This design comes from an exercise in tuning for small area on the open sky130 flow, not from production work. Only simulation tests tie the RTL to the original design; equivalence was not proved. Not every run is shown, and edits may drop behaviour that the tests do not exercise. No activity file was given, so power comes from the tool's default toggle rates. The clock port is modelled as an ideal driver; clocking choices that lean on that would not hold on a real chip.

==> flow/design.v <==
`timescale 1ns / 1ps
module regfile_aoi222(
input wire [2:0] a,
input wire [2:0] b,
output wire y
    );
 assign y = ~|(a & b);
endmodule
module regfile_rdbit(
input wire [32:0] d,
input wire [32:0] s,
output wire y
    );
 wire [10:0] t;
 genvar g;
 generate for (g=0; g<11; g=g+1) begin : grp
  regfile_aoi222 u (.a(d[3*g+2:3*g]), .b(s[3*g+2:3*g]), .y(t[g]));
 end endgenerate
 assign y = ~&t;
endmodule
module regfile(
input wire clk_i,
input wire rst_n_i,
input wire [4:0] rs1_addr_i,
input wire [4:0] rs2_addr_i,
input wire [4:0] rsd_addr_i,
input wire [31:0] rsd_i,
input wire rd_wren_i,
output reg [31:0] rs1_data_o,
output reg [31:0] rs2_data_o
    );
 reg [31:0] array [0:31];
 reg [31:0] valid;
 wire       rden = rst_n_i & ~rd_wren_i;
 integer i;
 always @( posedge clk_i or negedge rst_n_i) begin
 if(!rst_n_i) begin
  valid <= 32'd0;
 end
 else if(rd_wren_i) begin
  valid[rsd_addr_i] <= 1'b1;
 end
 end
 always @( posedge clk_i) begin
 if(rd_wren_i) begin
  array[rsd_addr_i] <= rsd_i;
 end
 end
 reg [32:0] sel1, sel2;
 always @(*) begin
  for (i=0; i<32; i=i+1) begin
   sel1[i] = rden & valid[i] & (rs1_addr_i == i);
   sel2[i] = rden & valid[i] & (rs2_addr_i == i);
  end
  sel1[32] = ~rden;
  sel2[32] = ~rden;
 end
 wire [31:0] nxt1, nxt2;
 genvar b, r;
 generate for (b=0; b<32; b=b+1) begin : bit_g
  wire [32:0] d1, d2;
  for (r=0; r<32; r=r+1) begin : row_g
   assign d1[r] = array[r][b];
  end
  assign d1[32] = rs1_data_o[b];
  assign d2[31:0] = d1[31:0];
  assign d2[32] = rs2_data_o[b];
  regfile_rdbit u1 (.d(d1), .s(sel1), .y(nxt1[b]));
  regfile_rdbit u2 (.d(d2), .s(sel2), .y(nxt2[b]));
 end endgenerate
 always @( posedge clk_i) begin
  rs1_data_o <= nxt1;
  rs2_data_o <= nxt2;
 end
endmodule
==> flow/run.sh <==
#!/bin/bash
# synth_recipe.tcl (not shown) runs the flow's synth.tcl, then flattens the netlist and writes it again
# the make line also repeats each setting of config.mk as NAME=value (left out here)
make -C /OpenROAD-flow-scripts/flow DESIGN_CONFIG=/design/flow/config.mk WORK_HOME=/design/flow/orfs CLKGATE_MAP_FILE= SYNTH_SCRIPT=/design/flow/synth_recipe.tcl finish
==> flow/config.mk <==
export PLATFORM = sky130hd
export DESIGN_NAME = regfile
export DESIGN_NICKNAME = regfile
export VERILOG_FILES = /design/flow/design.v
export SDC_FILE = /design/flow/constraint.sdc
export NUM_CORES = 4
export LEC_CHECK = 0
export CAP_MARGIN = 20
export CORE_MARGIN = 2
export CORE_UTILIZATION = 30
export PLACE_DENSITY = 0.5
export SLEW_MARGIN = 20
export SYNTH_HIERARCHICAL = 1
==> flow/constraint.sdc <==
create_clock -name core_clock -period 5.0 [get_ports {clk_i}]
set_input_delay 1.0000 -clock core_clock [delete_from_list [all_inputs] [get_ports {clk_i}]]
set_output_delay 1.0000 -clock core_clock [all_outputs]
set_load 0.01 [all_outputs]
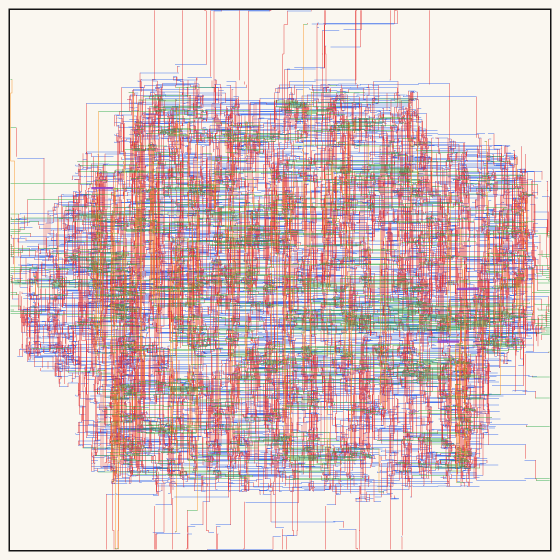
**Above:** run 1 (signal wires by layer).
| layer | colour | wire length |
|---|---|---|
| M3 | green | 23.2 mm |
| M2 | red | 80.6 mm |
| M4 | orange | 9,880 microns |
| M5 | purple | 41.4 microns |
| M1 | blue | 67.0 mm |

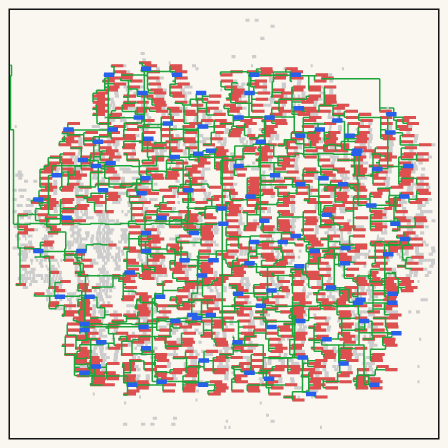
**Above:** run 1 (clock wires, drivers and flops).
[clock wires] green | length: 13,300 microns
[clock-net drivers] blue | count: 113
[flip-flops] red | count: 1,120
routed clock nets: 114
Clk power: 8.70 mW
worst skew pair latency: 0.72 ns
clock share of power: 0.435
Fin Clk Skew: 0.02445 ns

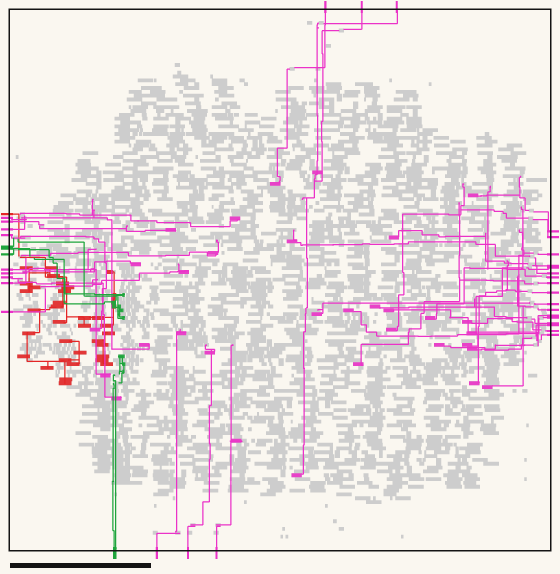
**Above:** run 1 (port wiring).
The bar under the picture is 100 microns long.
| port | colour | bits | direction | edge | end cells | buffers | wire |
|---|---|---|---|---|---|---|---|
| `rs2_addr_i` | green | 5 | input | 3 left, 2 bottom | 11 | 5 | 696 microns |
| `rst_n_i` | red | 1 | input | left | 37 | 2 | 433 microns |
| `rs1_data_o` | magenta | 32 | output | 17 right, 9 left, 3 top, 3 bottom | 32 | 32 | 5,210 microns |

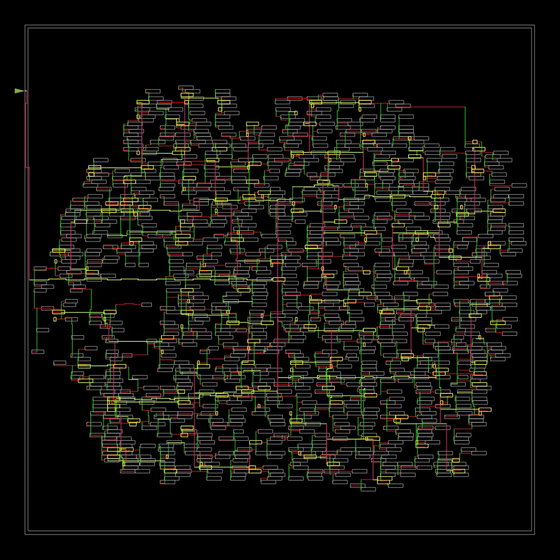
**Above:** run 1 (clock wiring as the flow saved it).
FFs & Latches: 1,120
clock buf count: 154
clk sinks: 1,120
total clock buffers created by CTS: 113

run 1: area by class of cell:
class,count,area [sq um],share of cell area
timing repair buffer,242,2347,0.04525
inverter,17,63.81,0.001230
clock inverter,59,591.8,0.01141
multi-input combinational,1215,10430,0.2010
sequential,1120,32830,0.6329
antenna,11,27.53,0.0005306
clock buffer,154,3209,0.06186
tap,1903,2381,0.04590
run 1: modules after synthesis (local to each module, per instance):
module | area [sq um] | flip-flops and latches | copies in the design
regfile | 34550 | 1120 | 1
regfile_aoi222 | 10.01 | 0 | 704
regfile_rdbit | 23.77 | 0 | 64
run 1: layout by cell type, fill, tap and decap left out, types with 17 or more instances in the layout:
cell / instances
or3_1: 66
dfxtp_1: 64
clkbuf_16: 119
and3_2: 49
clkdlybuf4s50_1: 85
nor2_4: 20
nand4_1: 129
clkinv_2: 20
dfrtp_1: 32
edfxtp_1: 1024
clkbuf_1: 25
buf_4: 98
clkinv_1: 17
a222oi_1: 704
buf_2: 28
buf_12: 31
nor2_1: 41
nand3_1: 69
run 1: per-layer routing:
layer	track usage	vias to the layer above	share of wire
met5	0	-	0.00023
met4	0.1188	6	0.055
met3	0.05778	453	0.13
met2	0.3620	2792	0.45
met1	0.3156	16335	0.37
li1	-	12368	-
run 1: flip-flops by register name, summed over array words and instances (netlist names):
register and cells:
array 1024, rs1_data_o 32, rs2_data_o 32, valid 32
run 1: power groups by stage:
stage,logic (mW),clock network [mW],registers (mW)
finish,0.732,8.70,10.6
global route,0.770,9.15,10.6
CTS,0.732,8.78,10.6
detailed placement,0.730,0,10.8
global placement,0.720,0,10.8
floorplan,0.211,0,10.7
run 1: worst max-delay path, cell delays in order:
cell,delay [ns]
clkdlybuf4s50_1,0.67
nand3b_1,0.22
nor2_1,0.11
and3_2,0.48
buf_4,0.37
a222oi_1,0.42
nand4_1,0.50
or3_1,0.50
run 1: worst paths after layout:
path                                 end  cells past startpoint
setup reg to reg           rs1_data_o[0]                      5
hold reg to reg                 valid[5]                      2
min in group core_clock         valid[5]                      2
setup / recovery           rs1_data_o[0]                      8
max in group asynchronous      valid[17]                      2
hold / removal                 valid[27]                      1
run 1: cells by family after synthesis:
group,Yosys count,synth area share
buffers and inverters,31,0.003134
adder cells (fa/ha/maj),4,0.001161
AND/OR/NAND/NOR,453,0.06010
AO/OA/AOI/OAI,747,0.1715
flip-flops,1120,0.7615
XOR/XNOR,2,0.0004064
multiplexers,9,0.002177
==> summary.txt, run 1 <==
CTS root buffer clkbuf_16; Synth cell types 40; leakage 16.60 nW; die span in y 383.1 microns; Final Cycle Share 0.7447; CTS Hold Bufs 0; synthesized cell area 43,110 sq um; most frequent cells after synthesis edfxtp_1 (1,024), a222oi_1 (704), nand4_1 (129); status finished clean; Layout Utilization 0.3624; Area after DPL 48,100 sq um; io pins 114; total gr overflow 0; Fillers 13,276; CP arrival 4.32 ns; post-route cell area 51,880 sq um; clock buffer depth 3; top fanout value on the critical path 18; sequential share of the synthesized area 0.7615; GR Util All Layers 0.2377; Area Overhead vs Synth 20.33%; Synth area leaders edfxtp_1 (71%), a222oi_1 (16%), dfxtp_1 (3.0%); post-route ant nets 0; Final Slew Violations 0; H-tree levels 3; Max Fclk 0.2686 GHz; initial antenna violation count 16; Rel. slew slack 0.1483; Sequential Power Share 0.529; share of cells above drive strength 1 0.1511; Tmin final 3.724 ns; Initial Util 0.3012; most frequent cell after synthesis edfxtp_1; CTS resizes 0; min-delay worst type in -> async; R2R setup slack 2.15 ns; CP Launch Point rd_wren_i; synth warn 7; CTS tree built; kind of end point of the critical path flip-flop; Cell Pwr Density 385.6 nW/um^2; synthesized flop and latch total 1,120; P_int 15.69 mW; setup bufs post-CTS 0; clk slew on worst S/H paths 0.06 ns; routability cong. 0.9281; top-area cell type share of the netlist area 0.7132; Reg-to-Reg Start valid[27]; final cell count without fillers 4,721; total wire length 180.7 mm; Combinational Power Share 0.037; core area 143,100 sq um; syn_area_per_cell 18.22 sq um; Max Cap Viol 0; first-pass GRT wire length 246.9 mm; Sw Share 0.2156; leading area contributor after synthesis edfxtp_1; # rows 139; Final WS setup 1.276 ns; final-report setup violation count 0; drt via density 6.768; FFs w/ async S/R, synth 0.02857; post-synth net total 2,420; Post-layout nets 2,763; largest net degree at the start of global routing 44; # DRC 0; die area 146,800 sq um; setup TNS 0 ns; Post-synth EDFFs 1,024; via count 31,954; Die Width 383.1 microns; hold_ws 0.2352 ns; Main synth FF type edfxtp_1; P_sw 4.313 mW; final hold vios 0; vias in the first global route 31,342; Place WS 0.6632 ns
--- run 2 (diff from run 1) ---
--- a/flow/design.v
+++ b/flow/design.v
@@ -18,6 +18,25 @@
  end endgenerate
  assign y = ~&t;
 endmodule
+module regfile_dec #(parameter MASKED = 1) (
+input wire [4:0] a,
+input wire en,
+input wire [31:0] m,
+output wire [31:0] y
+    );
+ wire [3:0] lo;
+ wire [7:0] hi;
+ genvar g;
+ generate for (g=0; g<4; g=g+1) begin : lo_g
+  assign lo[g] = en & (a[1:0] == g);
+ end
+ for (g=0; g<8; g=g+1) begin : hi_g
+  assign hi[g] = (a[4:2] == g);
+ end
+ for (g=0; g<32; g=g+1) begin : y_g
+  assign y[g] = lo[g%4] & hi[g/4] & (m[g] | !MASKED);
+ end endgenerate
+endmodule
 module regfile(
 input wire clk_i,
 input wire rst_n_i,
@@ -32,29 +51,25 @@
  reg [31:0] array [0:31];
  reg [31:0] valid;
  wire       rden = rst_n_i & ~rd_wren_i;
+ wire [31:0] dec1, dec2, decw;
  integer i;
+ regfile_dec #(.MASKED(0)) u_decw (.a(rsd_addr_i), .en(rd_wren_i), .m(32'hffffffff), .y(decw));
+ regfile_dec u_dec1 (.a(rs1_addr_i), .en(rden), .m(valid), .y(dec1));
+ regfile_dec u_dec2 (.a(rs2_addr_i), .en(rden), .m(valid), .y(dec2));
  always @( posedge clk_i or negedge rst_n_i) begin
  if(!rst_n_i) begin
   valid <= 32'd0;
  end
- else if(rd_wren_i) begin
-  valid[rsd_addr_i] <= 1'b1;
+ else begin
+  valid <= valid | decw;
  end
  end
  always @( posedge clk_i) begin
- if(rd_wren_i) begin
-  array[rsd_addr_i] <= rsd_i;
+ for (i=0; i<32; i=i+1)
+  if(decw[i]) array[i] <= rsd_i;
  end
- end
- reg [32:0] sel1, sel2;
- always @(*) begin
-  for (i=0; i<32; i=i+1) begin
-   sel1[i] = rden & valid[i] & (rs1_addr_i == i);
-   sel2[i] = rden & valid[i] & (rs2_addr_i == i);
-  end
-  sel1[32] = ~rden;
-  sel2[32] = ~rden;
- end
+ wire [32:0] sel1 = {~rden, dec1};
+ wire [32:0] sel2 = {~rden, dec2};
  wire [31:0] nxt1, nxt2;
  genvar b, r;
  generate for (b=0; b<32; b=b+1) begin : bit_g
==> flow/flow/run.sh (new file) <==
#!/bin/bash
# The standard ORFS layout (standard.sh, standard synthesis unchanged) with two
# options changed through ORFS's own variables:
#  - clock tree synthesis without dummy loads, with the buffers and sink clusters set below;
#  - port buffers of cell buf_1 (every input and output port still gets its buffer).
set -euo pipefail
export CTS_ARGS="-sink_clustering_enable -repair_clock_nets -dont_use_dummy_load -buf_list {sky130_fd_sc_hd__clkbuf_8 sky130_fd_sc_hd__clkbuf_16} -root_buf sky130_fd_sc_hd__clkbuf_16 -tree_buf sky130_fd_sc_hd__clkbuf_16 -sink_clustering_buffer sky130_fd_sc_hd__clkbuf_8 -sink_clustering_size 16 -sink_clustering_max_diameter 50"
export BUFFER_PORTS_ARGS="-buffer_cell sky130_fd_sc_hd__buf_1"
bash standard.sh finish > flow_make.log 2>&1
==> flow/standard.sh (new file) <==
#!/bin/bash
# synth_recipe.tcl (not shown) runs the flow's synth.tcl, then flattens the netlist and writes it again
# the make line also repeats each setting of config.mk as NAME=value (left out here)
make -C /OpenROAD-flow-scripts/flow DESIGN_CONFIG=/design/flow/config.mk WORK_HOME=/design/flow/orfs CLKGATE_MAP_FILE= SYNTH_SCRIPT=/design/flow/synth_recipe.tcl "${@:-finish}"
==> flow/config.mk (replaced) <==
export PLATFORM = sky130hd
export DESIGN_NAME = regfile
export DESIGN_NICKNAME = regfile
export VERILOG_FILES = /design/flow/design.v
export SDC_FILE = /design/flow/constraint.sdc
export NUM_CORES = 4
export LEC_CHECK = 0
export CAP_MARGIN = 0
export CORE_MARGIN = 2
export CORE_UTILIZATION = 40
export PLACE_DENSITY = 0.6
export SLEW_MARGIN = 0
export SYNTH_HIERARCHICAL = 1
removed: flow/run.sh
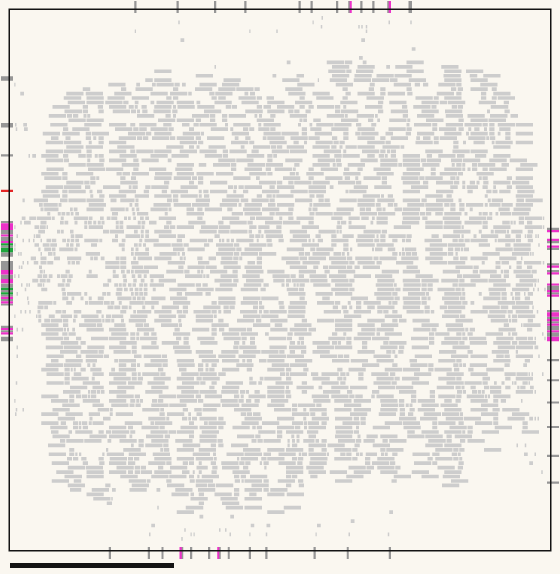
**Above:** run 2 (I/O pins on the die edge).
The bar under the picture is 100 microns long. Pins as bars across the die edge, other pins in grey.
| port | colour | pins | direction | edge |
|---|---|---|---|---|
| `rs2_addr_i` | green | 5 | input | left |
| `rs1_data_o` | magenta | 32 | output | 15 right, 13 left, 2 bottom, 2 top |
| `rst_n_i` | red | 1 | input | left |

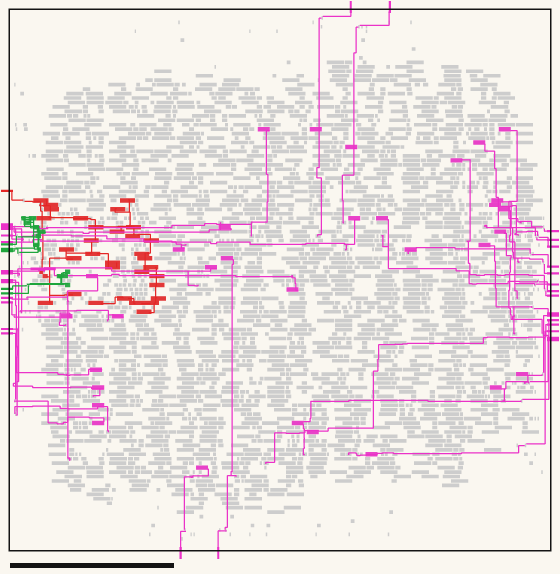
**Above:** run 2 (port wiring).
The bar under the picture is 100 microns long.
| port | colour | bits | direction | edge | end cells | buffers | wire |
|---|---|---|---|---|---|---|---|
| `rs2_addr_i` | green | 5 | input | left | 12 | 5 | 269 microns |
| `rst_n_i` | red | 1 | input | left | 34 | 2 | 400 microns |
| `rs1_data_o` | magenta | 32 | output | 15 right, 13 left, 2 bottom, 2 top | 32 | 32 | 4,370 microns |
PortBufs: 113
io pins: 114

==> run 2 against run 1 <==
Effect of this change: largest cell class unchanged; power is 17% lower; largest power group unchanged; count of clock-buffer cells in the layout fell by 51; routed wire length decreased by 9.9%; core utilization increased by 8.7 points; highest routed layer unchanged; sequential power about the same.
==> summary.txt, run 2 <==
status finished clean; Max Fclk 0.2809 GHz; die span in y 329.8 microns; Initial Util 0.4034; clk slew on worst S/H paths 0.09 ns; Die Width 329.8 microns; worst skew pair latency 0.66 ns; routability cong. 0.8853; Area after DPL 45,820 sq um; Final Slew Violations 0; clock buffer depth 3; leakage 14.83 nW; vias in the first global route 30,446; Reg-to-Reg Start valid[14]; Rel. slew slack 0.1123; crit-path cells buf_1 -> nor2b_1 -> nor3b_2 -> and3_2 -> buf_4 -> a222oi_1 -> nand4_1 -> or3_1; via count 30,496; post-route ant nets 0; R2R depth 4; leading cell types in the layout, fill and taps excluded edfxtp_1 (1,024), a222oi_1 (704), nand4_1 (129); setup TNS 0 ns; syn_area_per_cell 18.88 sq um; kind of end point of the critical path flip-flop; CTS tree built; crit path max-delay cell type and3_2; synth warn 8; Worst path max stage delay 1.09 ns; min-delay worst type in -> async; Final WS setup 1.440 ns; H-tree levels 3; post-route cell area 47,350 sq um; top fanout value on the critical path 27; Fin Clk Skew 0.07043 ns; Fillers 8,935; Post-layout nets 2,628; core area 105,300 sq um; max FFs per register 1,024; die area 108,800 sq um; CP arrival 4.12 ns; R2R setup slack 2.38 ns; total gr overflow 0; final cell count without fillers 3,968; final hold vios 0; dpl cells 3,863; Setup Crit Path Kind in -> reg; share of cells above drive strength 1 0.1141; # rows 119; Cell Pwr Density 350.4 nW/um^2; Max Cap Viol 0; CTS resizes 0; post-DP HPWL 94.61 mm; FF-to-FF End rs2_data_o[18]; Final Cycle Share 0.7119; Buf/Inv on CP 2; Tmin final 3.560 ns; Place WS 0.8978 ns; # DRC 0; first-pass GRT wire length 224.4 mm; CTS Hold Bufs 0; largest reg by FF count array; Top delay family on crit path simple AND/OR/NAND/NOR gates; CTS root buffer clkbuf_16; post-synth net total 2,299; drt via density 7.685; initial antenna violation count 7; final-report setup violation count 0; Area Overhead vs Synth 11.50%; clk sinks 1,120; commonest non-fill, non-tap cell in the layout edfxtp_1; total clock buffers created by CTS 103; synthesized cell area 42,470 sq um; largest net degree at the start of global routing 65
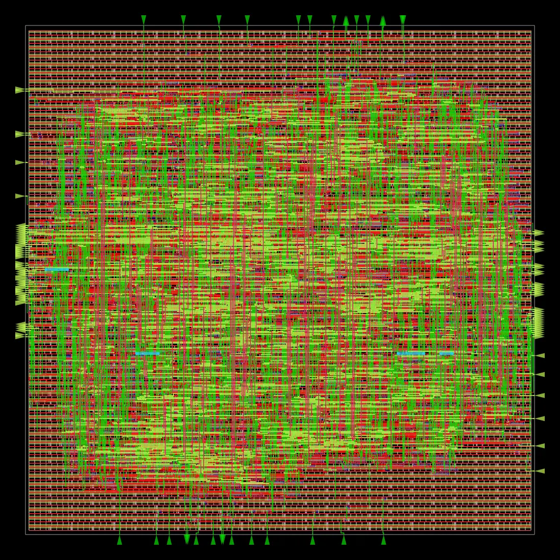
**Above:** run 2 (signal routing as the flow saved it).
Top Metal Used: met5
GR Util All Layers: 0.2923
met3 wire length: 25.53 mm
total wire length: 162.8 mm
routed len/inst: 41.02 microns

-- run 2: layer usage --
layer,GRT usage,up-vias,wire length [microns]
met5,0,-,51
met1,0.3777,15157,55100
met3,0.08485,507,25530
met2,0.4406,3055,72020
li1,-,11769,-
met4,0.1695,8,10060
-- run 2: worst register-to-register path, stage by stage, from the launching register on --
cell and delay [ns]:
dfrtp_1 0.39, and3_1 0.40, a222oi_1 0.70, nand4_1 0.53, or3_1 0.49
-- run 2: how the worst max path moves through the flow --
| stage | start | end | slack [ns] | cells past startpoint |
|---|---|---|---|---|
| 2_1_floorplan | rsd_addr_i[4] | array[3][0] | 1.58 | 2 |
| 3_3_place_gp | rd_wren_i | rs2_data_o[6] | 0.96 | 8 |
| 3_5_place_dp | rd_wren_i | rs2_data_o[6] | 0.90 | 8 |
| 4_1_cts | rd_wren_i | rs2_data_o[6] | 1.57 | 8 |
| 5_1_grt | rd_wren_i | rs2_data_o[6] | 1.36 | 8 |
| 6_report | rd_wren_i | rs2_data_o[6] | 1.44 | 8 |
-- run 2: per-stage QoR --
stage / util / total power, mW / hold slack [ns]
2_1_floorplan: - / 11.19 / 0.4371
3_3_place_gp: 0.4352 / 11.83 / 0.4526
3_5_place_dp: 0.4352 / 11.86 / 0.4533
4_1_cts: 0.4497 / 16.58 / 0.4256
5_1_grt: 0.4498 / 17.01 / 0.4549
6_report: 0.4498 / 16.59 / 0.4466
-- run 2: layout make-up --
| type | count | area, sq um | area share |
|---|---|---|---|
| Sequential cell | 1120 | 32830 | 0.6933 |
| Clock buffer | 103 | 1519 | 0.03208 |
| Timing Repair Buffer | 227 | 1351 | 0.02854 |
| Antenna cell | 1 | 2.502 | 0.00005285 |
| Multi-Input combinational cell | 1126 | 9908 | 0.2092 |
| Tap cell | 1391 | 1740 | 0.03675 |
-- run 2: report_power, final --
part	leakage [nW]	internal, mW	switching, mW
clock network	0.787	2.01	2.90
registers	10.1	10.5	0.308
logic	3.93	0.284	0.606
total	14.8	12.8	3.82
**Run 2: clock wires, drivers and flops**

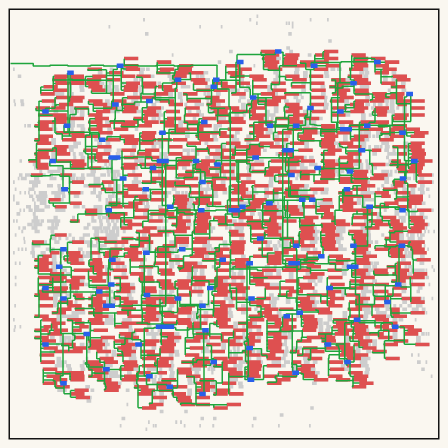

--- run 3 (diff from run 2) ---
--- a/flow/design.v
+++ b/flow/design.v
@@ -50,19 +50,24 @@
     );
  reg [31:0] array [0:31];
  reg [31:0] valid;
+ reg        rst_seen;
  wire       rden = rst_n_i & ~rd_wren_i;
+ wire       rsel = rden & rst_seen;
  wire [31:0] dec1, dec2, decw;
  integer i;
- regfile_dec #(.MASKED(0)) u_decw (.a(rsd_addr_i), .en(rd_wren_i), .m(32'hffffffff), .y(decw));
- regfile_dec u_dec1 (.a(rs1_addr_i), .en(rden), .m(valid), .y(dec1));
- regfile_dec u_dec2 (.a(rs2_addr_i), .en(rden), .m(valid), .y(dec2));
+ regfile_dec #(.MASKED(0)) u_decw (.a(rsd_addr_i), .en(rd_wren_i), .m(valid), .y(decw));  
+ regfile_dec u_dec1 (.a(rs1_addr_i), .en(rsel), .m(valid), .y(dec1));
+ regfile_dec u_dec2 (.a(rs2_addr_i), .en(rsel), .m(valid), .y(dec2));
  always @( posedge clk_i or negedge rst_n_i) begin
  if(!rst_n_i) begin
-  valid <= 32'd0;
+  rst_seen <= 1'b0;
  end
  else begin
-  valid <= valid | decw;
+  rst_seen <= rst_n_i;  
  end
+ end
+ always @( posedge clk_i) begin
+  valid <= (valid & {32{rst_seen}}) | decw;
  end
  always @( posedge clk_i) begin
  for (i=0; i<32; i=i+1)
==> flow/flow/run.sh (replaced) <==
#!/bin/bash
# The standard ORFS layout (standard.sh, standard synthesis unchanged) with two
# options changed through ORFS's own variables:
#  - clock tree synthesis without dummy loads, with the buffers and sink clusters set below;
#  - port buffers of cell buf_1 (every input and output port still gets its buffer).
set -euo pipefail
export CTS_ARGS="-sink_clustering_enable -repair_clock_nets -dont_use_dummy_load -buf_list sky130_fd_sc_hd__clkbuf_16 -root_buf sky130_fd_sc_hd__clkbuf_16 -tree_buf sky130_fd_sc_hd__clkbuf_16 -sink_clustering_buffer sky130_fd_sc_hd__clkbuf_16 -sink_clustering_size 28 -sink_clustering_max_diameter 80"
export BUFFER_PORTS_ARGS="-buffer_cell sky130_fd_sc_hd__buf_1"
bash standard.sh finish > flow_make.log 2>&1
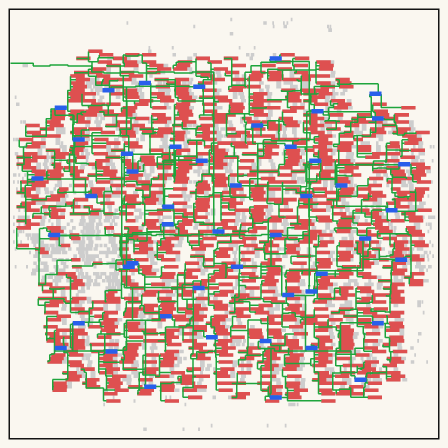
**Above:** run 3 (clock wires, drivers and flops).
[flip-flops] red | count: 1,121
[clock wires] green | length: 11,000 microns
[clock-net drivers] blue | count: 48
routed clock nets: 49
Fin Clk Skew: 0.06276 ns
clock share of power: 0.294

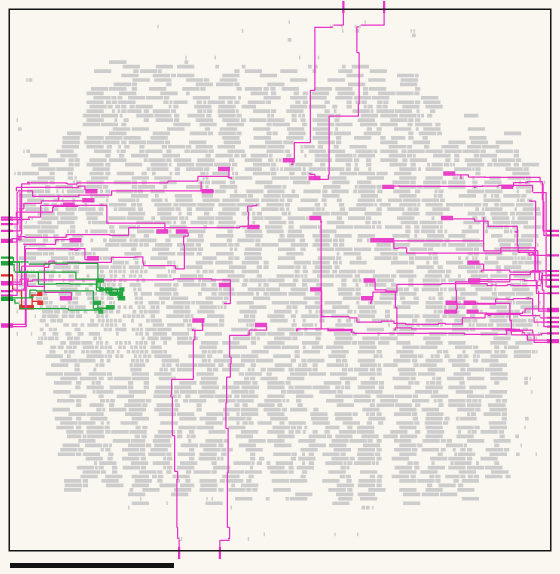
**Above:** run 3 (port wiring).
The bar under the picture is 100 microns long.
| port | colour | bits | direction | edge | end cells | buffers | wire |
|---|---|---|---|---|---|---|---|
| `rs2_addr_i` | green | 5 | input | left | 12 | 5 | 461 microns |
| `rst_n_i` | red | 1 | input | left | 3 | 1 | 44.9 microns |
| `rs1_data_o` | magenta | 32 | output | 16 right, 12 left, 2 bottom, 2 top | 32 | 32 | 3,900 microns |

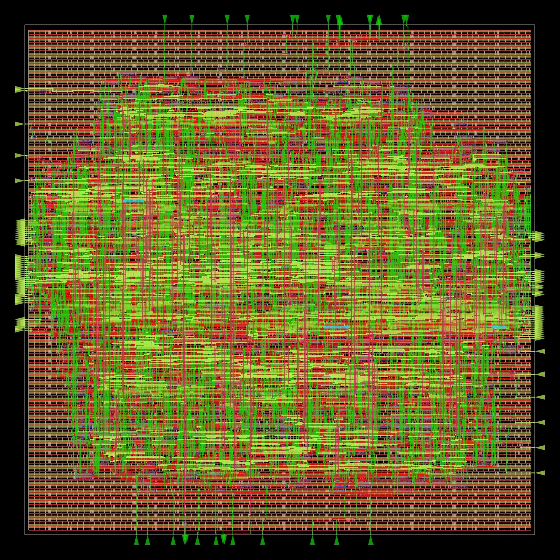
**Above:** run 3 (signal routing as the flow saved it).
GR Util All Layers: 0.2809
routed len/inst: 40.40 microns
M1 wire length: 54.92 mm
total wire length: 158.3 mm

==> run 3 against run 2 <==
Effect of this change: critical path depth did not move; routed wire length fell by 2.8%; power fell by 8.6%; count of clock-buffer cells in the layout fell by 55; critical endpoint is now rs2_data_o[0].
==> summary.txt, run 3 <==
post-route ant nets 0; leading area contributor after synthesis edfxtp_1; most frequent cells after synthesis edfxtp_1 (1,024), a222oi_1 (704), nand4_1 (129); FFs w/ async S/R, synth 0.0008921; vias in the first global route 29,793; CTS root buffer clkbuf_16; Max Cap Viol 0; Synth cell types 24; # DRC 0; # rows 119; final hold vios 0; Synth area leaders edfxtp_1 (72%), a222oi_1 (17%), dfxtp_1 (4.5%); Fillers 8,994; Die Width 329.7 microns; max FFs per register 1,024; Worst path max stage delay 1.22 ns; Reg-to-Reg Start rst_seen; die span in y 329.7 microns; clk sinks 1,121; Rel. slew slack 0.04788; leakage 14.93 nW; status finished clean; Tmin final 3.760 ns; overall power 15.17 mW; sequential share of the synthesized area 0.7707; top fanout value on the critical path 15; PortBufs 113; Final Cycle Share 0.7521; leading cell types in the layout, fill and taps excluded edfxtp_1 (1,024), a222oi_1 (704), nand4_1 (129); core area 105,300 sq um; syn_area_per_cell 18.82 sq um; routability cong. 0.8989; R2R setup slack 1.54 ns; most frequent cell after synthesis edfxtp_1; min-delay worst type in -> async; Post-layout nets 2,578; Place WS 0.9354 ns; CTS Hold Bufs 0; top-area cell type share of the netlist area 0.7248; drt via density 7.761; post-synth net total 2,304; crit path max-delay cell type and3_1; H-tree levels 2; Final Slew Violations 0; clock buffer depth 3
[run 3: where the power goes]
group          switching, mW  internal [mW]  total, mW
combinational          0.267         0.0536      0.320
sequential            0.0642           10.3       10.4
clock                   2.74           1.72       4.46
total                   3.07           12.1       15.2
[run 3: per-stage QoR]
stage	hold slack, ns	instance area [sq um]
2_1_floorplan	0.4361	42420
3_3_place_gp	0.4481	45680
3_5_place_dp	0.4543	45680
4_1_cts	0.1660	46880
5_1_grt	0.1890	46880
6_report	0.1865	46890
[run 3: worst max-delay path, delay by kind of cell]
family	cells	cell delay, ns
AO/OA/AOI/OAI	1	0.14
AND/OR/NAND/NOR	5	2.64
buffers and inverters	2	0.57
[run 3: worst max path at each step]
stage | start | endpoint | slack, ns
after floorplan | rsd_addr_i[4] | array[3][0] | 1.56
after global placement | rd_wren_i | rs2_data_o[0] | 1.05
after detailed placement | rd_wren_i | rs2_data_o[0] | 0.94
after CTS | rd_wren_i | rs2_data_o[0] | 1.63
after global routing | rd_wren_i | rs2_data_o[0] | 1.33
final | rd_wren_i | rs2_data_o[0] | 1.24
[run 3: Yosys stat by module (local to each module, per instance), a selection]
| module | cells | area, sq um | times used |
|---|---|---|---|
| regfile_aoi222 | 1 | 10.01 | 704 |
| regfile_dec | 44 | 312.8 | 2 |
| regfile_rdbit | 4 | 23.77 | 64 |
| regfile | 1159 | 33000 | 1 |
[run 3: area by class of cell]
cell class	instances	area, sq um	area share
Sequential cell	1121	32700	0.6974
Clock buffer	48	1201	0.02562
Antenna cell	1	2.502	0.00005337
Multi-Input combinational cell	1126	9935	0.2119
Tap cell	1391	1740	0.03712
Timing Repair Buffer	231	1310	0.02794
[run 3: cells by family after synthesis]
logic type | synth area share
DFF | 0.7707
and+or+nand+nor | 0.05615
buffers and inverters | 0.001327
AOI/OAI and AO/OA | 0.1718
[run 3: metal layers]
layer,vias to the layer above,wire length (microns),global-route usage
met5,-,32,0
met1,15264,54920,0.3750
met3,453,25120,0.08125
met2,2974,69680,0.4211
met4,6,8521,0.1388
li1,11711,-,-
**Run 3: signal wires by layer**

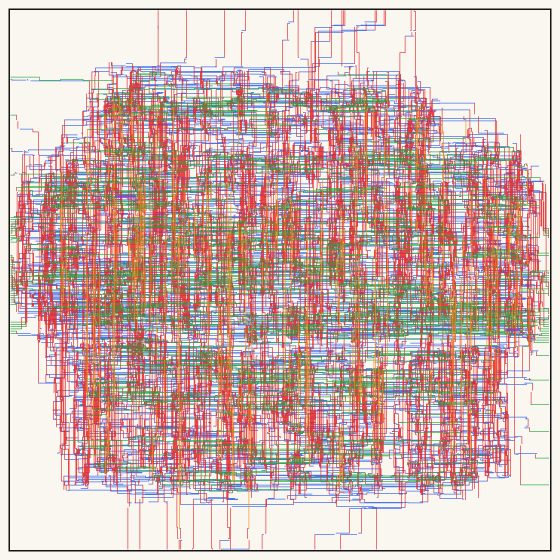

--- run 4 (diff from run 3) ---
==> flow/flow/run.sh (replaced) <==
#!/bin/bash
# The standard ORFS layout (standard.sh, standard synthesis unchanged) with two
# options changed through ORFS's own variables:
#  - clock tree synthesis without dummy loads, with the buffers and sink clusters set below;
#  - port buffers of cell buf_1 (every input and output port still gets its buffer).
set -euo pipefail
export CTS_ARGS="-sink_clustering_enable -repair_clock_nets -dont_use_dummy_load -buf_list {sky130_fd_sc_hd__clkbuf_8 sky130_fd_sc_hd__clkbuf_16} -root_buf sky130_fd_sc_hd__clkbuf_16 -tree_buf sky130_fd_sc_hd__clkbuf_16 -sink_clustering_buffer sky130_fd_sc_hd__clkbuf_8 -sink_clustering_size 16 -sink_clustering_max_diameter 80"
export BUFFER_PORTS_ARGS="-buffer_cell sky130_fd_sc_hd__buf_1"
bash standard.sh finish > flow_make.log 2>&1
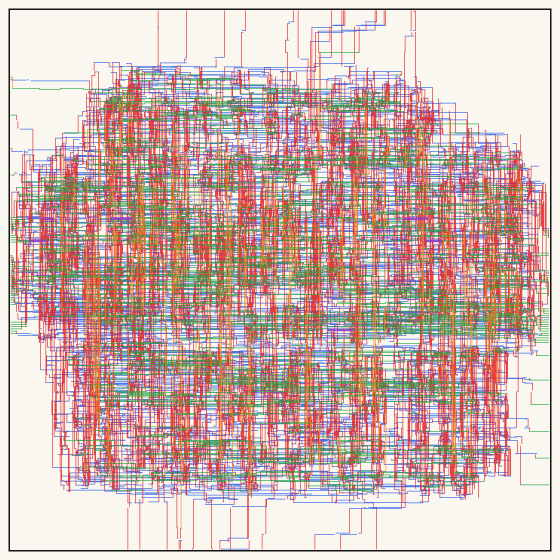
**Above:** run 4 (signal wires by layer).
| layer | colour | wire length |
|---|---|---|
| M5 | purple | 73.6 microns |
| M4 | orange | 9,060 microns |
| M3 | green | 26.3 mm |
| M2 | red | 69.3 mm |
| M1 | blue | 54.5 mm |
via count: 30,825
GR Util All Layers: 0.2837
total wire length: 159.3 mm
routed len/inst: 40.31 microns

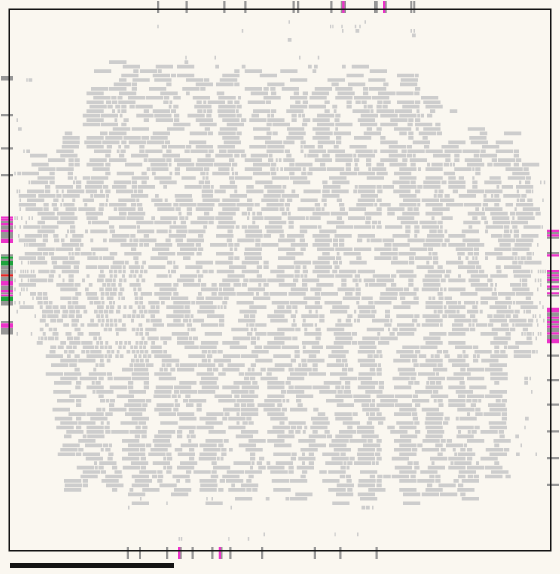
**Above:** run 4 (I/O pins on the die edge).
The bar under the picture is 100 microns long. Pins as bars across the die edge, other pins in grey.
| port | colour | pins | direction | edge |
|---|---|---|---|---|
| `rs2_addr_i` | green | 5 | input | left |
| `rst_n_i` | red | 1 | input | left |
| `rs1_data_o` | magenta | 32 | output | 16 right, 12 left, 2 bottom, 2 top |

==> run 4 against run 3 <==
Effect of this change: area after synthesis unchanged; clock power decreased by 0.9%; non-clock buffer count unchanged; critical path depth unchanged; combinational power about the same; critical path type unchanged.
==> summary.txt, run 4 <==
post-synth net total 2,304; Final Cycle Share 0.7394; io pins 114; min-delay worst type in -> async; Setup Crit Path Kind in -> reg; status finished clean; Max Fclk 0.2705 GHz; # DRC 0; Initial Util 0.4030; CTS root buffer clkbuf_16; clk slew on worst S/H paths 0.11 ns; Post-layout nets 2,610; top fanout value on the critical path 15; vias in the first global route 30,277; Fin Clk Skew 0.05229 ns; die area 108,700 sq um; Place WS 0.9354 ns; final-report setup violation count 0; syn_area_per_cell 18.82 sq um; drt via density 7.798; first-pass GRT wire length 219.4 mm; synth warn 8; Synth cell types 24; Synth Area in Simple Gates 0.05615; final hold vios 0; max FFs per register 1,024; Synth area leaders edfxtp_1 (72%), a222oi_1 (17%), dfxtp_1 (4.5%); Synth Area in Compound Gates 0.1718; sequential share of the synthesized area 0.7707; worst skew pair latency 0.65 ns; CTS resizes 0; FFs w/ async S/R, synth 0.0008921; synthesized flop and latch total 1,121; CP arrival 4.27 ns; mux cell area share after synthesis 0; core area 105,300 sq um; clock buffer depth 3; leakage 14.96 nW; post-route ant nets 0; Layout Utilization 0.4455; synthesized cell area 42,420 sq um; die span in y 329.7 microns; Main synth FF type edfxtp_1; setup TNS 0 ns; kind of end point of the critical path flip-flop; most frequent cell after synthesis edfxtp_1; clk sinks 1,121; adder-cell share of the synthesized area 0; Max Cap Viol 0; xor/xnor cell area share of the yosys netlist 0; Cell Pwr Density 322.7 nW/um^2; Tmin final 3.697 ns; hold_ws 0.1859 ns; largest reg by FF count array; post-DP HPWL 89.95 mm; Final WS setup 1.303 ns; total clock buffers created by CTS 80; top-area cell type share of the netlist area 0.7248; initial antenna violation count 6; CTS Hold Bufs 0; routability cong. 0.8989; Area Overhead vs Synth 10.53%; setup bufs post-CTS 0; leading area contributor after synthesis edfxtp_1; CTS tree built; H-tree levels 3; Die Width 329.7 microns; Rel. slew slack 0.05134; share of cells above drive strength 1 0.1020; Final Slew Violations 0; # rows 119; largest net degree at the start of global routing 42; leading cell types in the layout, fill and taps excluded edfxtp_1 (1,024), a222oi_1 (704), nand4_1 (129)
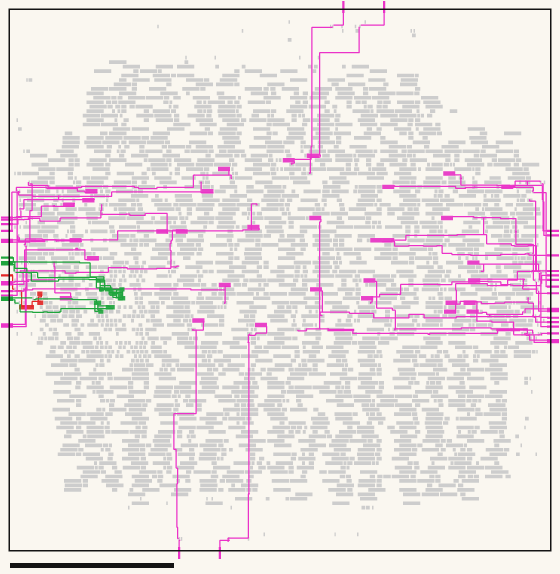
**Above:** run 4 (port wiring).
The bar under the picture is 100 microns long.
| port | colour | bits | direction | edge | end cells | buffers | wire |
|---|---|---|---|---|---|---|---|
| `rs2_addr_i` | green | 5 | input | left | 12 | 5 | 449 microns |
| `rs1_data_o` | magenta | 32 | output | 16 right, 12 left, 2 bottom, 2 top | 32 | 32 | 3,890 microns |
| `rst_n_i` | red | 1 | input | left | 3 | 1 | 40.7 microns |

run 4: cell counts after synthesis:
Identical to the previous run, type by type.
run 4: layout make-up:
cell class,count,area (sq um)
clock buffers,80,1202
fillers,9003,58370
diodes,4,10.01
repair buffers,231,1310
well taps,1391,1740
flip-flops and latches,1121,32700
multi-input cells,1126,9935
run 4: cells by family (layout without fill, tap and decap cells):
group	after synthesis	count (layout)
AO/OA/AOI/OAI	736	736
flip-flops	1121	1121
AND/OR/NAND/NOR	390	390
buffers and inverters	7	311
other	0	4
run 4: worst max-delay path, cell delays in order:
cell and delay (ns):
buf_1 0.18, and3b_2 0.36, nor3b_2 0.49, and3_1 1.20, buf_4 0.38, a222oi_1 0.13, nand4_1 0.33, or3_1 0.16
run 4: routing by layer:
layer / part of all wire / vias up / routed length [microns] / track usage
met5: 0.00046 / - / 73 / 0
met2: 0.44 / 3210 / 69340 / 0.4213
met3: 0.17 / 484 / 26350 / 0.08894
li1: - / 11754 / - / -
met4: 0.057 / 14 / 9057 / 0.1495
met1: 0.34 / 15363 / 54520 / 0.3738
run 4: power by group:
group          total, mW  internal (mW)  switching [mW]
sequential          10.4           10.3          0.0641
clock               4.42           1.61            2.81
combinational      0.321         0.0536           0.267
run 4: metrics by stage:
stage / cell area (sq um) / std cells / total power, mW
after global routing: 46880 / 3949 / 15.50
after CTS: 46880 / 3949 / 15.14
final: 46890 / 3953 / 15.13
after global placement: 45680 / 3869 / 10.89
after detailed placement: 45680 / 3869 / 10.91
after floorplan: 42420 / 2254 / 10.65
run 4: path summary, 6_finish.rpt:
check	start	end	slack [ns]	cells past startpoint
setup / recovery	rd_wren_i	rs2_data_o[0]	1.30	8
hold / removal	rst_n_i	rst_seen	0.19	1
setup reg to reg	rst_seen	rs2_data_o[0]	1.60	7
hold reg to reg	valid[26]	valid[26]	0.48	1
max in group asynchronous	rst_n_i	rst_seen	4.64	1
min in group core_clock	valid[26]	valid[26]	0.48	1
run 4: per-module statistics from Yosys (local to each module, per instance), excerpt:
module          cells  flip-flops and latches
regfile_aoi222      1                       0
regfile_rdbit       4                       0
regfile          1159                    1121
regfile_dec        44                       0
--- run 5 (diff from run 4) ---
==> flow/flow/run.sh (replaced) <==
#!/bin/bash
# The standard ORFS layout (standard.sh, standard synthesis unchanged) with two
# options changed through ORFS's own variables:
#  - clock tree synthesis without dummy loads, with the buffers and sink clusters set below;
#  - port buffers of cell buf_1 (every input and output port still gets its buffer).
set -euo pipefail
export CTS_ARGS="-sink_clustering_enable -repair_clock_nets -dont_use_dummy_load -buf_list sky130_fd_sc_hd__clkbuf_16 -root_buf sky130_fd_sc_hd__clkbuf_16 -tree_buf sky130_fd_sc_hd__clkbuf_16 -sink_clustering_buffer sky130_fd_sc_hd__clkbuf_16 -sink_clustering_size 32 -sink_clustering_max_diameter 90"
export BUFFER_PORTS_ARGS="-buffer_cell sky130_fd_sc_hd__buf_1"
bash standard.sh finish > flow_make.log 2>&1
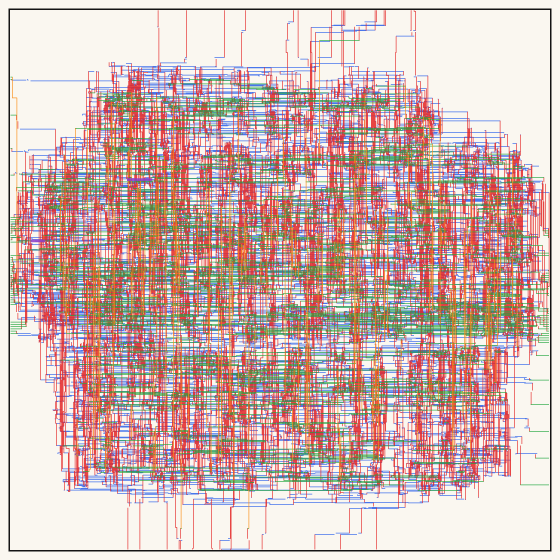
**Above:** run 5 (signal wires by layer).
| layer | colour | wire length |
|---|---|---|
| M1 | blue | 54.7 mm |
| M2 | red | 69.5 mm |
| M4 | orange | 8,680 microns |
| M3 | green | 25.3 mm |
| M5 | purple | 21.2 microns |
routed len/inst: 40.42 microns
GR Util All Layers: 0.2809
via count: 30,458
total wire length: 158.2 mm

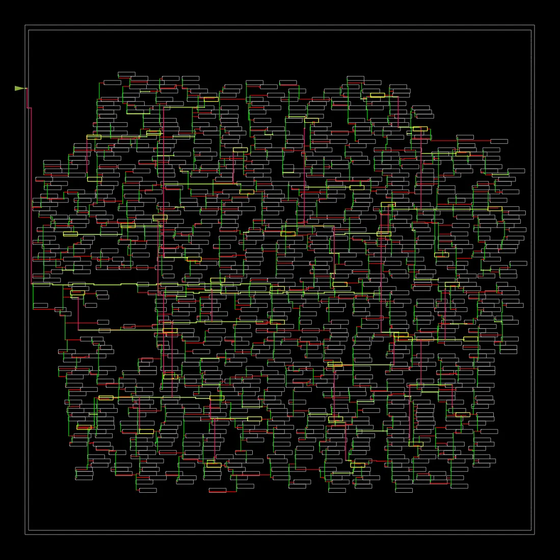
**Above:** run 5 (clock wiring as the flow saved it).
clk sinks: 1,121
total clock buffers created by CTS: 42
Clk power: 4.22 mW

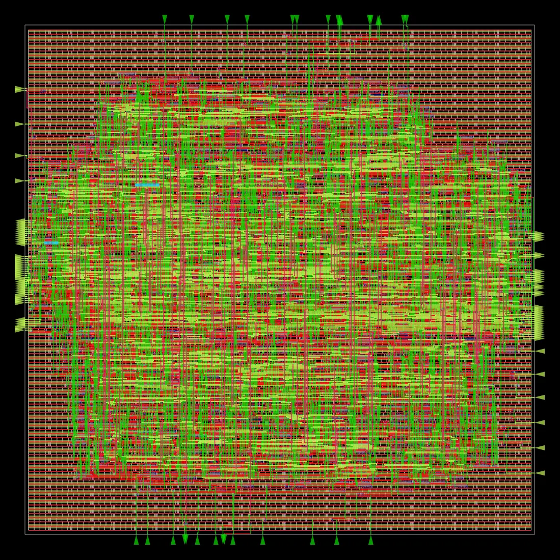
**Above:** run 5 (signal routing as the flow saved it).
met2 wire length: 69.46 mm
M1 wire length: 54.71 mm
met3 wire length: 25.29 mm

==> run 5 against run 4 <==
Effect of this change: count of clock-buffer cells in the layout shrank 38; global-route usage shrank 0.28 points; die area is the same; sequential share of layout area grew 0.23 points; first-iteration DRC count shrank 0.18%; fmax shrank 1.3%; sequential power is essentially flat; largest power group unchanged.
==> summary.txt, run 5 <==
status finished clean; Cell Pwr Density 319.4 nW/um^2; Final Slew Violations 0; Reg-to-Reg Start rst_seen; Buf/Inv on CP 2; core area 105,300 sq um; synthesized flop and latch total 1,121; largest family of logic cells by synthesized area compound AO/OA/AOI/OAI gates; leading cell types in the layout, fill and taps excluded edfxtp_1 (1,024), a222oi_1 (704), nand4_1 (129); H-tree levels 2; kind of end point of the critical path flip-flop; PortBufs 113; xor/xnor cell area share of the yosys netlist 0; clock share of power 0.283; Tmin final 3.745 ns; crit-path cells buf_1 -> and3b_2 -> nor3b_2 -> and3_1 -> buf_4 -> a222oi_1 -> nand4_1 -> or3_1; FF-to-FF End rs2_data_o[0]; largest reg by FF count array; post-synth net total 2,304; synth warn 8; top-area cell type share of the netlist area 0.7248; setup TNS 0 ns; # rows 119; post-route ant nets 0; syn_area_per_cell 18.82 sq um; final hold vios 0; Synth area leaders edfxtp_1 (72%), a222oi_1 (17%), dfxtp_1 (4.5%); P_sw 3.021 mW; leakage 14.85 nW; Post-layout nets 2,572; Setup Crit Path Kind in -> reg; R2R depth 7; Synth Area in Simple Gates 0.05615; Die Width 329.7 microns; setup bufs post-CTS 0; Initial Util 0.4030; Fin Clk Skew 0.04653 ns; largest net degree at the start of global routing 42; Area Overhead vs Synth 10.17%; R2R setup slack 1.56 ns; Combinational Power Share 0.021; die area 108,700 sq um; final-report setup violation count 0; die span in y 329.7 microns; CP Depth 8; leading area contributor after synthesis edfxtp_1; Top delay family on crit path simple AND/OR/NAND/NOR gates; Synth cell types 24; synthesized cell area 42,420 sq um; routability cong. 0.8989; drt via density 7.784; io pins 114; # DRC 0; Main synth FF type edfxtp_1; first-pass GRT wire length 217.8 mm; Final Cycle Share 0.7491; Worst path max stage delay 1.23 ns; Max Cap Viol 0; vias in the first global route 29,819; max FFs per register 1,024; initial antenna violation count 4; Rel. slew slack 0.03140; Sequential Power Share 0.696; FFs w/ async S/R, synth 0.0008921; clock buffer depth 3; total gr overflow 0; P_int 11.91 mW; clk slew on worst S/H paths 0.12 ns; mux cell area share after synthesis 0; CTS Hold Bufs 0; share of cells above drive strength 1 0.08849; CTS tree built; Fillers 9,015; crit path max-delay cell type and3_1; Layout Utilization 0.4440; CTS root buffer clkbuf_16; commonest non-fill, non-tap cell in the layout edfxtp_1; CP arrival 4.33 ns
[run 5: logic make-up after synthesis]
| kind of cell | after synthesis |
|---|---|
| AOI/OAI and AO/OA | 736 |
| buffers and inverters | 7 |
| DFF | 1121 |
| and+or+nand+nor | 390 |
[run 5: area by class of cell]
cell class,count,share of cell area
antenna,2,0.0001071
tap,1391,0.03724
clock buffer,42,0.02249
timing repair buffer,231,0.02803
multi-input combinational,1126,0.2126
sequential,1121,0.6996
[run 5: metrics by stage]
step           hold slack [ns]  cell area [sq um]  worst slack, ns  instances  total power [mW]
2_1_floorplan           0.4361              42420            1.564       2254             10.65
3_3_place_gp            0.4481              45680            1.047       3869             10.89
3_5_place_dp            0.4543              45680           0.9354       3869             10.91
4_1_cts                 0.1635              46730            1.608       3911             14.95
5_1_grt                 0.1773              46730            1.269       3912             15.28
6_report                0.1880              46740            1.255       3913             14.93
[run 5: power groups by stage]
stage          registers [mW]  clock network, mW  logic [mW]
3_5_place_dp             10.6                  0       0.313
6_report                 10.4               4.22       0.319
5_1_grt                  10.4               4.54       0.333
2_1_floorplan            10.6                  0      0.0679
3_3_place_gp             10.6                  0       0.299
4_1_cts                  10.4               4.25       0.312
[run 5: Yosys stat by module (local to each module, per instance), a selection]
module / cell area (sq um) / flops+latches / times used
regfile: 33000 / 1121 / 1
regfile_dec: 312.8 / 0 / 2
regfile_rdbit: 23.77 / 0 / 64
regfile_aoi222: 10.01 / 0 / 704
[run 5: per-layer routing]
metal,part of all wire,vias to the layer above,global-route usage
met5,0.00013,-,0
met4,0.055,4,0.1442
met3,0.16,438,0.08173
met2,0.44,2969,0.4203
met1,0.35,15363,0.3731
li1,-,11684,-
[run 5: worst max-delay path by stage]
| stage | start | end | slack (ns) |
|---|---|---|---|
| global route | rd_wren_i | rs2_data_o[0] | 1.27 |
| CTS | rd_wren_i | rs2_data_o[0] | 1.61 |
| floorplan | rsd_addr_i[4] | array[3][0] | 1.56 |
| global placement | rd_wren_i | rs2_data_o[0] | 1.05 |
| detailed placement | rd_wren_i | rs2_data_o[0] | 0.94 |
| finish | rd_wren_i | rs2_data_o[0] | 1.25 |
--- run 6 (diff from run 5) ---
--- a/flow/config.mk
+++ b/flow/config.mk
@@ -8,6 +8,7 @@
 export CAP_MARGIN = 0
 export CORE_MARGIN = 2
 export CORE_UTILIZATION = 40
+export GPL_ROUTABILITY_DRIVEN = 0
 export PLACE_DENSITY = 0.6
 export SLEW_MARGIN = 0
 export SYNTH_HIERARCHICAL = 1
==> run 6 against run 5 <==
Effect of this change: clock power about the same; critical path depth unchanged; critical endpoint unchanged; count of clock-buffer cells in the layout unchanged; non-clock buffer count unchanged; cell count unchanged; critical path type unchanged; routed wire length unchanged; via count unchanged; register-to-register slack about the same; hold slack unchanged; synthesized cell count unchanged.
==> summary.txt, run 6 <==
Final Slew Violations 0; die area 108,700 sq um; leading area contributor after synthesis edfxtp_1; top fanout value on the critical path 15; routed len/inst 40.42 microns; CTS root buffer clkbuf_16; clk sinks 1,121; Rel. slew slack 0.03140; P_sw 3.021 mW; WP data required 5.58 ns; Tmin final 3.745 ns; synth warn 8; clk slew on worst S/H paths 0.12 ns; total gr overflow 0; CTS resizes 0; FFs w/ async S/R, synth 0.0008921; kind of end point of the critical path flip-flop; CTS tree built; CP startpoint kind primary input; top-area cell type share of the netlist area 0.7248; Sequential Power Share 0.696; Max Cap Viol 0; largest net degree at the start of global routing 42; overall power 14.93 mW; worst skew pair latency 0.66 ns; Setup Crit Path Kind in -> reg; Max Fclk 0.2670 GHz; setup bufs post-CTS 0; io pins 114; sequential share of the synthesized area 0.7707; first-pass GRT wire length 217.8 mm; min-delay worst type in -> async; clock share of power 0.283; syn_area_per_cell 18.82 sq um; Main synth FF type edfxtp_1; synthesized flop and latch total 1,121; commonest non-fill, non-tap cell in the layout edfxtp_1; total clock buffers created by CTS 42; Post-synth EDFFs 1,024; post-DP HPWL 89.95 mm; final-report setup violation count 0; via count 30,458; Initial Util 0.4030; worst slew pin tran 1.453 ns; vias in the first global route 29,819; max FFs per register 1,024; Cell Pwr Density 319.4 nW/um^2; drt via density 7.784; Gate Count Post-Synth 2,254; post-synth net total 2,304; Post-layout nets 2,572; PortBufs 113; Sw Share 0.2024; # rows 119; Synth cell types 24; clock buffer depth 3; die span in y 329.7 microns; Synth area leaders edfxtp_1 (72%), a222oi_1 (17%), dfxtp_1 (4.5%); Die Width 329.7 microns; largest reg by FF count array; share of cells above drive strength 1 0.08849; P_int 11.91 mW; initial antenna violation count 4; setup TNS 0 ns; leading cell types in the layout, fill and taps excluded edfxtp_1 (1,024), a222oi_1 (704), nand4_1 (129); setup repair after global routing missed its margin no; final hold vios 0; initial DRC count 7,936; core area 105,300 sq um; Final Cycle Share 0.7491; total wire length 158.2 mm; GR Util All Layers 0.2809; Combinational Power Share 0.021; status finished clean; post-route ant nets 0; CTS Hold Bufs 0; most frequent cell after synthesis edfxtp_1; VDD IR max 0.2360 mV; Area Overhead vs Synth 10.17%; Fin Clk Skew 0.04653 ns; # DRC 0; leakage 14.85 nW; synthesized cell area 42,420 sq um; CP arrival 4.33 ns; H-tree levels 2; most frequent cells after synthesis edfxtp_1 (1,024), a222oi_1 (704), nand4_1 (129)
run 6: cell counts in the layout (fill, tap and decap cells not counted):
No cell type changed its count.
run 6: stage by stage:
step / instances / hold slack, ns / util / cell area (sq um) / worst slack [ns]
floorplan: 2254 / 0.4361 / - / 42420 / 1.564
global placement: 3869 / 0.4481 / 0.4340 / 45680 / 1.047
detailed placement: 3869 / 0.4543 / 0.4340 / 45680 / 0.9354
CTS: 3911 / 0.1635 / 0.4439 / 46730 / 1.608
global route: 3912 / 0.1773 / 0.4440 / 46730 / 1.269
finish: 3913 / 0.1880 / 0.4440 / 46740 / 1.255
run 6: layout make-up:
type | instances | area, sq um
fillers | 9015 | 58530
diodes | 2 | 5.005
repair buffers | 231 | 1310
well taps | 1391 | 1740
multi-input cells | 1126 | 9935
clock buffers | 42 | 1051
flip-flops and latches | 1121 | 32700
run 6: layer usage:
metal  share of wire  track usage  vias up
li1                -            -    11684
met1            0.35       0.3731    15363
met2            0.44       0.4203     2969
met3            0.16      0.08173      438
met4           0.055       0.1442        4
met5         0.00013            0        -
run 6: modules after synthesis, one instance, submodules excluded, a selection:
module / flops+latches / cells inside / cell area, sq um
regfile: 1121 / 1159 / 33000
regfile_dec: 0 / 44 / 312.8
regfile_rdbit: 0 / 4 / 23.77
regfile_aoi222: 0 / 1 / 10.01
run 6: final timing paths:
kind                            from             to  slack, ns  cells past startpoint
max                        rd_wren_i  rs2_data_o[0]       1.25                      8
min                          rst_n_i       rst_seen       0.19                      1
max reg2reg                 rst_seen  rs2_data_o[0]       1.56                      7
min reg2reg                valid[25]      valid[25]       0.48                      1
max in group asynchronous    rst_n_i       rst_seen       4.64                      1
min in group core_clock    valid[25]      valid[25]       0.48                      1
run 6: power by group through the flow:
| stage | Combinational, mW | Clock, mW | Sequential [mW] |
|---|---|---|---|
| 6_report | 0.319 | 4.22 | 10.4 |
| 5_1_grt | 0.333 | 4.54 | 10.4 |
| 4_1_cts | 0.312 | 4.25 | 10.4 |
| 3_5_place_dp | 0.313 | 0 | 10.6 |
| 3_3_place_gp | 0.299 | 0 | 10.6 |
| 2_1_floorplan | 0.0679 | 0 | 10.6 |
run 6: cell families (layout without fill, tap and decap cells):
logic type             after synthesis  count (layout)  synth area share
flip-flops                        1121            1121            0.7707
AO/OA/AOI/OAI                      736             736            0.1718
AND/OR/NAND/NOR                    390             390           0.05615
buffers and inverters                7             273          0.001327
other                                0               2                 0
run 6: worst max-delay path, cell delays in order:
cell and delay [ns]:
buf_1 0.18, and3b_2 0.36, nor3b_2 0.51, and3_1 1.23, buf_4 0.39, a222oi_1 0.14, nand4_1 0.33, or3_1 0.16
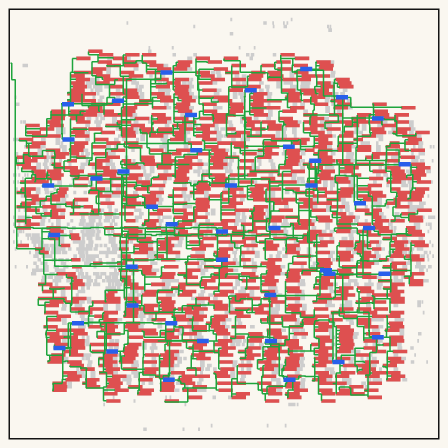
**Above:** run 6 (clock wires, drivers and flops).
[flip-flops] red | count: 1,121
[clock wires] green | length: 10,900 microns
[clock-net drivers] blue | count: 42
routed clock nets: 43

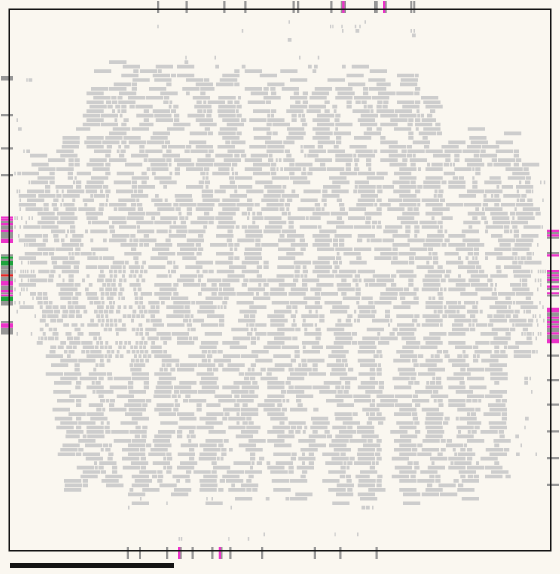
**Above:** run 6 (I/O pins on the die edge).
The bar under the picture is 100 microns long. Pins as bars across the die edge, other pins in grey.
| port | colour | pins | direction | edge |
|---|---|---|---|---|
| `rst_n_i` | red | 1 | input | left |
| `rs2_addr_i` | green | 5 | input | left |
| `rs1_data_o` | magenta | 32 | output | 16 right, 12 left, 2 bottom, 2 top |
all pins by edge: 46 left, 38 right, 16 top, 14 bottom

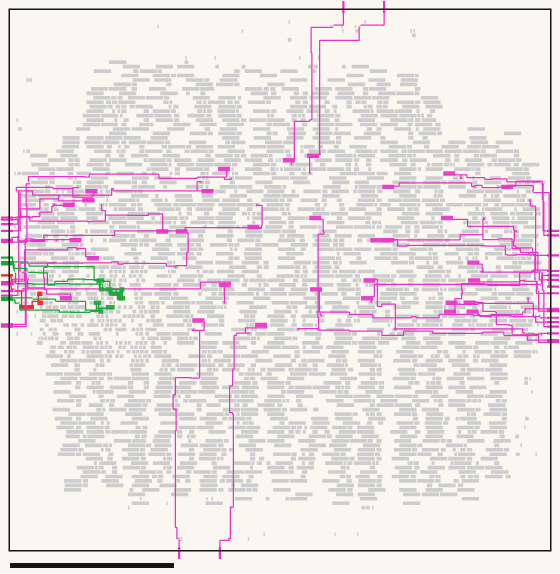
**Above:** run 6 (port wiring).
The bar under the picture is 100 microns long.
| port | colour | bits | direction | edge | end cells | buffers | wire |
|---|---|---|---|---|---|---|---|
| `rs1_data_o` | magenta | 32 | output | 16 right, 12 left, 2 bottom, 2 top | 32 | 32 | 3,920 microns |
| `rst_n_i` | red | 1 | input | left | 3 | 1 | 42.5 microns |
| `rs2_addr_i` | green | 5 | input | left | 12 | 5 | 455 microns |

--- run 7 (diff from run 6) ---
--- a/flow/config.mk
+++ b/flow/config.mk
@@ -7,8 +7,7 @@
 export LEC_CHECK = 0
 export CAP_MARGIN = 0
 export CORE_MARGIN = 2
-export CORE_UTILIZATION = 40
-export GPL_ROUTABILITY_DRIVEN = 0
-export PLACE_DENSITY = 0.6
+export CORE_UTILIZATION = 45
+export PLACE_DENSITY = 0.65
 export SLEW_MARGIN = 0
 export SYNTH_HIERARCHICAL = 1
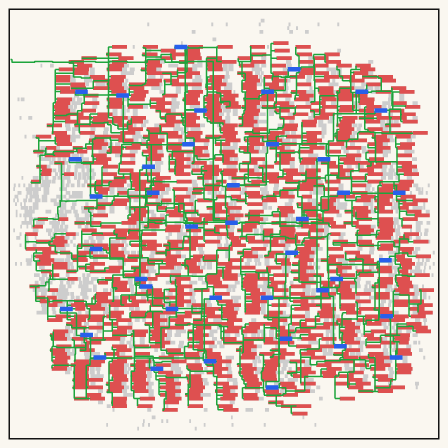
**Above:** run 7 (clock wires, drivers and flops).
[clock-net drivers] blue | count: 41
[flip-flops] red | count: 1,121
[clock wires] green | length: 10,300 microns
routed clock nets: 42
worst skew pair latency: 0.63 ns
clock share of power: 0.278
Fin Clk Skew: 0.02632 ns
Clk power: 4.13 mW

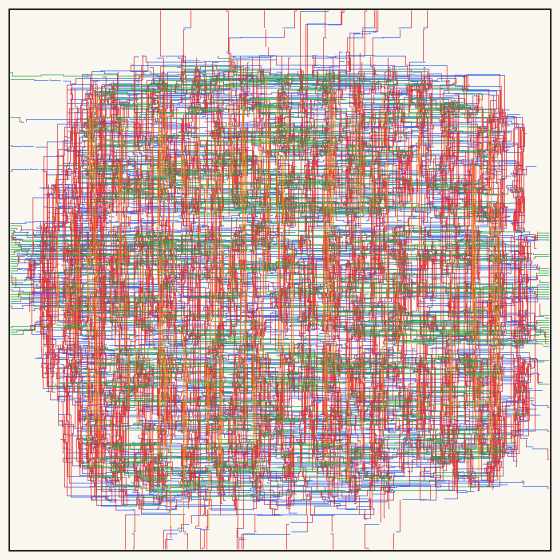
**Above:** run 7 (signal wires by layer).
| layer | colour | wire length |
|---|---|---|
| M3 | green | 24.2 mm |
| M4 | orange | 8,230 microns |
| M5 | purple | 12.0 microns |
| M1 | blue | 50.6 mm |
| M2 | red | 65.6 mm |

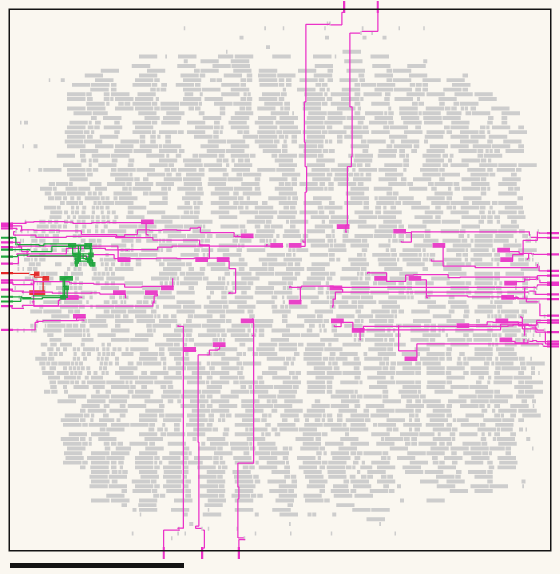
**Above:** run 7 (port wiring).
The bar under the picture is 100 microns long.
| port | colour | bits | direction | edge | end cells | buffers | wire |
|---|---|---|---|---|---|---|---|
| `rs2_addr_i` | green | 5 | input | left | 12 | 5 | 344 microns |
| `rs1_data_o` | magenta | 32 | output | 16 right, 11 left, 3 bottom, 2 top | 32 | 32 | 3,260 microns |
| `rst_n_i` | red | 1 | input | left | 3 | 1 | 34.9 microns |

==> run 7 against run 6 <==
Effect of this change: still clean; clock power decreased by 2%; die area fell by 11%; flip-flop and latch count unchanged; setup slack lost 0.097 ns; critical path depth down 1; clock skew decreased by 0.020 ns; routed wire length down 6.0%; cell count down 3.5%; fmax decreased by 2.5%; register-to-register slack worse by 0.40 ns; final area decreased by 0.39%; largest cell class unchanged; highest routed layer unchanged.
==> summary.txt, run 7 <==
io pins 114; # DRC 0; Synth area leaders edfxtp_1 (72%), a222oi_1 (17%), dfxtp_1 (4.5%); final-report setup violation count 0; hold_ws 0.1635 ns; Synth cell types 24; CTS resizes 0; Reg-to-Reg Start rst_seen; final hold vios 0; Fillers 7,691; total gr overflow 0; post-synth net total 2,304; Area after DPL 45,510 sq um; CTS tree built; Post-synth EDFFs 1,024; Place WS 1.141 ns; Final Cycle Share 0.7685; crit path max-delay cell type dfrtp_1; Rel. slew slack 0.09825; vias in the first global route 29,343; leading cell types in the layout, fill and taps excluded edfxtp_1 (1,024), a222oi_1 (704), nand4_1 (129); WP data required 5.50 ns; setup repair after global routing missed its margin no; # rows 112; leakage 14.87 nW; max FFs per register 1,024; die area 96,750 sq um; most frequent cells after synthesis edfxtp_1 (1,024), a222oi_1 (704), nand4_1 (129); Final Slew Violations 0; GR Util All Layers 0.2951; Die Width 311.0 microns; setup TNS 0 ns; CTS root buffer clkbuf_16; CP arrival 4.34 ns; Max Cap Viol 0; synthesized cell area 42,420 sq um; core area 93,330 sq um; syn_area_per_cell 18.82 sq um; sequential share of the synthesized area 0.7707; commonest non-fill, non-tap cell in the layout edfxtp_1; CP startpoint kind flip-flop; most frequent cell after synthesis edfxtp_1; routed len/inst 39.35 microns; clk slew on worst S/H paths 0.12 ns; share of cells above drive strength 1 0.08446; final cell count without fillers 3,777; First-pass DRT Iterations 14; initial DRC count 8,162; Final WS setup 1.157 ns; status finished clean; largest reg by FF count array; post-route cell area 46,550 sq um; Gate Count Post-Synth 2,254; total wire length 148.6 mm; Initial Util 0.4546; kind of end point of the critical path flip-flop; dpl cells 3,734; routability cong. 0.9417; setup bufs post-CTS 0; R2R setup slack 1.16 ns; PortBufs 113; post-route ant nets 0; first-pass GRT wire length 207.8 mm; Post-layout nets 2,574; die span in y 311.0 microns; via count 30,070; Buf/Inv on CP 1; total clock buffers created by CTS 41; FFs w/ async S/R, synth 0.0008921; Top delay family on crit path simple AND/OR/NAND/NOR gates; synthesized flop and latch total 1,121; worst slew pin tran 1.353 ns; drt via density 7.961; top-area cell type share of the netlist area 0.7248; Worst path max stage delay 0.87 ns; clock buffer depth 3; Cell Pwr Density 318.4 nW/um^2; leading area contributor after synthesis edfxtp_1; synth warn 8; VDD IR max 0.2084 mV; top fanout value on the critical path 33; min-delay worst type in -> async; Setup Crit Path Kind reg -> reg; largest net degree at the start of global routing 65; CTS Hold Bufs 0; post-DP HPWL 85.20 mm; Main synth FF type edfxtp_1; Area Overhead vs Synth 9.733%
==> run 7: cell counts after synthesis <==
Identical to the previous run, type by type.
==> run 7: per-stage QoR <==
step                        util  power [mW]
after floorplan                -       10.65
after global placement    0.4876       10.88
after detailed placement  0.4876       10.90
after CTS                 0.4986       14.83
after global routing      0.4988       15.14
final                     0.4988       14.82
==> run 7: layout make-up <==
class | count | area (sq um) | share of cell area
sequential | 1121 | 32700 | 0.7023
multi-input combinational | 1126 | 9920 | 0.2131
tap | 1254 | 1569 | 0.03370
timing repair buffer | 234 | 1340 | 0.02879
antenna | 1 | 2.502 | 0.00005375
clock buffer | 41 | 1026 | 0.02204
==> run 7: worst register-to-register path: stages (launching register included) <==
cell	delay [ns]
dfrtp_1	0.87
and3b_2	0.53
and3b_1	0.33
and3_1	0.23
buf_4	0.32
a222oi_1	0.57
nand4_1	0.41
or3_1	0.45
==> run 7: cells by family (layout without fill, tap and decap cells) <==
group / after synthesis / after routing / share of synthesized area
flops: 1121 / 1121 / 0.7707
buf+inv: 7 / 275 / 0.001327
compound gates: 736 / 736 / 0.1718
simple gates: 390 / 390 / 0.05615
other cells: 0 / 1 / 0
==> run 7: power by group <==
group | leakage, nW | internal [mW] | switching, mW
clock | 0.505 | 1.49 | 2.63
combinational | 4.35 | 0.0533 | 0.252
sequential | 10.0 | 10.3 | 0.0683
==> run 7: per-layer routing <==
metal	global-route usage	vias to the layer above	share of wire
li1	-	11694	-
met5	0	-	0.000074
met3	0.07478	388	0.16
met4	0.1447	2	0.055
met1	0.4043	14987	0.34
met2	0.4407	2999	0.44
==> run 7: path summary, 6_finish.rpt <==
check / to / cells after the start
max in group asynchronous: rst_seen / 1
worst max-delay path: rs2_data_o[10] / 7
min in group core_clock: valid[17] / 1
worst max register to register: rs2_data_o[10] / 7
worst min register to register: valid[17] / 1
worst min-delay path: rst_seen / 1
==> run 7: Yosys stat by module, one instance, submodules excluded, excerpt <==
module          times used  cell area (sq um)  cells inside
regfile                  1              33000          1159
regfile_dec              2              312.8            44
regfile_rdbit           64              23.77             4
regfile_aoi222         704              10.01             1
**Run 7: I/O pins on the die edge**

The bar under the picture is 100 microns long. Pins as bars across the die edge, other pins in grey.
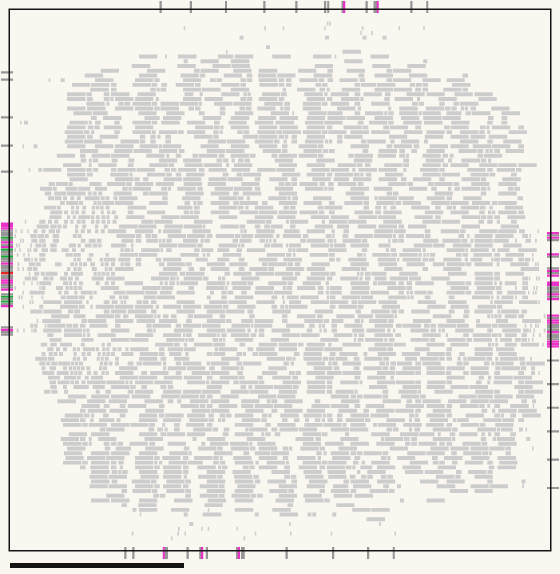

--- run 8 (diff from run 7) ---
--- a/flow/design.v
+++ b/flow/design.v
@@ -53,9 +53,10 @@
  reg        rst_seen;
  wire       rden = rst_n_i & ~rd_wren_i;
  wire       rsel = rden & rst_seen;
- wire [31:0] dec1, dec2, decw;
+ wire [31:0] dec1, dec2, decw, decw2;
  integer i;
  regfile_dec #(.MASKED(0)) u_decw (.a(rsd_addr_i), .en(rd_wren_i), .m(valid), .y(decw));  
+ regfile_dec #(.MASKED(0)) u_decw2 (.a(rsd_addr_i), .en(rd_wren_i), .m(valid), .y(decw2));  
  regfile_dec u_dec1 (.a(rs1_addr_i), .en(rsel), .m(valid), .y(dec1));
  regfile_dec u_dec2 (.a(rs2_addr_i), .en(rsel), .m(valid), .y(dec2));
  always @( posedge clk_i or negedge rst_n_i) begin
@@ -70,8 +71,10 @@
   valid <= (valid & {32{rst_seen}}) | decw;
  end
  always @( posedge clk_i) begin
- for (i=0; i<32; i=i+1)
-  if(decw[i]) array[i] <= rsd_i;
+ for (i=0; i<32; i=i+1) begin
+  if(decw[i]) array[i][15:0] <= rsd_i[15:0];
+  if(decw2[i]) array[i][31:16] <= rsd_i[31:16];
+ end
  end
  wire [32:0] sel1 = {~rden, dec1};
  wire [32:0] sel2 = {~rden, dec2};
--- a/flow/config.mk
+++ b/flow/config.mk
@@ -7,7 +7,7 @@
 export LEC_CHECK = 0
 export CAP_MARGIN = 0
 export CORE_MARGIN = 2
-export CORE_UTILIZATION = 45
-export PLACE_DENSITY = 0.65
+export CORE_UTILIZATION = 40
+export PLACE_DENSITY = 0.6
 export SLEW_MARGIN = 0
 export SYNTH_HIERARCHICAL = 1
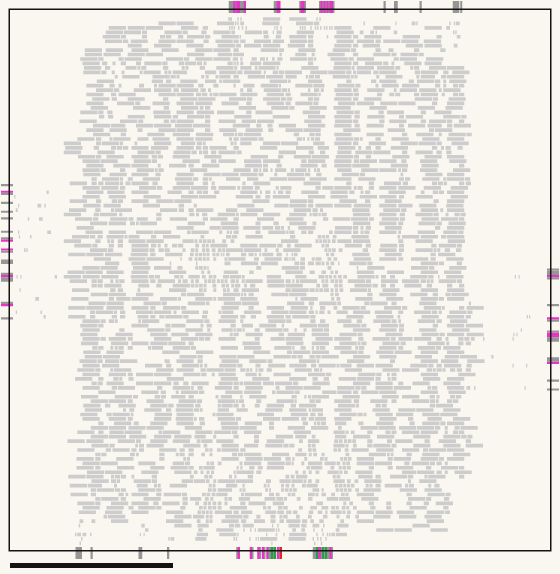
**Above:** run 8 (I/O pins on the die edge).
The bar under the picture is 100 microns long. Pins as bars across the die edge, other pins in grey.
| port | colour | pins | direction | edge |
|---|---|---|---|---|
| `rs2_addr_i` | green | 5 | input | bottom |
| `rst_n_i` | red | 1 | input | bottom |
| `rs1_data_o` | magenta | 32 | output | 13 top, 9 bottom, 5 right, 5 left |
all pins by edge: 38 top, 38 bottom, 20 left, 18 right

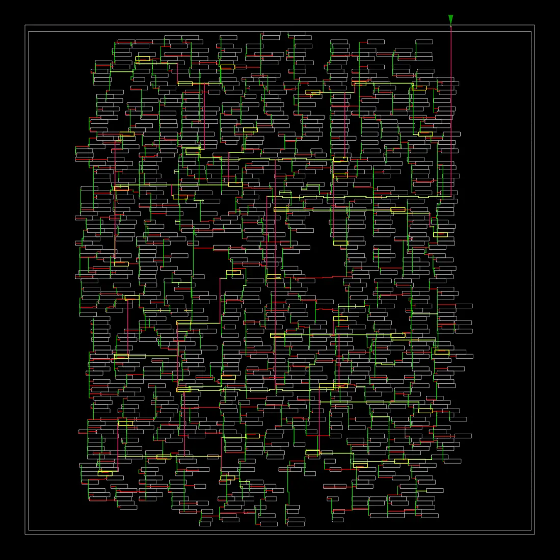
**Above:** run 8 (clock wiring as the flow saved it).
FFs & Latches: 1,121
Fin Clk Skew: 0.04929 ns
worst skew pair latency: 0.66 ns

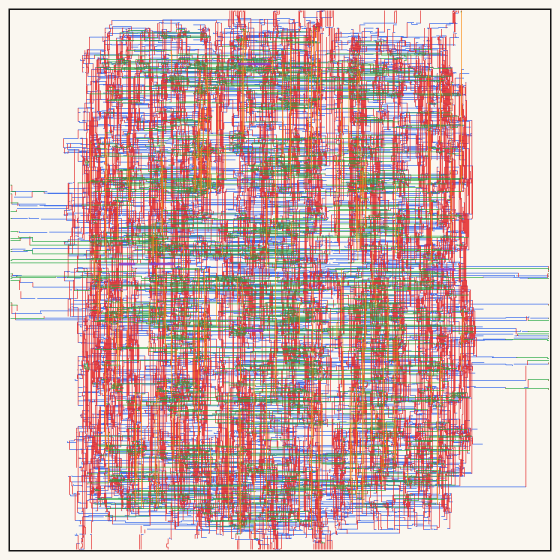
**Above:** run 8 (signal wires by layer).
| layer | colour | wire length |
|---|---|---|
| M1 | blue | 53.0 mm |
| M3 | green | 22.4 mm |
| M4 | orange | 5,680 microns |
| M2 | red | 70.1 mm |
| M5 | purple | 66.2 microns |

==> run 8 against run 7 <==
Effect of this change: critical path type unchanged; die area grew 13%; highest routed layer unchanged; clock power grew 1%; via count grew 0.13%; still clean; combinational power grew about 10%.
==> summary.txt, run 8 <==
total gr overflow 0; largest reg by FF count array; setup repair after global routing missed its margin no; commonest non-fill, non-tap cell in the layout edfxtp_1; initial antenna violation count 15; Post-synth EDFFs 1,024; leakage 15.07 nW; worst slew pin tran 1.254 ns; overall power 14.90 mW; Setup Crit Path Kind reg -> reg; io pins 114; FF+latch area 32,700 sq um; post-synth net total 2,351; drt via density 7.552; min-delay worst type in -> async; Gate Count Post-Synth 2,301; Die Width 330.6 microns; post-DP HPWL 89.94 mm; setup TNS 0 ns; die span in y 330.6 microns; routed len/inst 37.96 microns; die area 109,300 sq um; FFs w/ async S/R, synth 0.0008921; routability cong. 0.9229; WP data required 5.58 ns; first-pass GRT wire length 208.5 mm; sequential share of the synthesized area 0.7665; Layout Utilization 0.4459; P_sw 2.988 mW; Initial Util 0.4041; CTS resizes 0; Reg-to-Reg Start rst_seen; Post-layout nets 2,643; VDD IR max 0.2787 mV; top fanout value on the critical path 33; dpl cells 3,940; Final WS setup 1.552 ns; Max Cap Viol 0; Fillers 8,927; most frequent cells after synthesis edfxtp_1 (1,024), a222oi_1 (704), nand4_1 (130); status finished clean; synthesized flop and latch total 1,121; setup bufs post-CTS 0; final-report setup violation count 0; via count 30,109; # DRC 0; Max Fclk 0.2901 GHz; total wire length 151.3 mm; Combinational Power Share 0.023; CP startpoint kind flip-flop; Cell Pwr Density 316.5 nW/um^2; R2R depth 7; H-tree levels 2; PortBufs 113; clock buffer depth 3; Place WS 0.9649 ns; initial DRC count 7,732; Area Overhead vs Synth 10.35%; Rel. slew slack 0.1631; syn_area_per_cell 18.54 sq um; core area 105,600 sq um; GR Util All Layers 0.2671; clk sinks 1,121; Synth area leaders edfxtp_1 (72%), a222oi_1 (17%), dfxtp_1 (4.5%); Tmin final 3.448 ns; Sequential Power Share 0.697; synth warn 8; kind of end point of the critical path flip-flop; area of the multi-input gates 10,050 sq um
-- run 8: logic make-up (layout without fill, tap and decap cells) --
family                 after synthesis  in the layout  share of synthesized area
buffers and inverters               10            300                   0.001584
DFF                               1121           1121                     0.7665
AOI/OAI and AO/OA                  736            736                     0.1709
other                                0              5                          0
and+or+nand+nor                    434            434                    0.06098
-- run 8: per-layer routing --
| metal | up-vias | wire, microns | track usage | part of all wire |
|---|---|---|---|---|
| met1 | 15191 | 53050 | 0.3523 | 0.35 |
| met4 | 10 | 5680 | 0.1064 | 0.038 |
| met5 | - | 66 | 0 | 0.00044 |
| met2 | 2635 | 70110 | 0.4226 | 0.46 |
| li1 | 11901 | - | - | - |
| met3 | 372 | 22430 | 0.07019 | 0.15 |
-- run 8: power by group through the flow --
stage,combinational (mW),clock [mW],sequential (mW)
after floorplan,0.0756,0,10.6
after global placement,0.308,0,10.6
after detailed placement,0.326,0,10.6
after CTS,0.326,4.21,10.4
after global routing,0.351,4.49,10.4
final,0.336,4.17,10.4
-- run 8: how the worst max path moves through the flow --
stage | from | end | slack, ns | cells after the start
after global placement | rd_wren_i | rs2_data_o[7] | 0.96 | 8
after global routing | rst_seen | rs2_data_o[18] | 1.46 | 7
after CTS | rd_wren_i | rs2_data_o[25] | 1.67 | 8
final | rst_seen | rs2_data_o[22] | 1.55 | 7
after detailed placement | rd_wren_i | rs2_data_o[7] | 0.96 | 8
after floorplan | rd_wren_i | rs1_data_o[0] | 2.12 | 4
-- run 8: critical path, stage by stage (launching register included) --
cell and delay [ns]:
dfrtp_1 0.34, buf_4 0.35, and3b_2 0.30, nor3b_2 0.65, and3_2 0.96, a222oi_1 0.20
nand4_1 0.39, or3_1 0.17
-- run 8: per-module statistics from Yosys (local to each module, per instance), a selection --
module | times used | flops+latches
regfile_dec | 2 | 0
regfile | 1 | 1121
regfile_rdbit | 64 | 0
regfile_aoi222 | 704 | 0
-- run 8: metrics by stage --
stage	hold WS, ns	instance area [sq um]
after floorplan	0.4361	42650
after global routing	0.1500	47060
after detailed placement	0.4549	46000
final	0.1677	47070
after CTS	0.1364	47050
after global placement	0.4443	46000
-- run 8: layout make-up --
type	instances	area share
Antenna cell	5	0.0002658
Clock buffer	42	0.02233
Multi-Input combinational cell	1170	0.2135
Sequential cell	1121	0.6946
Tap cell	1391	0.03698
Timing Repair Buffer	258	0.03230
--- run 9 (diff from run 8) ---
--- a/flow/design.v
+++ b/flow/design.v
@@ -53,10 +53,9 @@
  reg        rst_seen;
  wire       rden = rst_n_i & ~rd_wren_i;
  wire       rsel = rden & rst_seen;
- wire [31:0] dec1, dec2, decw, decw2;
+ wire [31:0] dec1, dec2, decw;
  integer i;
  regfile_dec #(.MASKED(0)) u_decw (.a(rsd_addr_i), .en(rd_wren_i), .m(valid), .y(decw));  
- regfile_dec #(.MASKED(0)) u_decw2 (.a(rsd_addr_i), .en(rd_wren_i), .m(valid), .y(decw2));  
  regfile_dec u_dec1 (.a(rs1_addr_i), .en(rsel), .m(valid), .y(dec1));
  regfile_dec u_dec2 (.a(rs2_addr_i), .en(rsel), .m(valid), .y(dec2));
  always @( posedge clk_i or negedge rst_n_i) begin
@@ -71,10 +70,8 @@
   valid <= (valid & {32{rst_seen}}) | decw;
  end
  always @( posedge clk_i) begin
- for (i=0; i<32; i=i+1) begin
-  if(decw[i]) array[i][15:0] <= rsd_i[15:0];
-  if(decw2[i]) array[i][31:16] <= rsd_i[31:16];
- end
+ for (i=0; i<32; i=i+1)
+  if(decw[i]) array[i] <= rsd_i;
  end
  wire [32:0] sel1 = {~rden, dec1};
  wire [32:0] sel2 = {~rden, dec2};
==> flow/run.sh (new file) <==
#!/bin/bash
# synth_recipe.tcl (not shown) runs the flow's synth.tcl, then flattens the netlist and writes it again
# the make line also repeats each setting of config.mk as NAME=value (left out here)
make -C /OpenROAD-flow-scripts/flow DESIGN_CONFIG=/design/flow/config.mk WORK_HOME=/design/flow/orfs CLKGATE_MAP_FILE= SYNTH_SCRIPT=/design/flow/synth_recipe.tcl finish
--- a/flow/config.mk
+++ b/flow/config.mk
@@ -8,6 +8,9 @@
 export CAP_MARGIN = 0
 export CORE_MARGIN = 2
 export CORE_UTILIZATION = 40
+export CTS_BUF_LIST = sky130_fd_sc_hd__clkbuf_16
+export CTS_CLUSTER_DIAMETER = 80
+export CTS_CLUSTER_SIZE = 28
 export PLACE_DENSITY = 0.6
 export SLEW_MARGIN = 0
 export SYNTH_HIERARCHICAL = 1
removed: flow/flow/run.sh
removed: flow/standard.sh
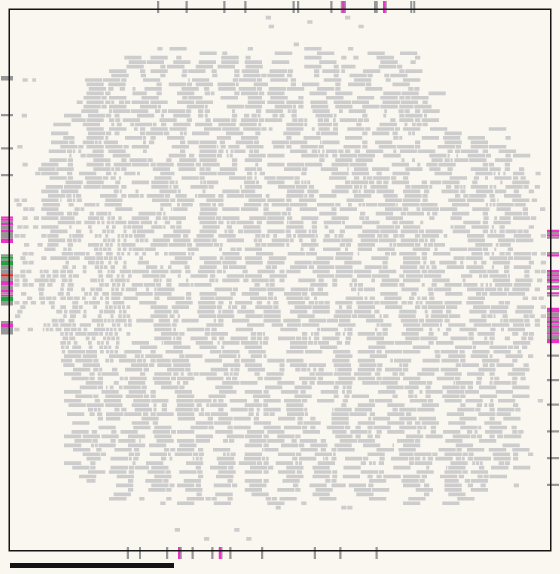
**Above:** run 9 (I/O pins on the die edge).
The bar under the picture is 100 microns long. Pins as bars across the die edge, other pins in grey.
| port | colour | pins | direction | edge |
|---|---|---|---|---|
| `rs2_addr_i` | green | 5 | input | left |
| `rst_n_i` | red | 1 | input | left |
| `rs1_data_o` | magenta | 32 | output | 16 right, 12 left, 2 bottom, 2 top |
all pins by edge: 46 left, 38 right, 16 top, 14 bottom
Die Width: 329.7 microns
die span in y: 329.7 microns

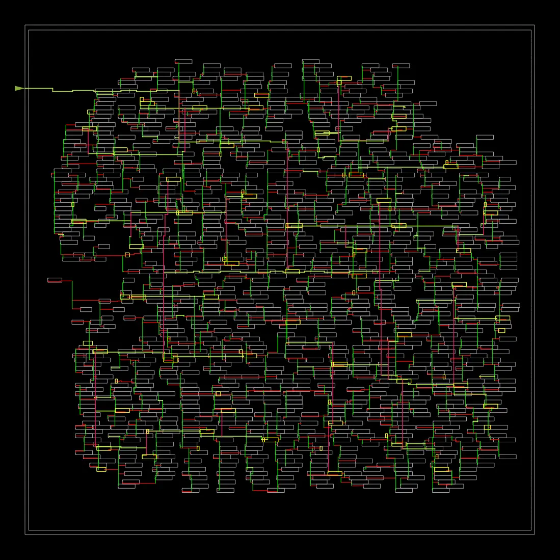
**Above:** run 9 (clock wiring as the flow saved it).
Fin Clk Skew: 0.02777 ns
Clk power: 4.84 mW
total clock buffers created by CTS: 49
worst skew pair latency: 0.67 ns
clock buf count: 51

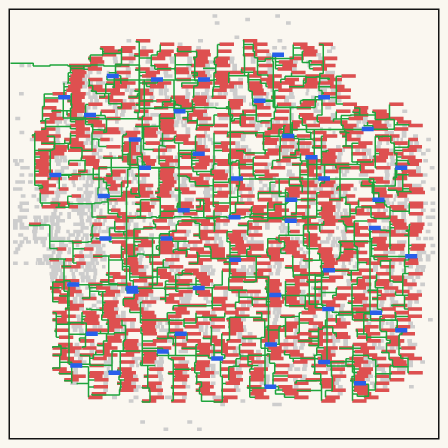
**Above:** run 9 (clock wires, drivers and flops).
[flip-flops] red | count: 1,121
[clock-net drivers] blue | count: 49
[clock wires] green | length: 11,100 microns
routed clock nets: 50
flops lie: widely spread
clock share of power: 0.311

==> run 9 against run 8 <==
Effect of this change: still clean; register-to-register slack better by 0.25 ns; cell count is 0.68% lower; via count is 1.7% higher; sequential power hardly changed; flip-flop and latch count stayed put; routed wire length is 6.2% higher; synthesized cell count is 2.0% lower; setup slack worse by 0.38 ns; critical endpoint is now rs1_data_o[27]; largest power group unchanged.
==> summary.txt, run 9 <==
die area 108,700 sq um; overall power 15.57 mW; Synth cell types 24; Final Slew Violations 0; Setup Crit Path Kind in -> reg; total wire length 160.7 mm; first-pass GRT wire length 219.7 mm; post-route cell area 47,980 sq um; FFs w/ async S/R, synth 0.0008921; P_int 12.32 mW; top fanout value on the critical path 19; setup bufs post-CTS 0; share of cells above drive strength 1 0.09052; setup TNS 0 ns; min-delay worst type reg -> reg; core area 105,300 sq um; hold_ws 0.4794 ns; vias in the first global route 29,966; largest net degree at the start of global routing 38; CP startpoint kind primary input; VDD IR max 0.3748 mV; clock buffer depth 3; Place WS 0.6050 ns; Sw Share 0.2092; sequential share of the synthesized area 0.7707; io pins 114; Max Fclk 0.2610 GHz; syn_area_per_cell 18.82 sq um; drt via density 7.735; status finished clean; max FFs per register 1,024; routability cong. 0.8779; P_sw 3.258 mW; Sequential Power Share 0.668; # rows 119; WP data required 5.55 ns; CTS Hold Bufs 0; routed len/inst 40.57 microns; Fillers 8,835; post-synth net total 2,304; CTS resizes 0; setup repair after global routing missed its margin no; H-tree levels 2; Cell Pwr Density 324.6 nW/um^2; Reg-to-Reg Start rst_seen; total gr overflow 0; most frequent cell after synthesis edfxtp_1; CP arrival 4.38 ns; commonest non-fill, non-tap cell in the layout edfxtp_1; worst slew pin tran 1.387 ns; leakage 15.43 nW; CTS root buffer clkbuf_16; initial DRC count 8,771; # DRC 0; top-area cell type share of the netlist area 0.7248; leading area contributor after synthesis edfxtp_1; Main synth FF type edfxtp_1; Area Overhead vs Synth 13.09%; Post-synth EDFFs 1,024; kind of end point of the critical path flip-flop; PortBufs 113; Post-layout nets 2,577; post-DP HPWL 92.17 mm; Combinational Power Share 0.022; synth warn 8; initial antenna violation count 5; Gate Count Post-Synth 2,254; synthesized cell area 42,420 sq um; final-report setup violation count 0; most frequent cells after synthesis edfxtp_1 (1,024), a222oi_1 (704), nand4_1 (129); largest reg by FF count array; CP Launch Point rd_wren_i; final hold vios 0; R2R setup slack 1.80 ns; via count 30,629; R2R depth 7; Area after DPL 46,470 sq um; clk slew on worst S/H paths 0.10 ns; CP Capture Point rs1_data_o[27]; Final Cycle Share 0.7663; Tmin final 3.831 ns
run 9: changes by cell type in the layout (fill, tap and decap cells not counted), sizes merged, moves of 2 or more:
cell,before,now
buf,252,116
clkbuf,48,51
clkdlybuf4s50,0,113
clkinv,0,8
clkinvlp,0,4
inv,0,24
nand2b,5,3
nand4b,6,3
nand4bb,6,3
nor2,64,32
run 9: power by group through the flow:
stage	Sequential (mW)	Combinational, mW	Clock (mW)
floorplan	10.6	0.0679	0
global placement	10.6	0.317	0
detailed placement	10.6	0.330	0
CTS	10.4	0.330	4.84
global route	10.4	0.351	5.15
finish	10.4	0.337	4.84
run 9: critical path, cell delays in order:
cell             delay (ns)
clkdlybuf4s50_1        0.63
and3b_2                0.30
and3b_1                0.30
and3_1                 0.59
buf_12                 0.35
a222oi_1               0.37
nand4_1                0.37
or3_1                  0.44
run 9: routing by layer:
| layer | wire length (microns) | part of all wire | vias to the layer above | GRT usage |
|---|---|---|---|---|
| met1 | 55390 | 0.34 | 15253 | 0.3846 |
| met5 | 13 | 0.000081 | - | 0 |
| met2 | 69920 | 0.44 | 3150 | 0.4258 |
| met3 | 26770 | 0.17 | 464 | 0.08155 |
| li1 | - | - | 11760 | - |
| met4 | 8553 | 0.053 | 2 | 0.1384 |
run 9: cell families after synthesis:
logic type             synth area share
AOI/OAI and AO/OA                0.1718
and+or+nand+nor                 0.05615
DFF                              0.7707
buffers and inverters          0.001327
run 9: layout make-up:
cell class	instances	area, sq um	share of cell area
antenna	6	15.01	0.0003129
sequential	1121	32700	0.6815
timing repair buffer	229	2115	0.04407
clock buffer	51	1276	0.02660
clock inverter	36	214.0	0.004459
multi-input combinational	1126	9922	0.2068
tap	1391	1740	0.03627
run 9: how the worst min path moves through the flow:
stage / startpoint / to / depth (start not counted)
floorplan: valid[0] / valid[0] / 1
global placement: valid[24] / valid[24] / 1
detailed placement: valid[24] / valid[24] / 1
CTS: valid[24] / valid[24] / 1
global route: valid[7] / valid[7] / 1
finish: valid[24] / valid[24] / 1
run 9: metrics by stage:
stage | instances | utilization
floorplan | 2254 | -
global placement | 3867 | 0.4415
detailed placement | 3867 | 0.4415
CTS | 3954 | 0.4556
global route | 3954 | 0.4556
finish | 3960 | 0.4558
run 9: per-module statistics from Yosys (local to each module, per instance), excerpt:
| module | flops+latches | cells | cell area [sq um] | copies in the design |
|---|---|---|---|---|
| regfile_dec | 0 | 44 | 312.8 | 2 |
| regfile | 1121 | 1159 | 33000 | 1 |
| regfile_aoi222 | 0 | 1 | 10.01 | 704 |
| regfile_rdbit | 0 | 4 | 23.77 | 64 |

-- separate check: timing with driven ports --
The results above use ideal ports. As a check the final layouts listed here were re-extracted and re-timed, cells and wires unchanged.
Step 1 sets driving cells, clkbuf_16 on the clock port and buf_2 on the other inputs (assumed; they add their load-dependent delay and slew).
Step 2 times the ports against the registers' clock, not the clock port: input delays grow and output delays shrink by t, the midpoint of the rising clock arrivals with the driver on.
Three values: ideal, step 1, step 2; two values: the first two.
| run | t, ns | setup slack, ns | hold WS [ns] | latest minus earliest clock arrival (ns) |
|---|---|---|---|---|
| run 1 | 0.782 | 1.276 / 1.325 / 0.543 | 0.235 / 0.197 / 0.499 | 0.030 / 0.030 |
| run 2 | 0.699 | 1.440 / 1.485 / 0.786 | 0.447 / 0.403 / 0.473 | 0.074 / 0.074 |
| run 3 | 0.700 | 1.240 / 1.285 / 0.585 | 0.187 / 0.141 / 0.480 | 0.065 / 0.064 |
| run 4 | 0.680 | 1.303 / 1.344 / 0.663 | 0.186 / 0.146 / 0.478 | 0.085 / 0.085 |
| run 5 | 0.707 | 1.255 / 1.299 / 0.592 | 0.188 / 0.141 / 0.481 | 0.049 / 0.050 |
| run 6 | 0.707 | 1.255 / 1.299 / 0.592 | 0.188 / 0.141 / 0.481 | 0.049 / 0.050 |
| run 7 | 0.691 | 1.157 / 1.157 / 0.971 | 0.164 / 0.118 / 0.481 | 0.028 / 0.028 |
| run 8 | 0.711 | 1.552 / 1.552 / 0.904 | 0.168 / 0.117 / 0.478 | 0.050 / 0.051 |
| run 9 | 0.731 | 1.169 / 1.220 / 0.489 | 0.479 / 0.479 / 0.479 | 0.033 / 0.034 |
After both steps every run listed still meets setup and hold. For run 1, which loses most, drivers alone change the setup slack by +0.049 ns; drivers and shift together by -0.733 ns.
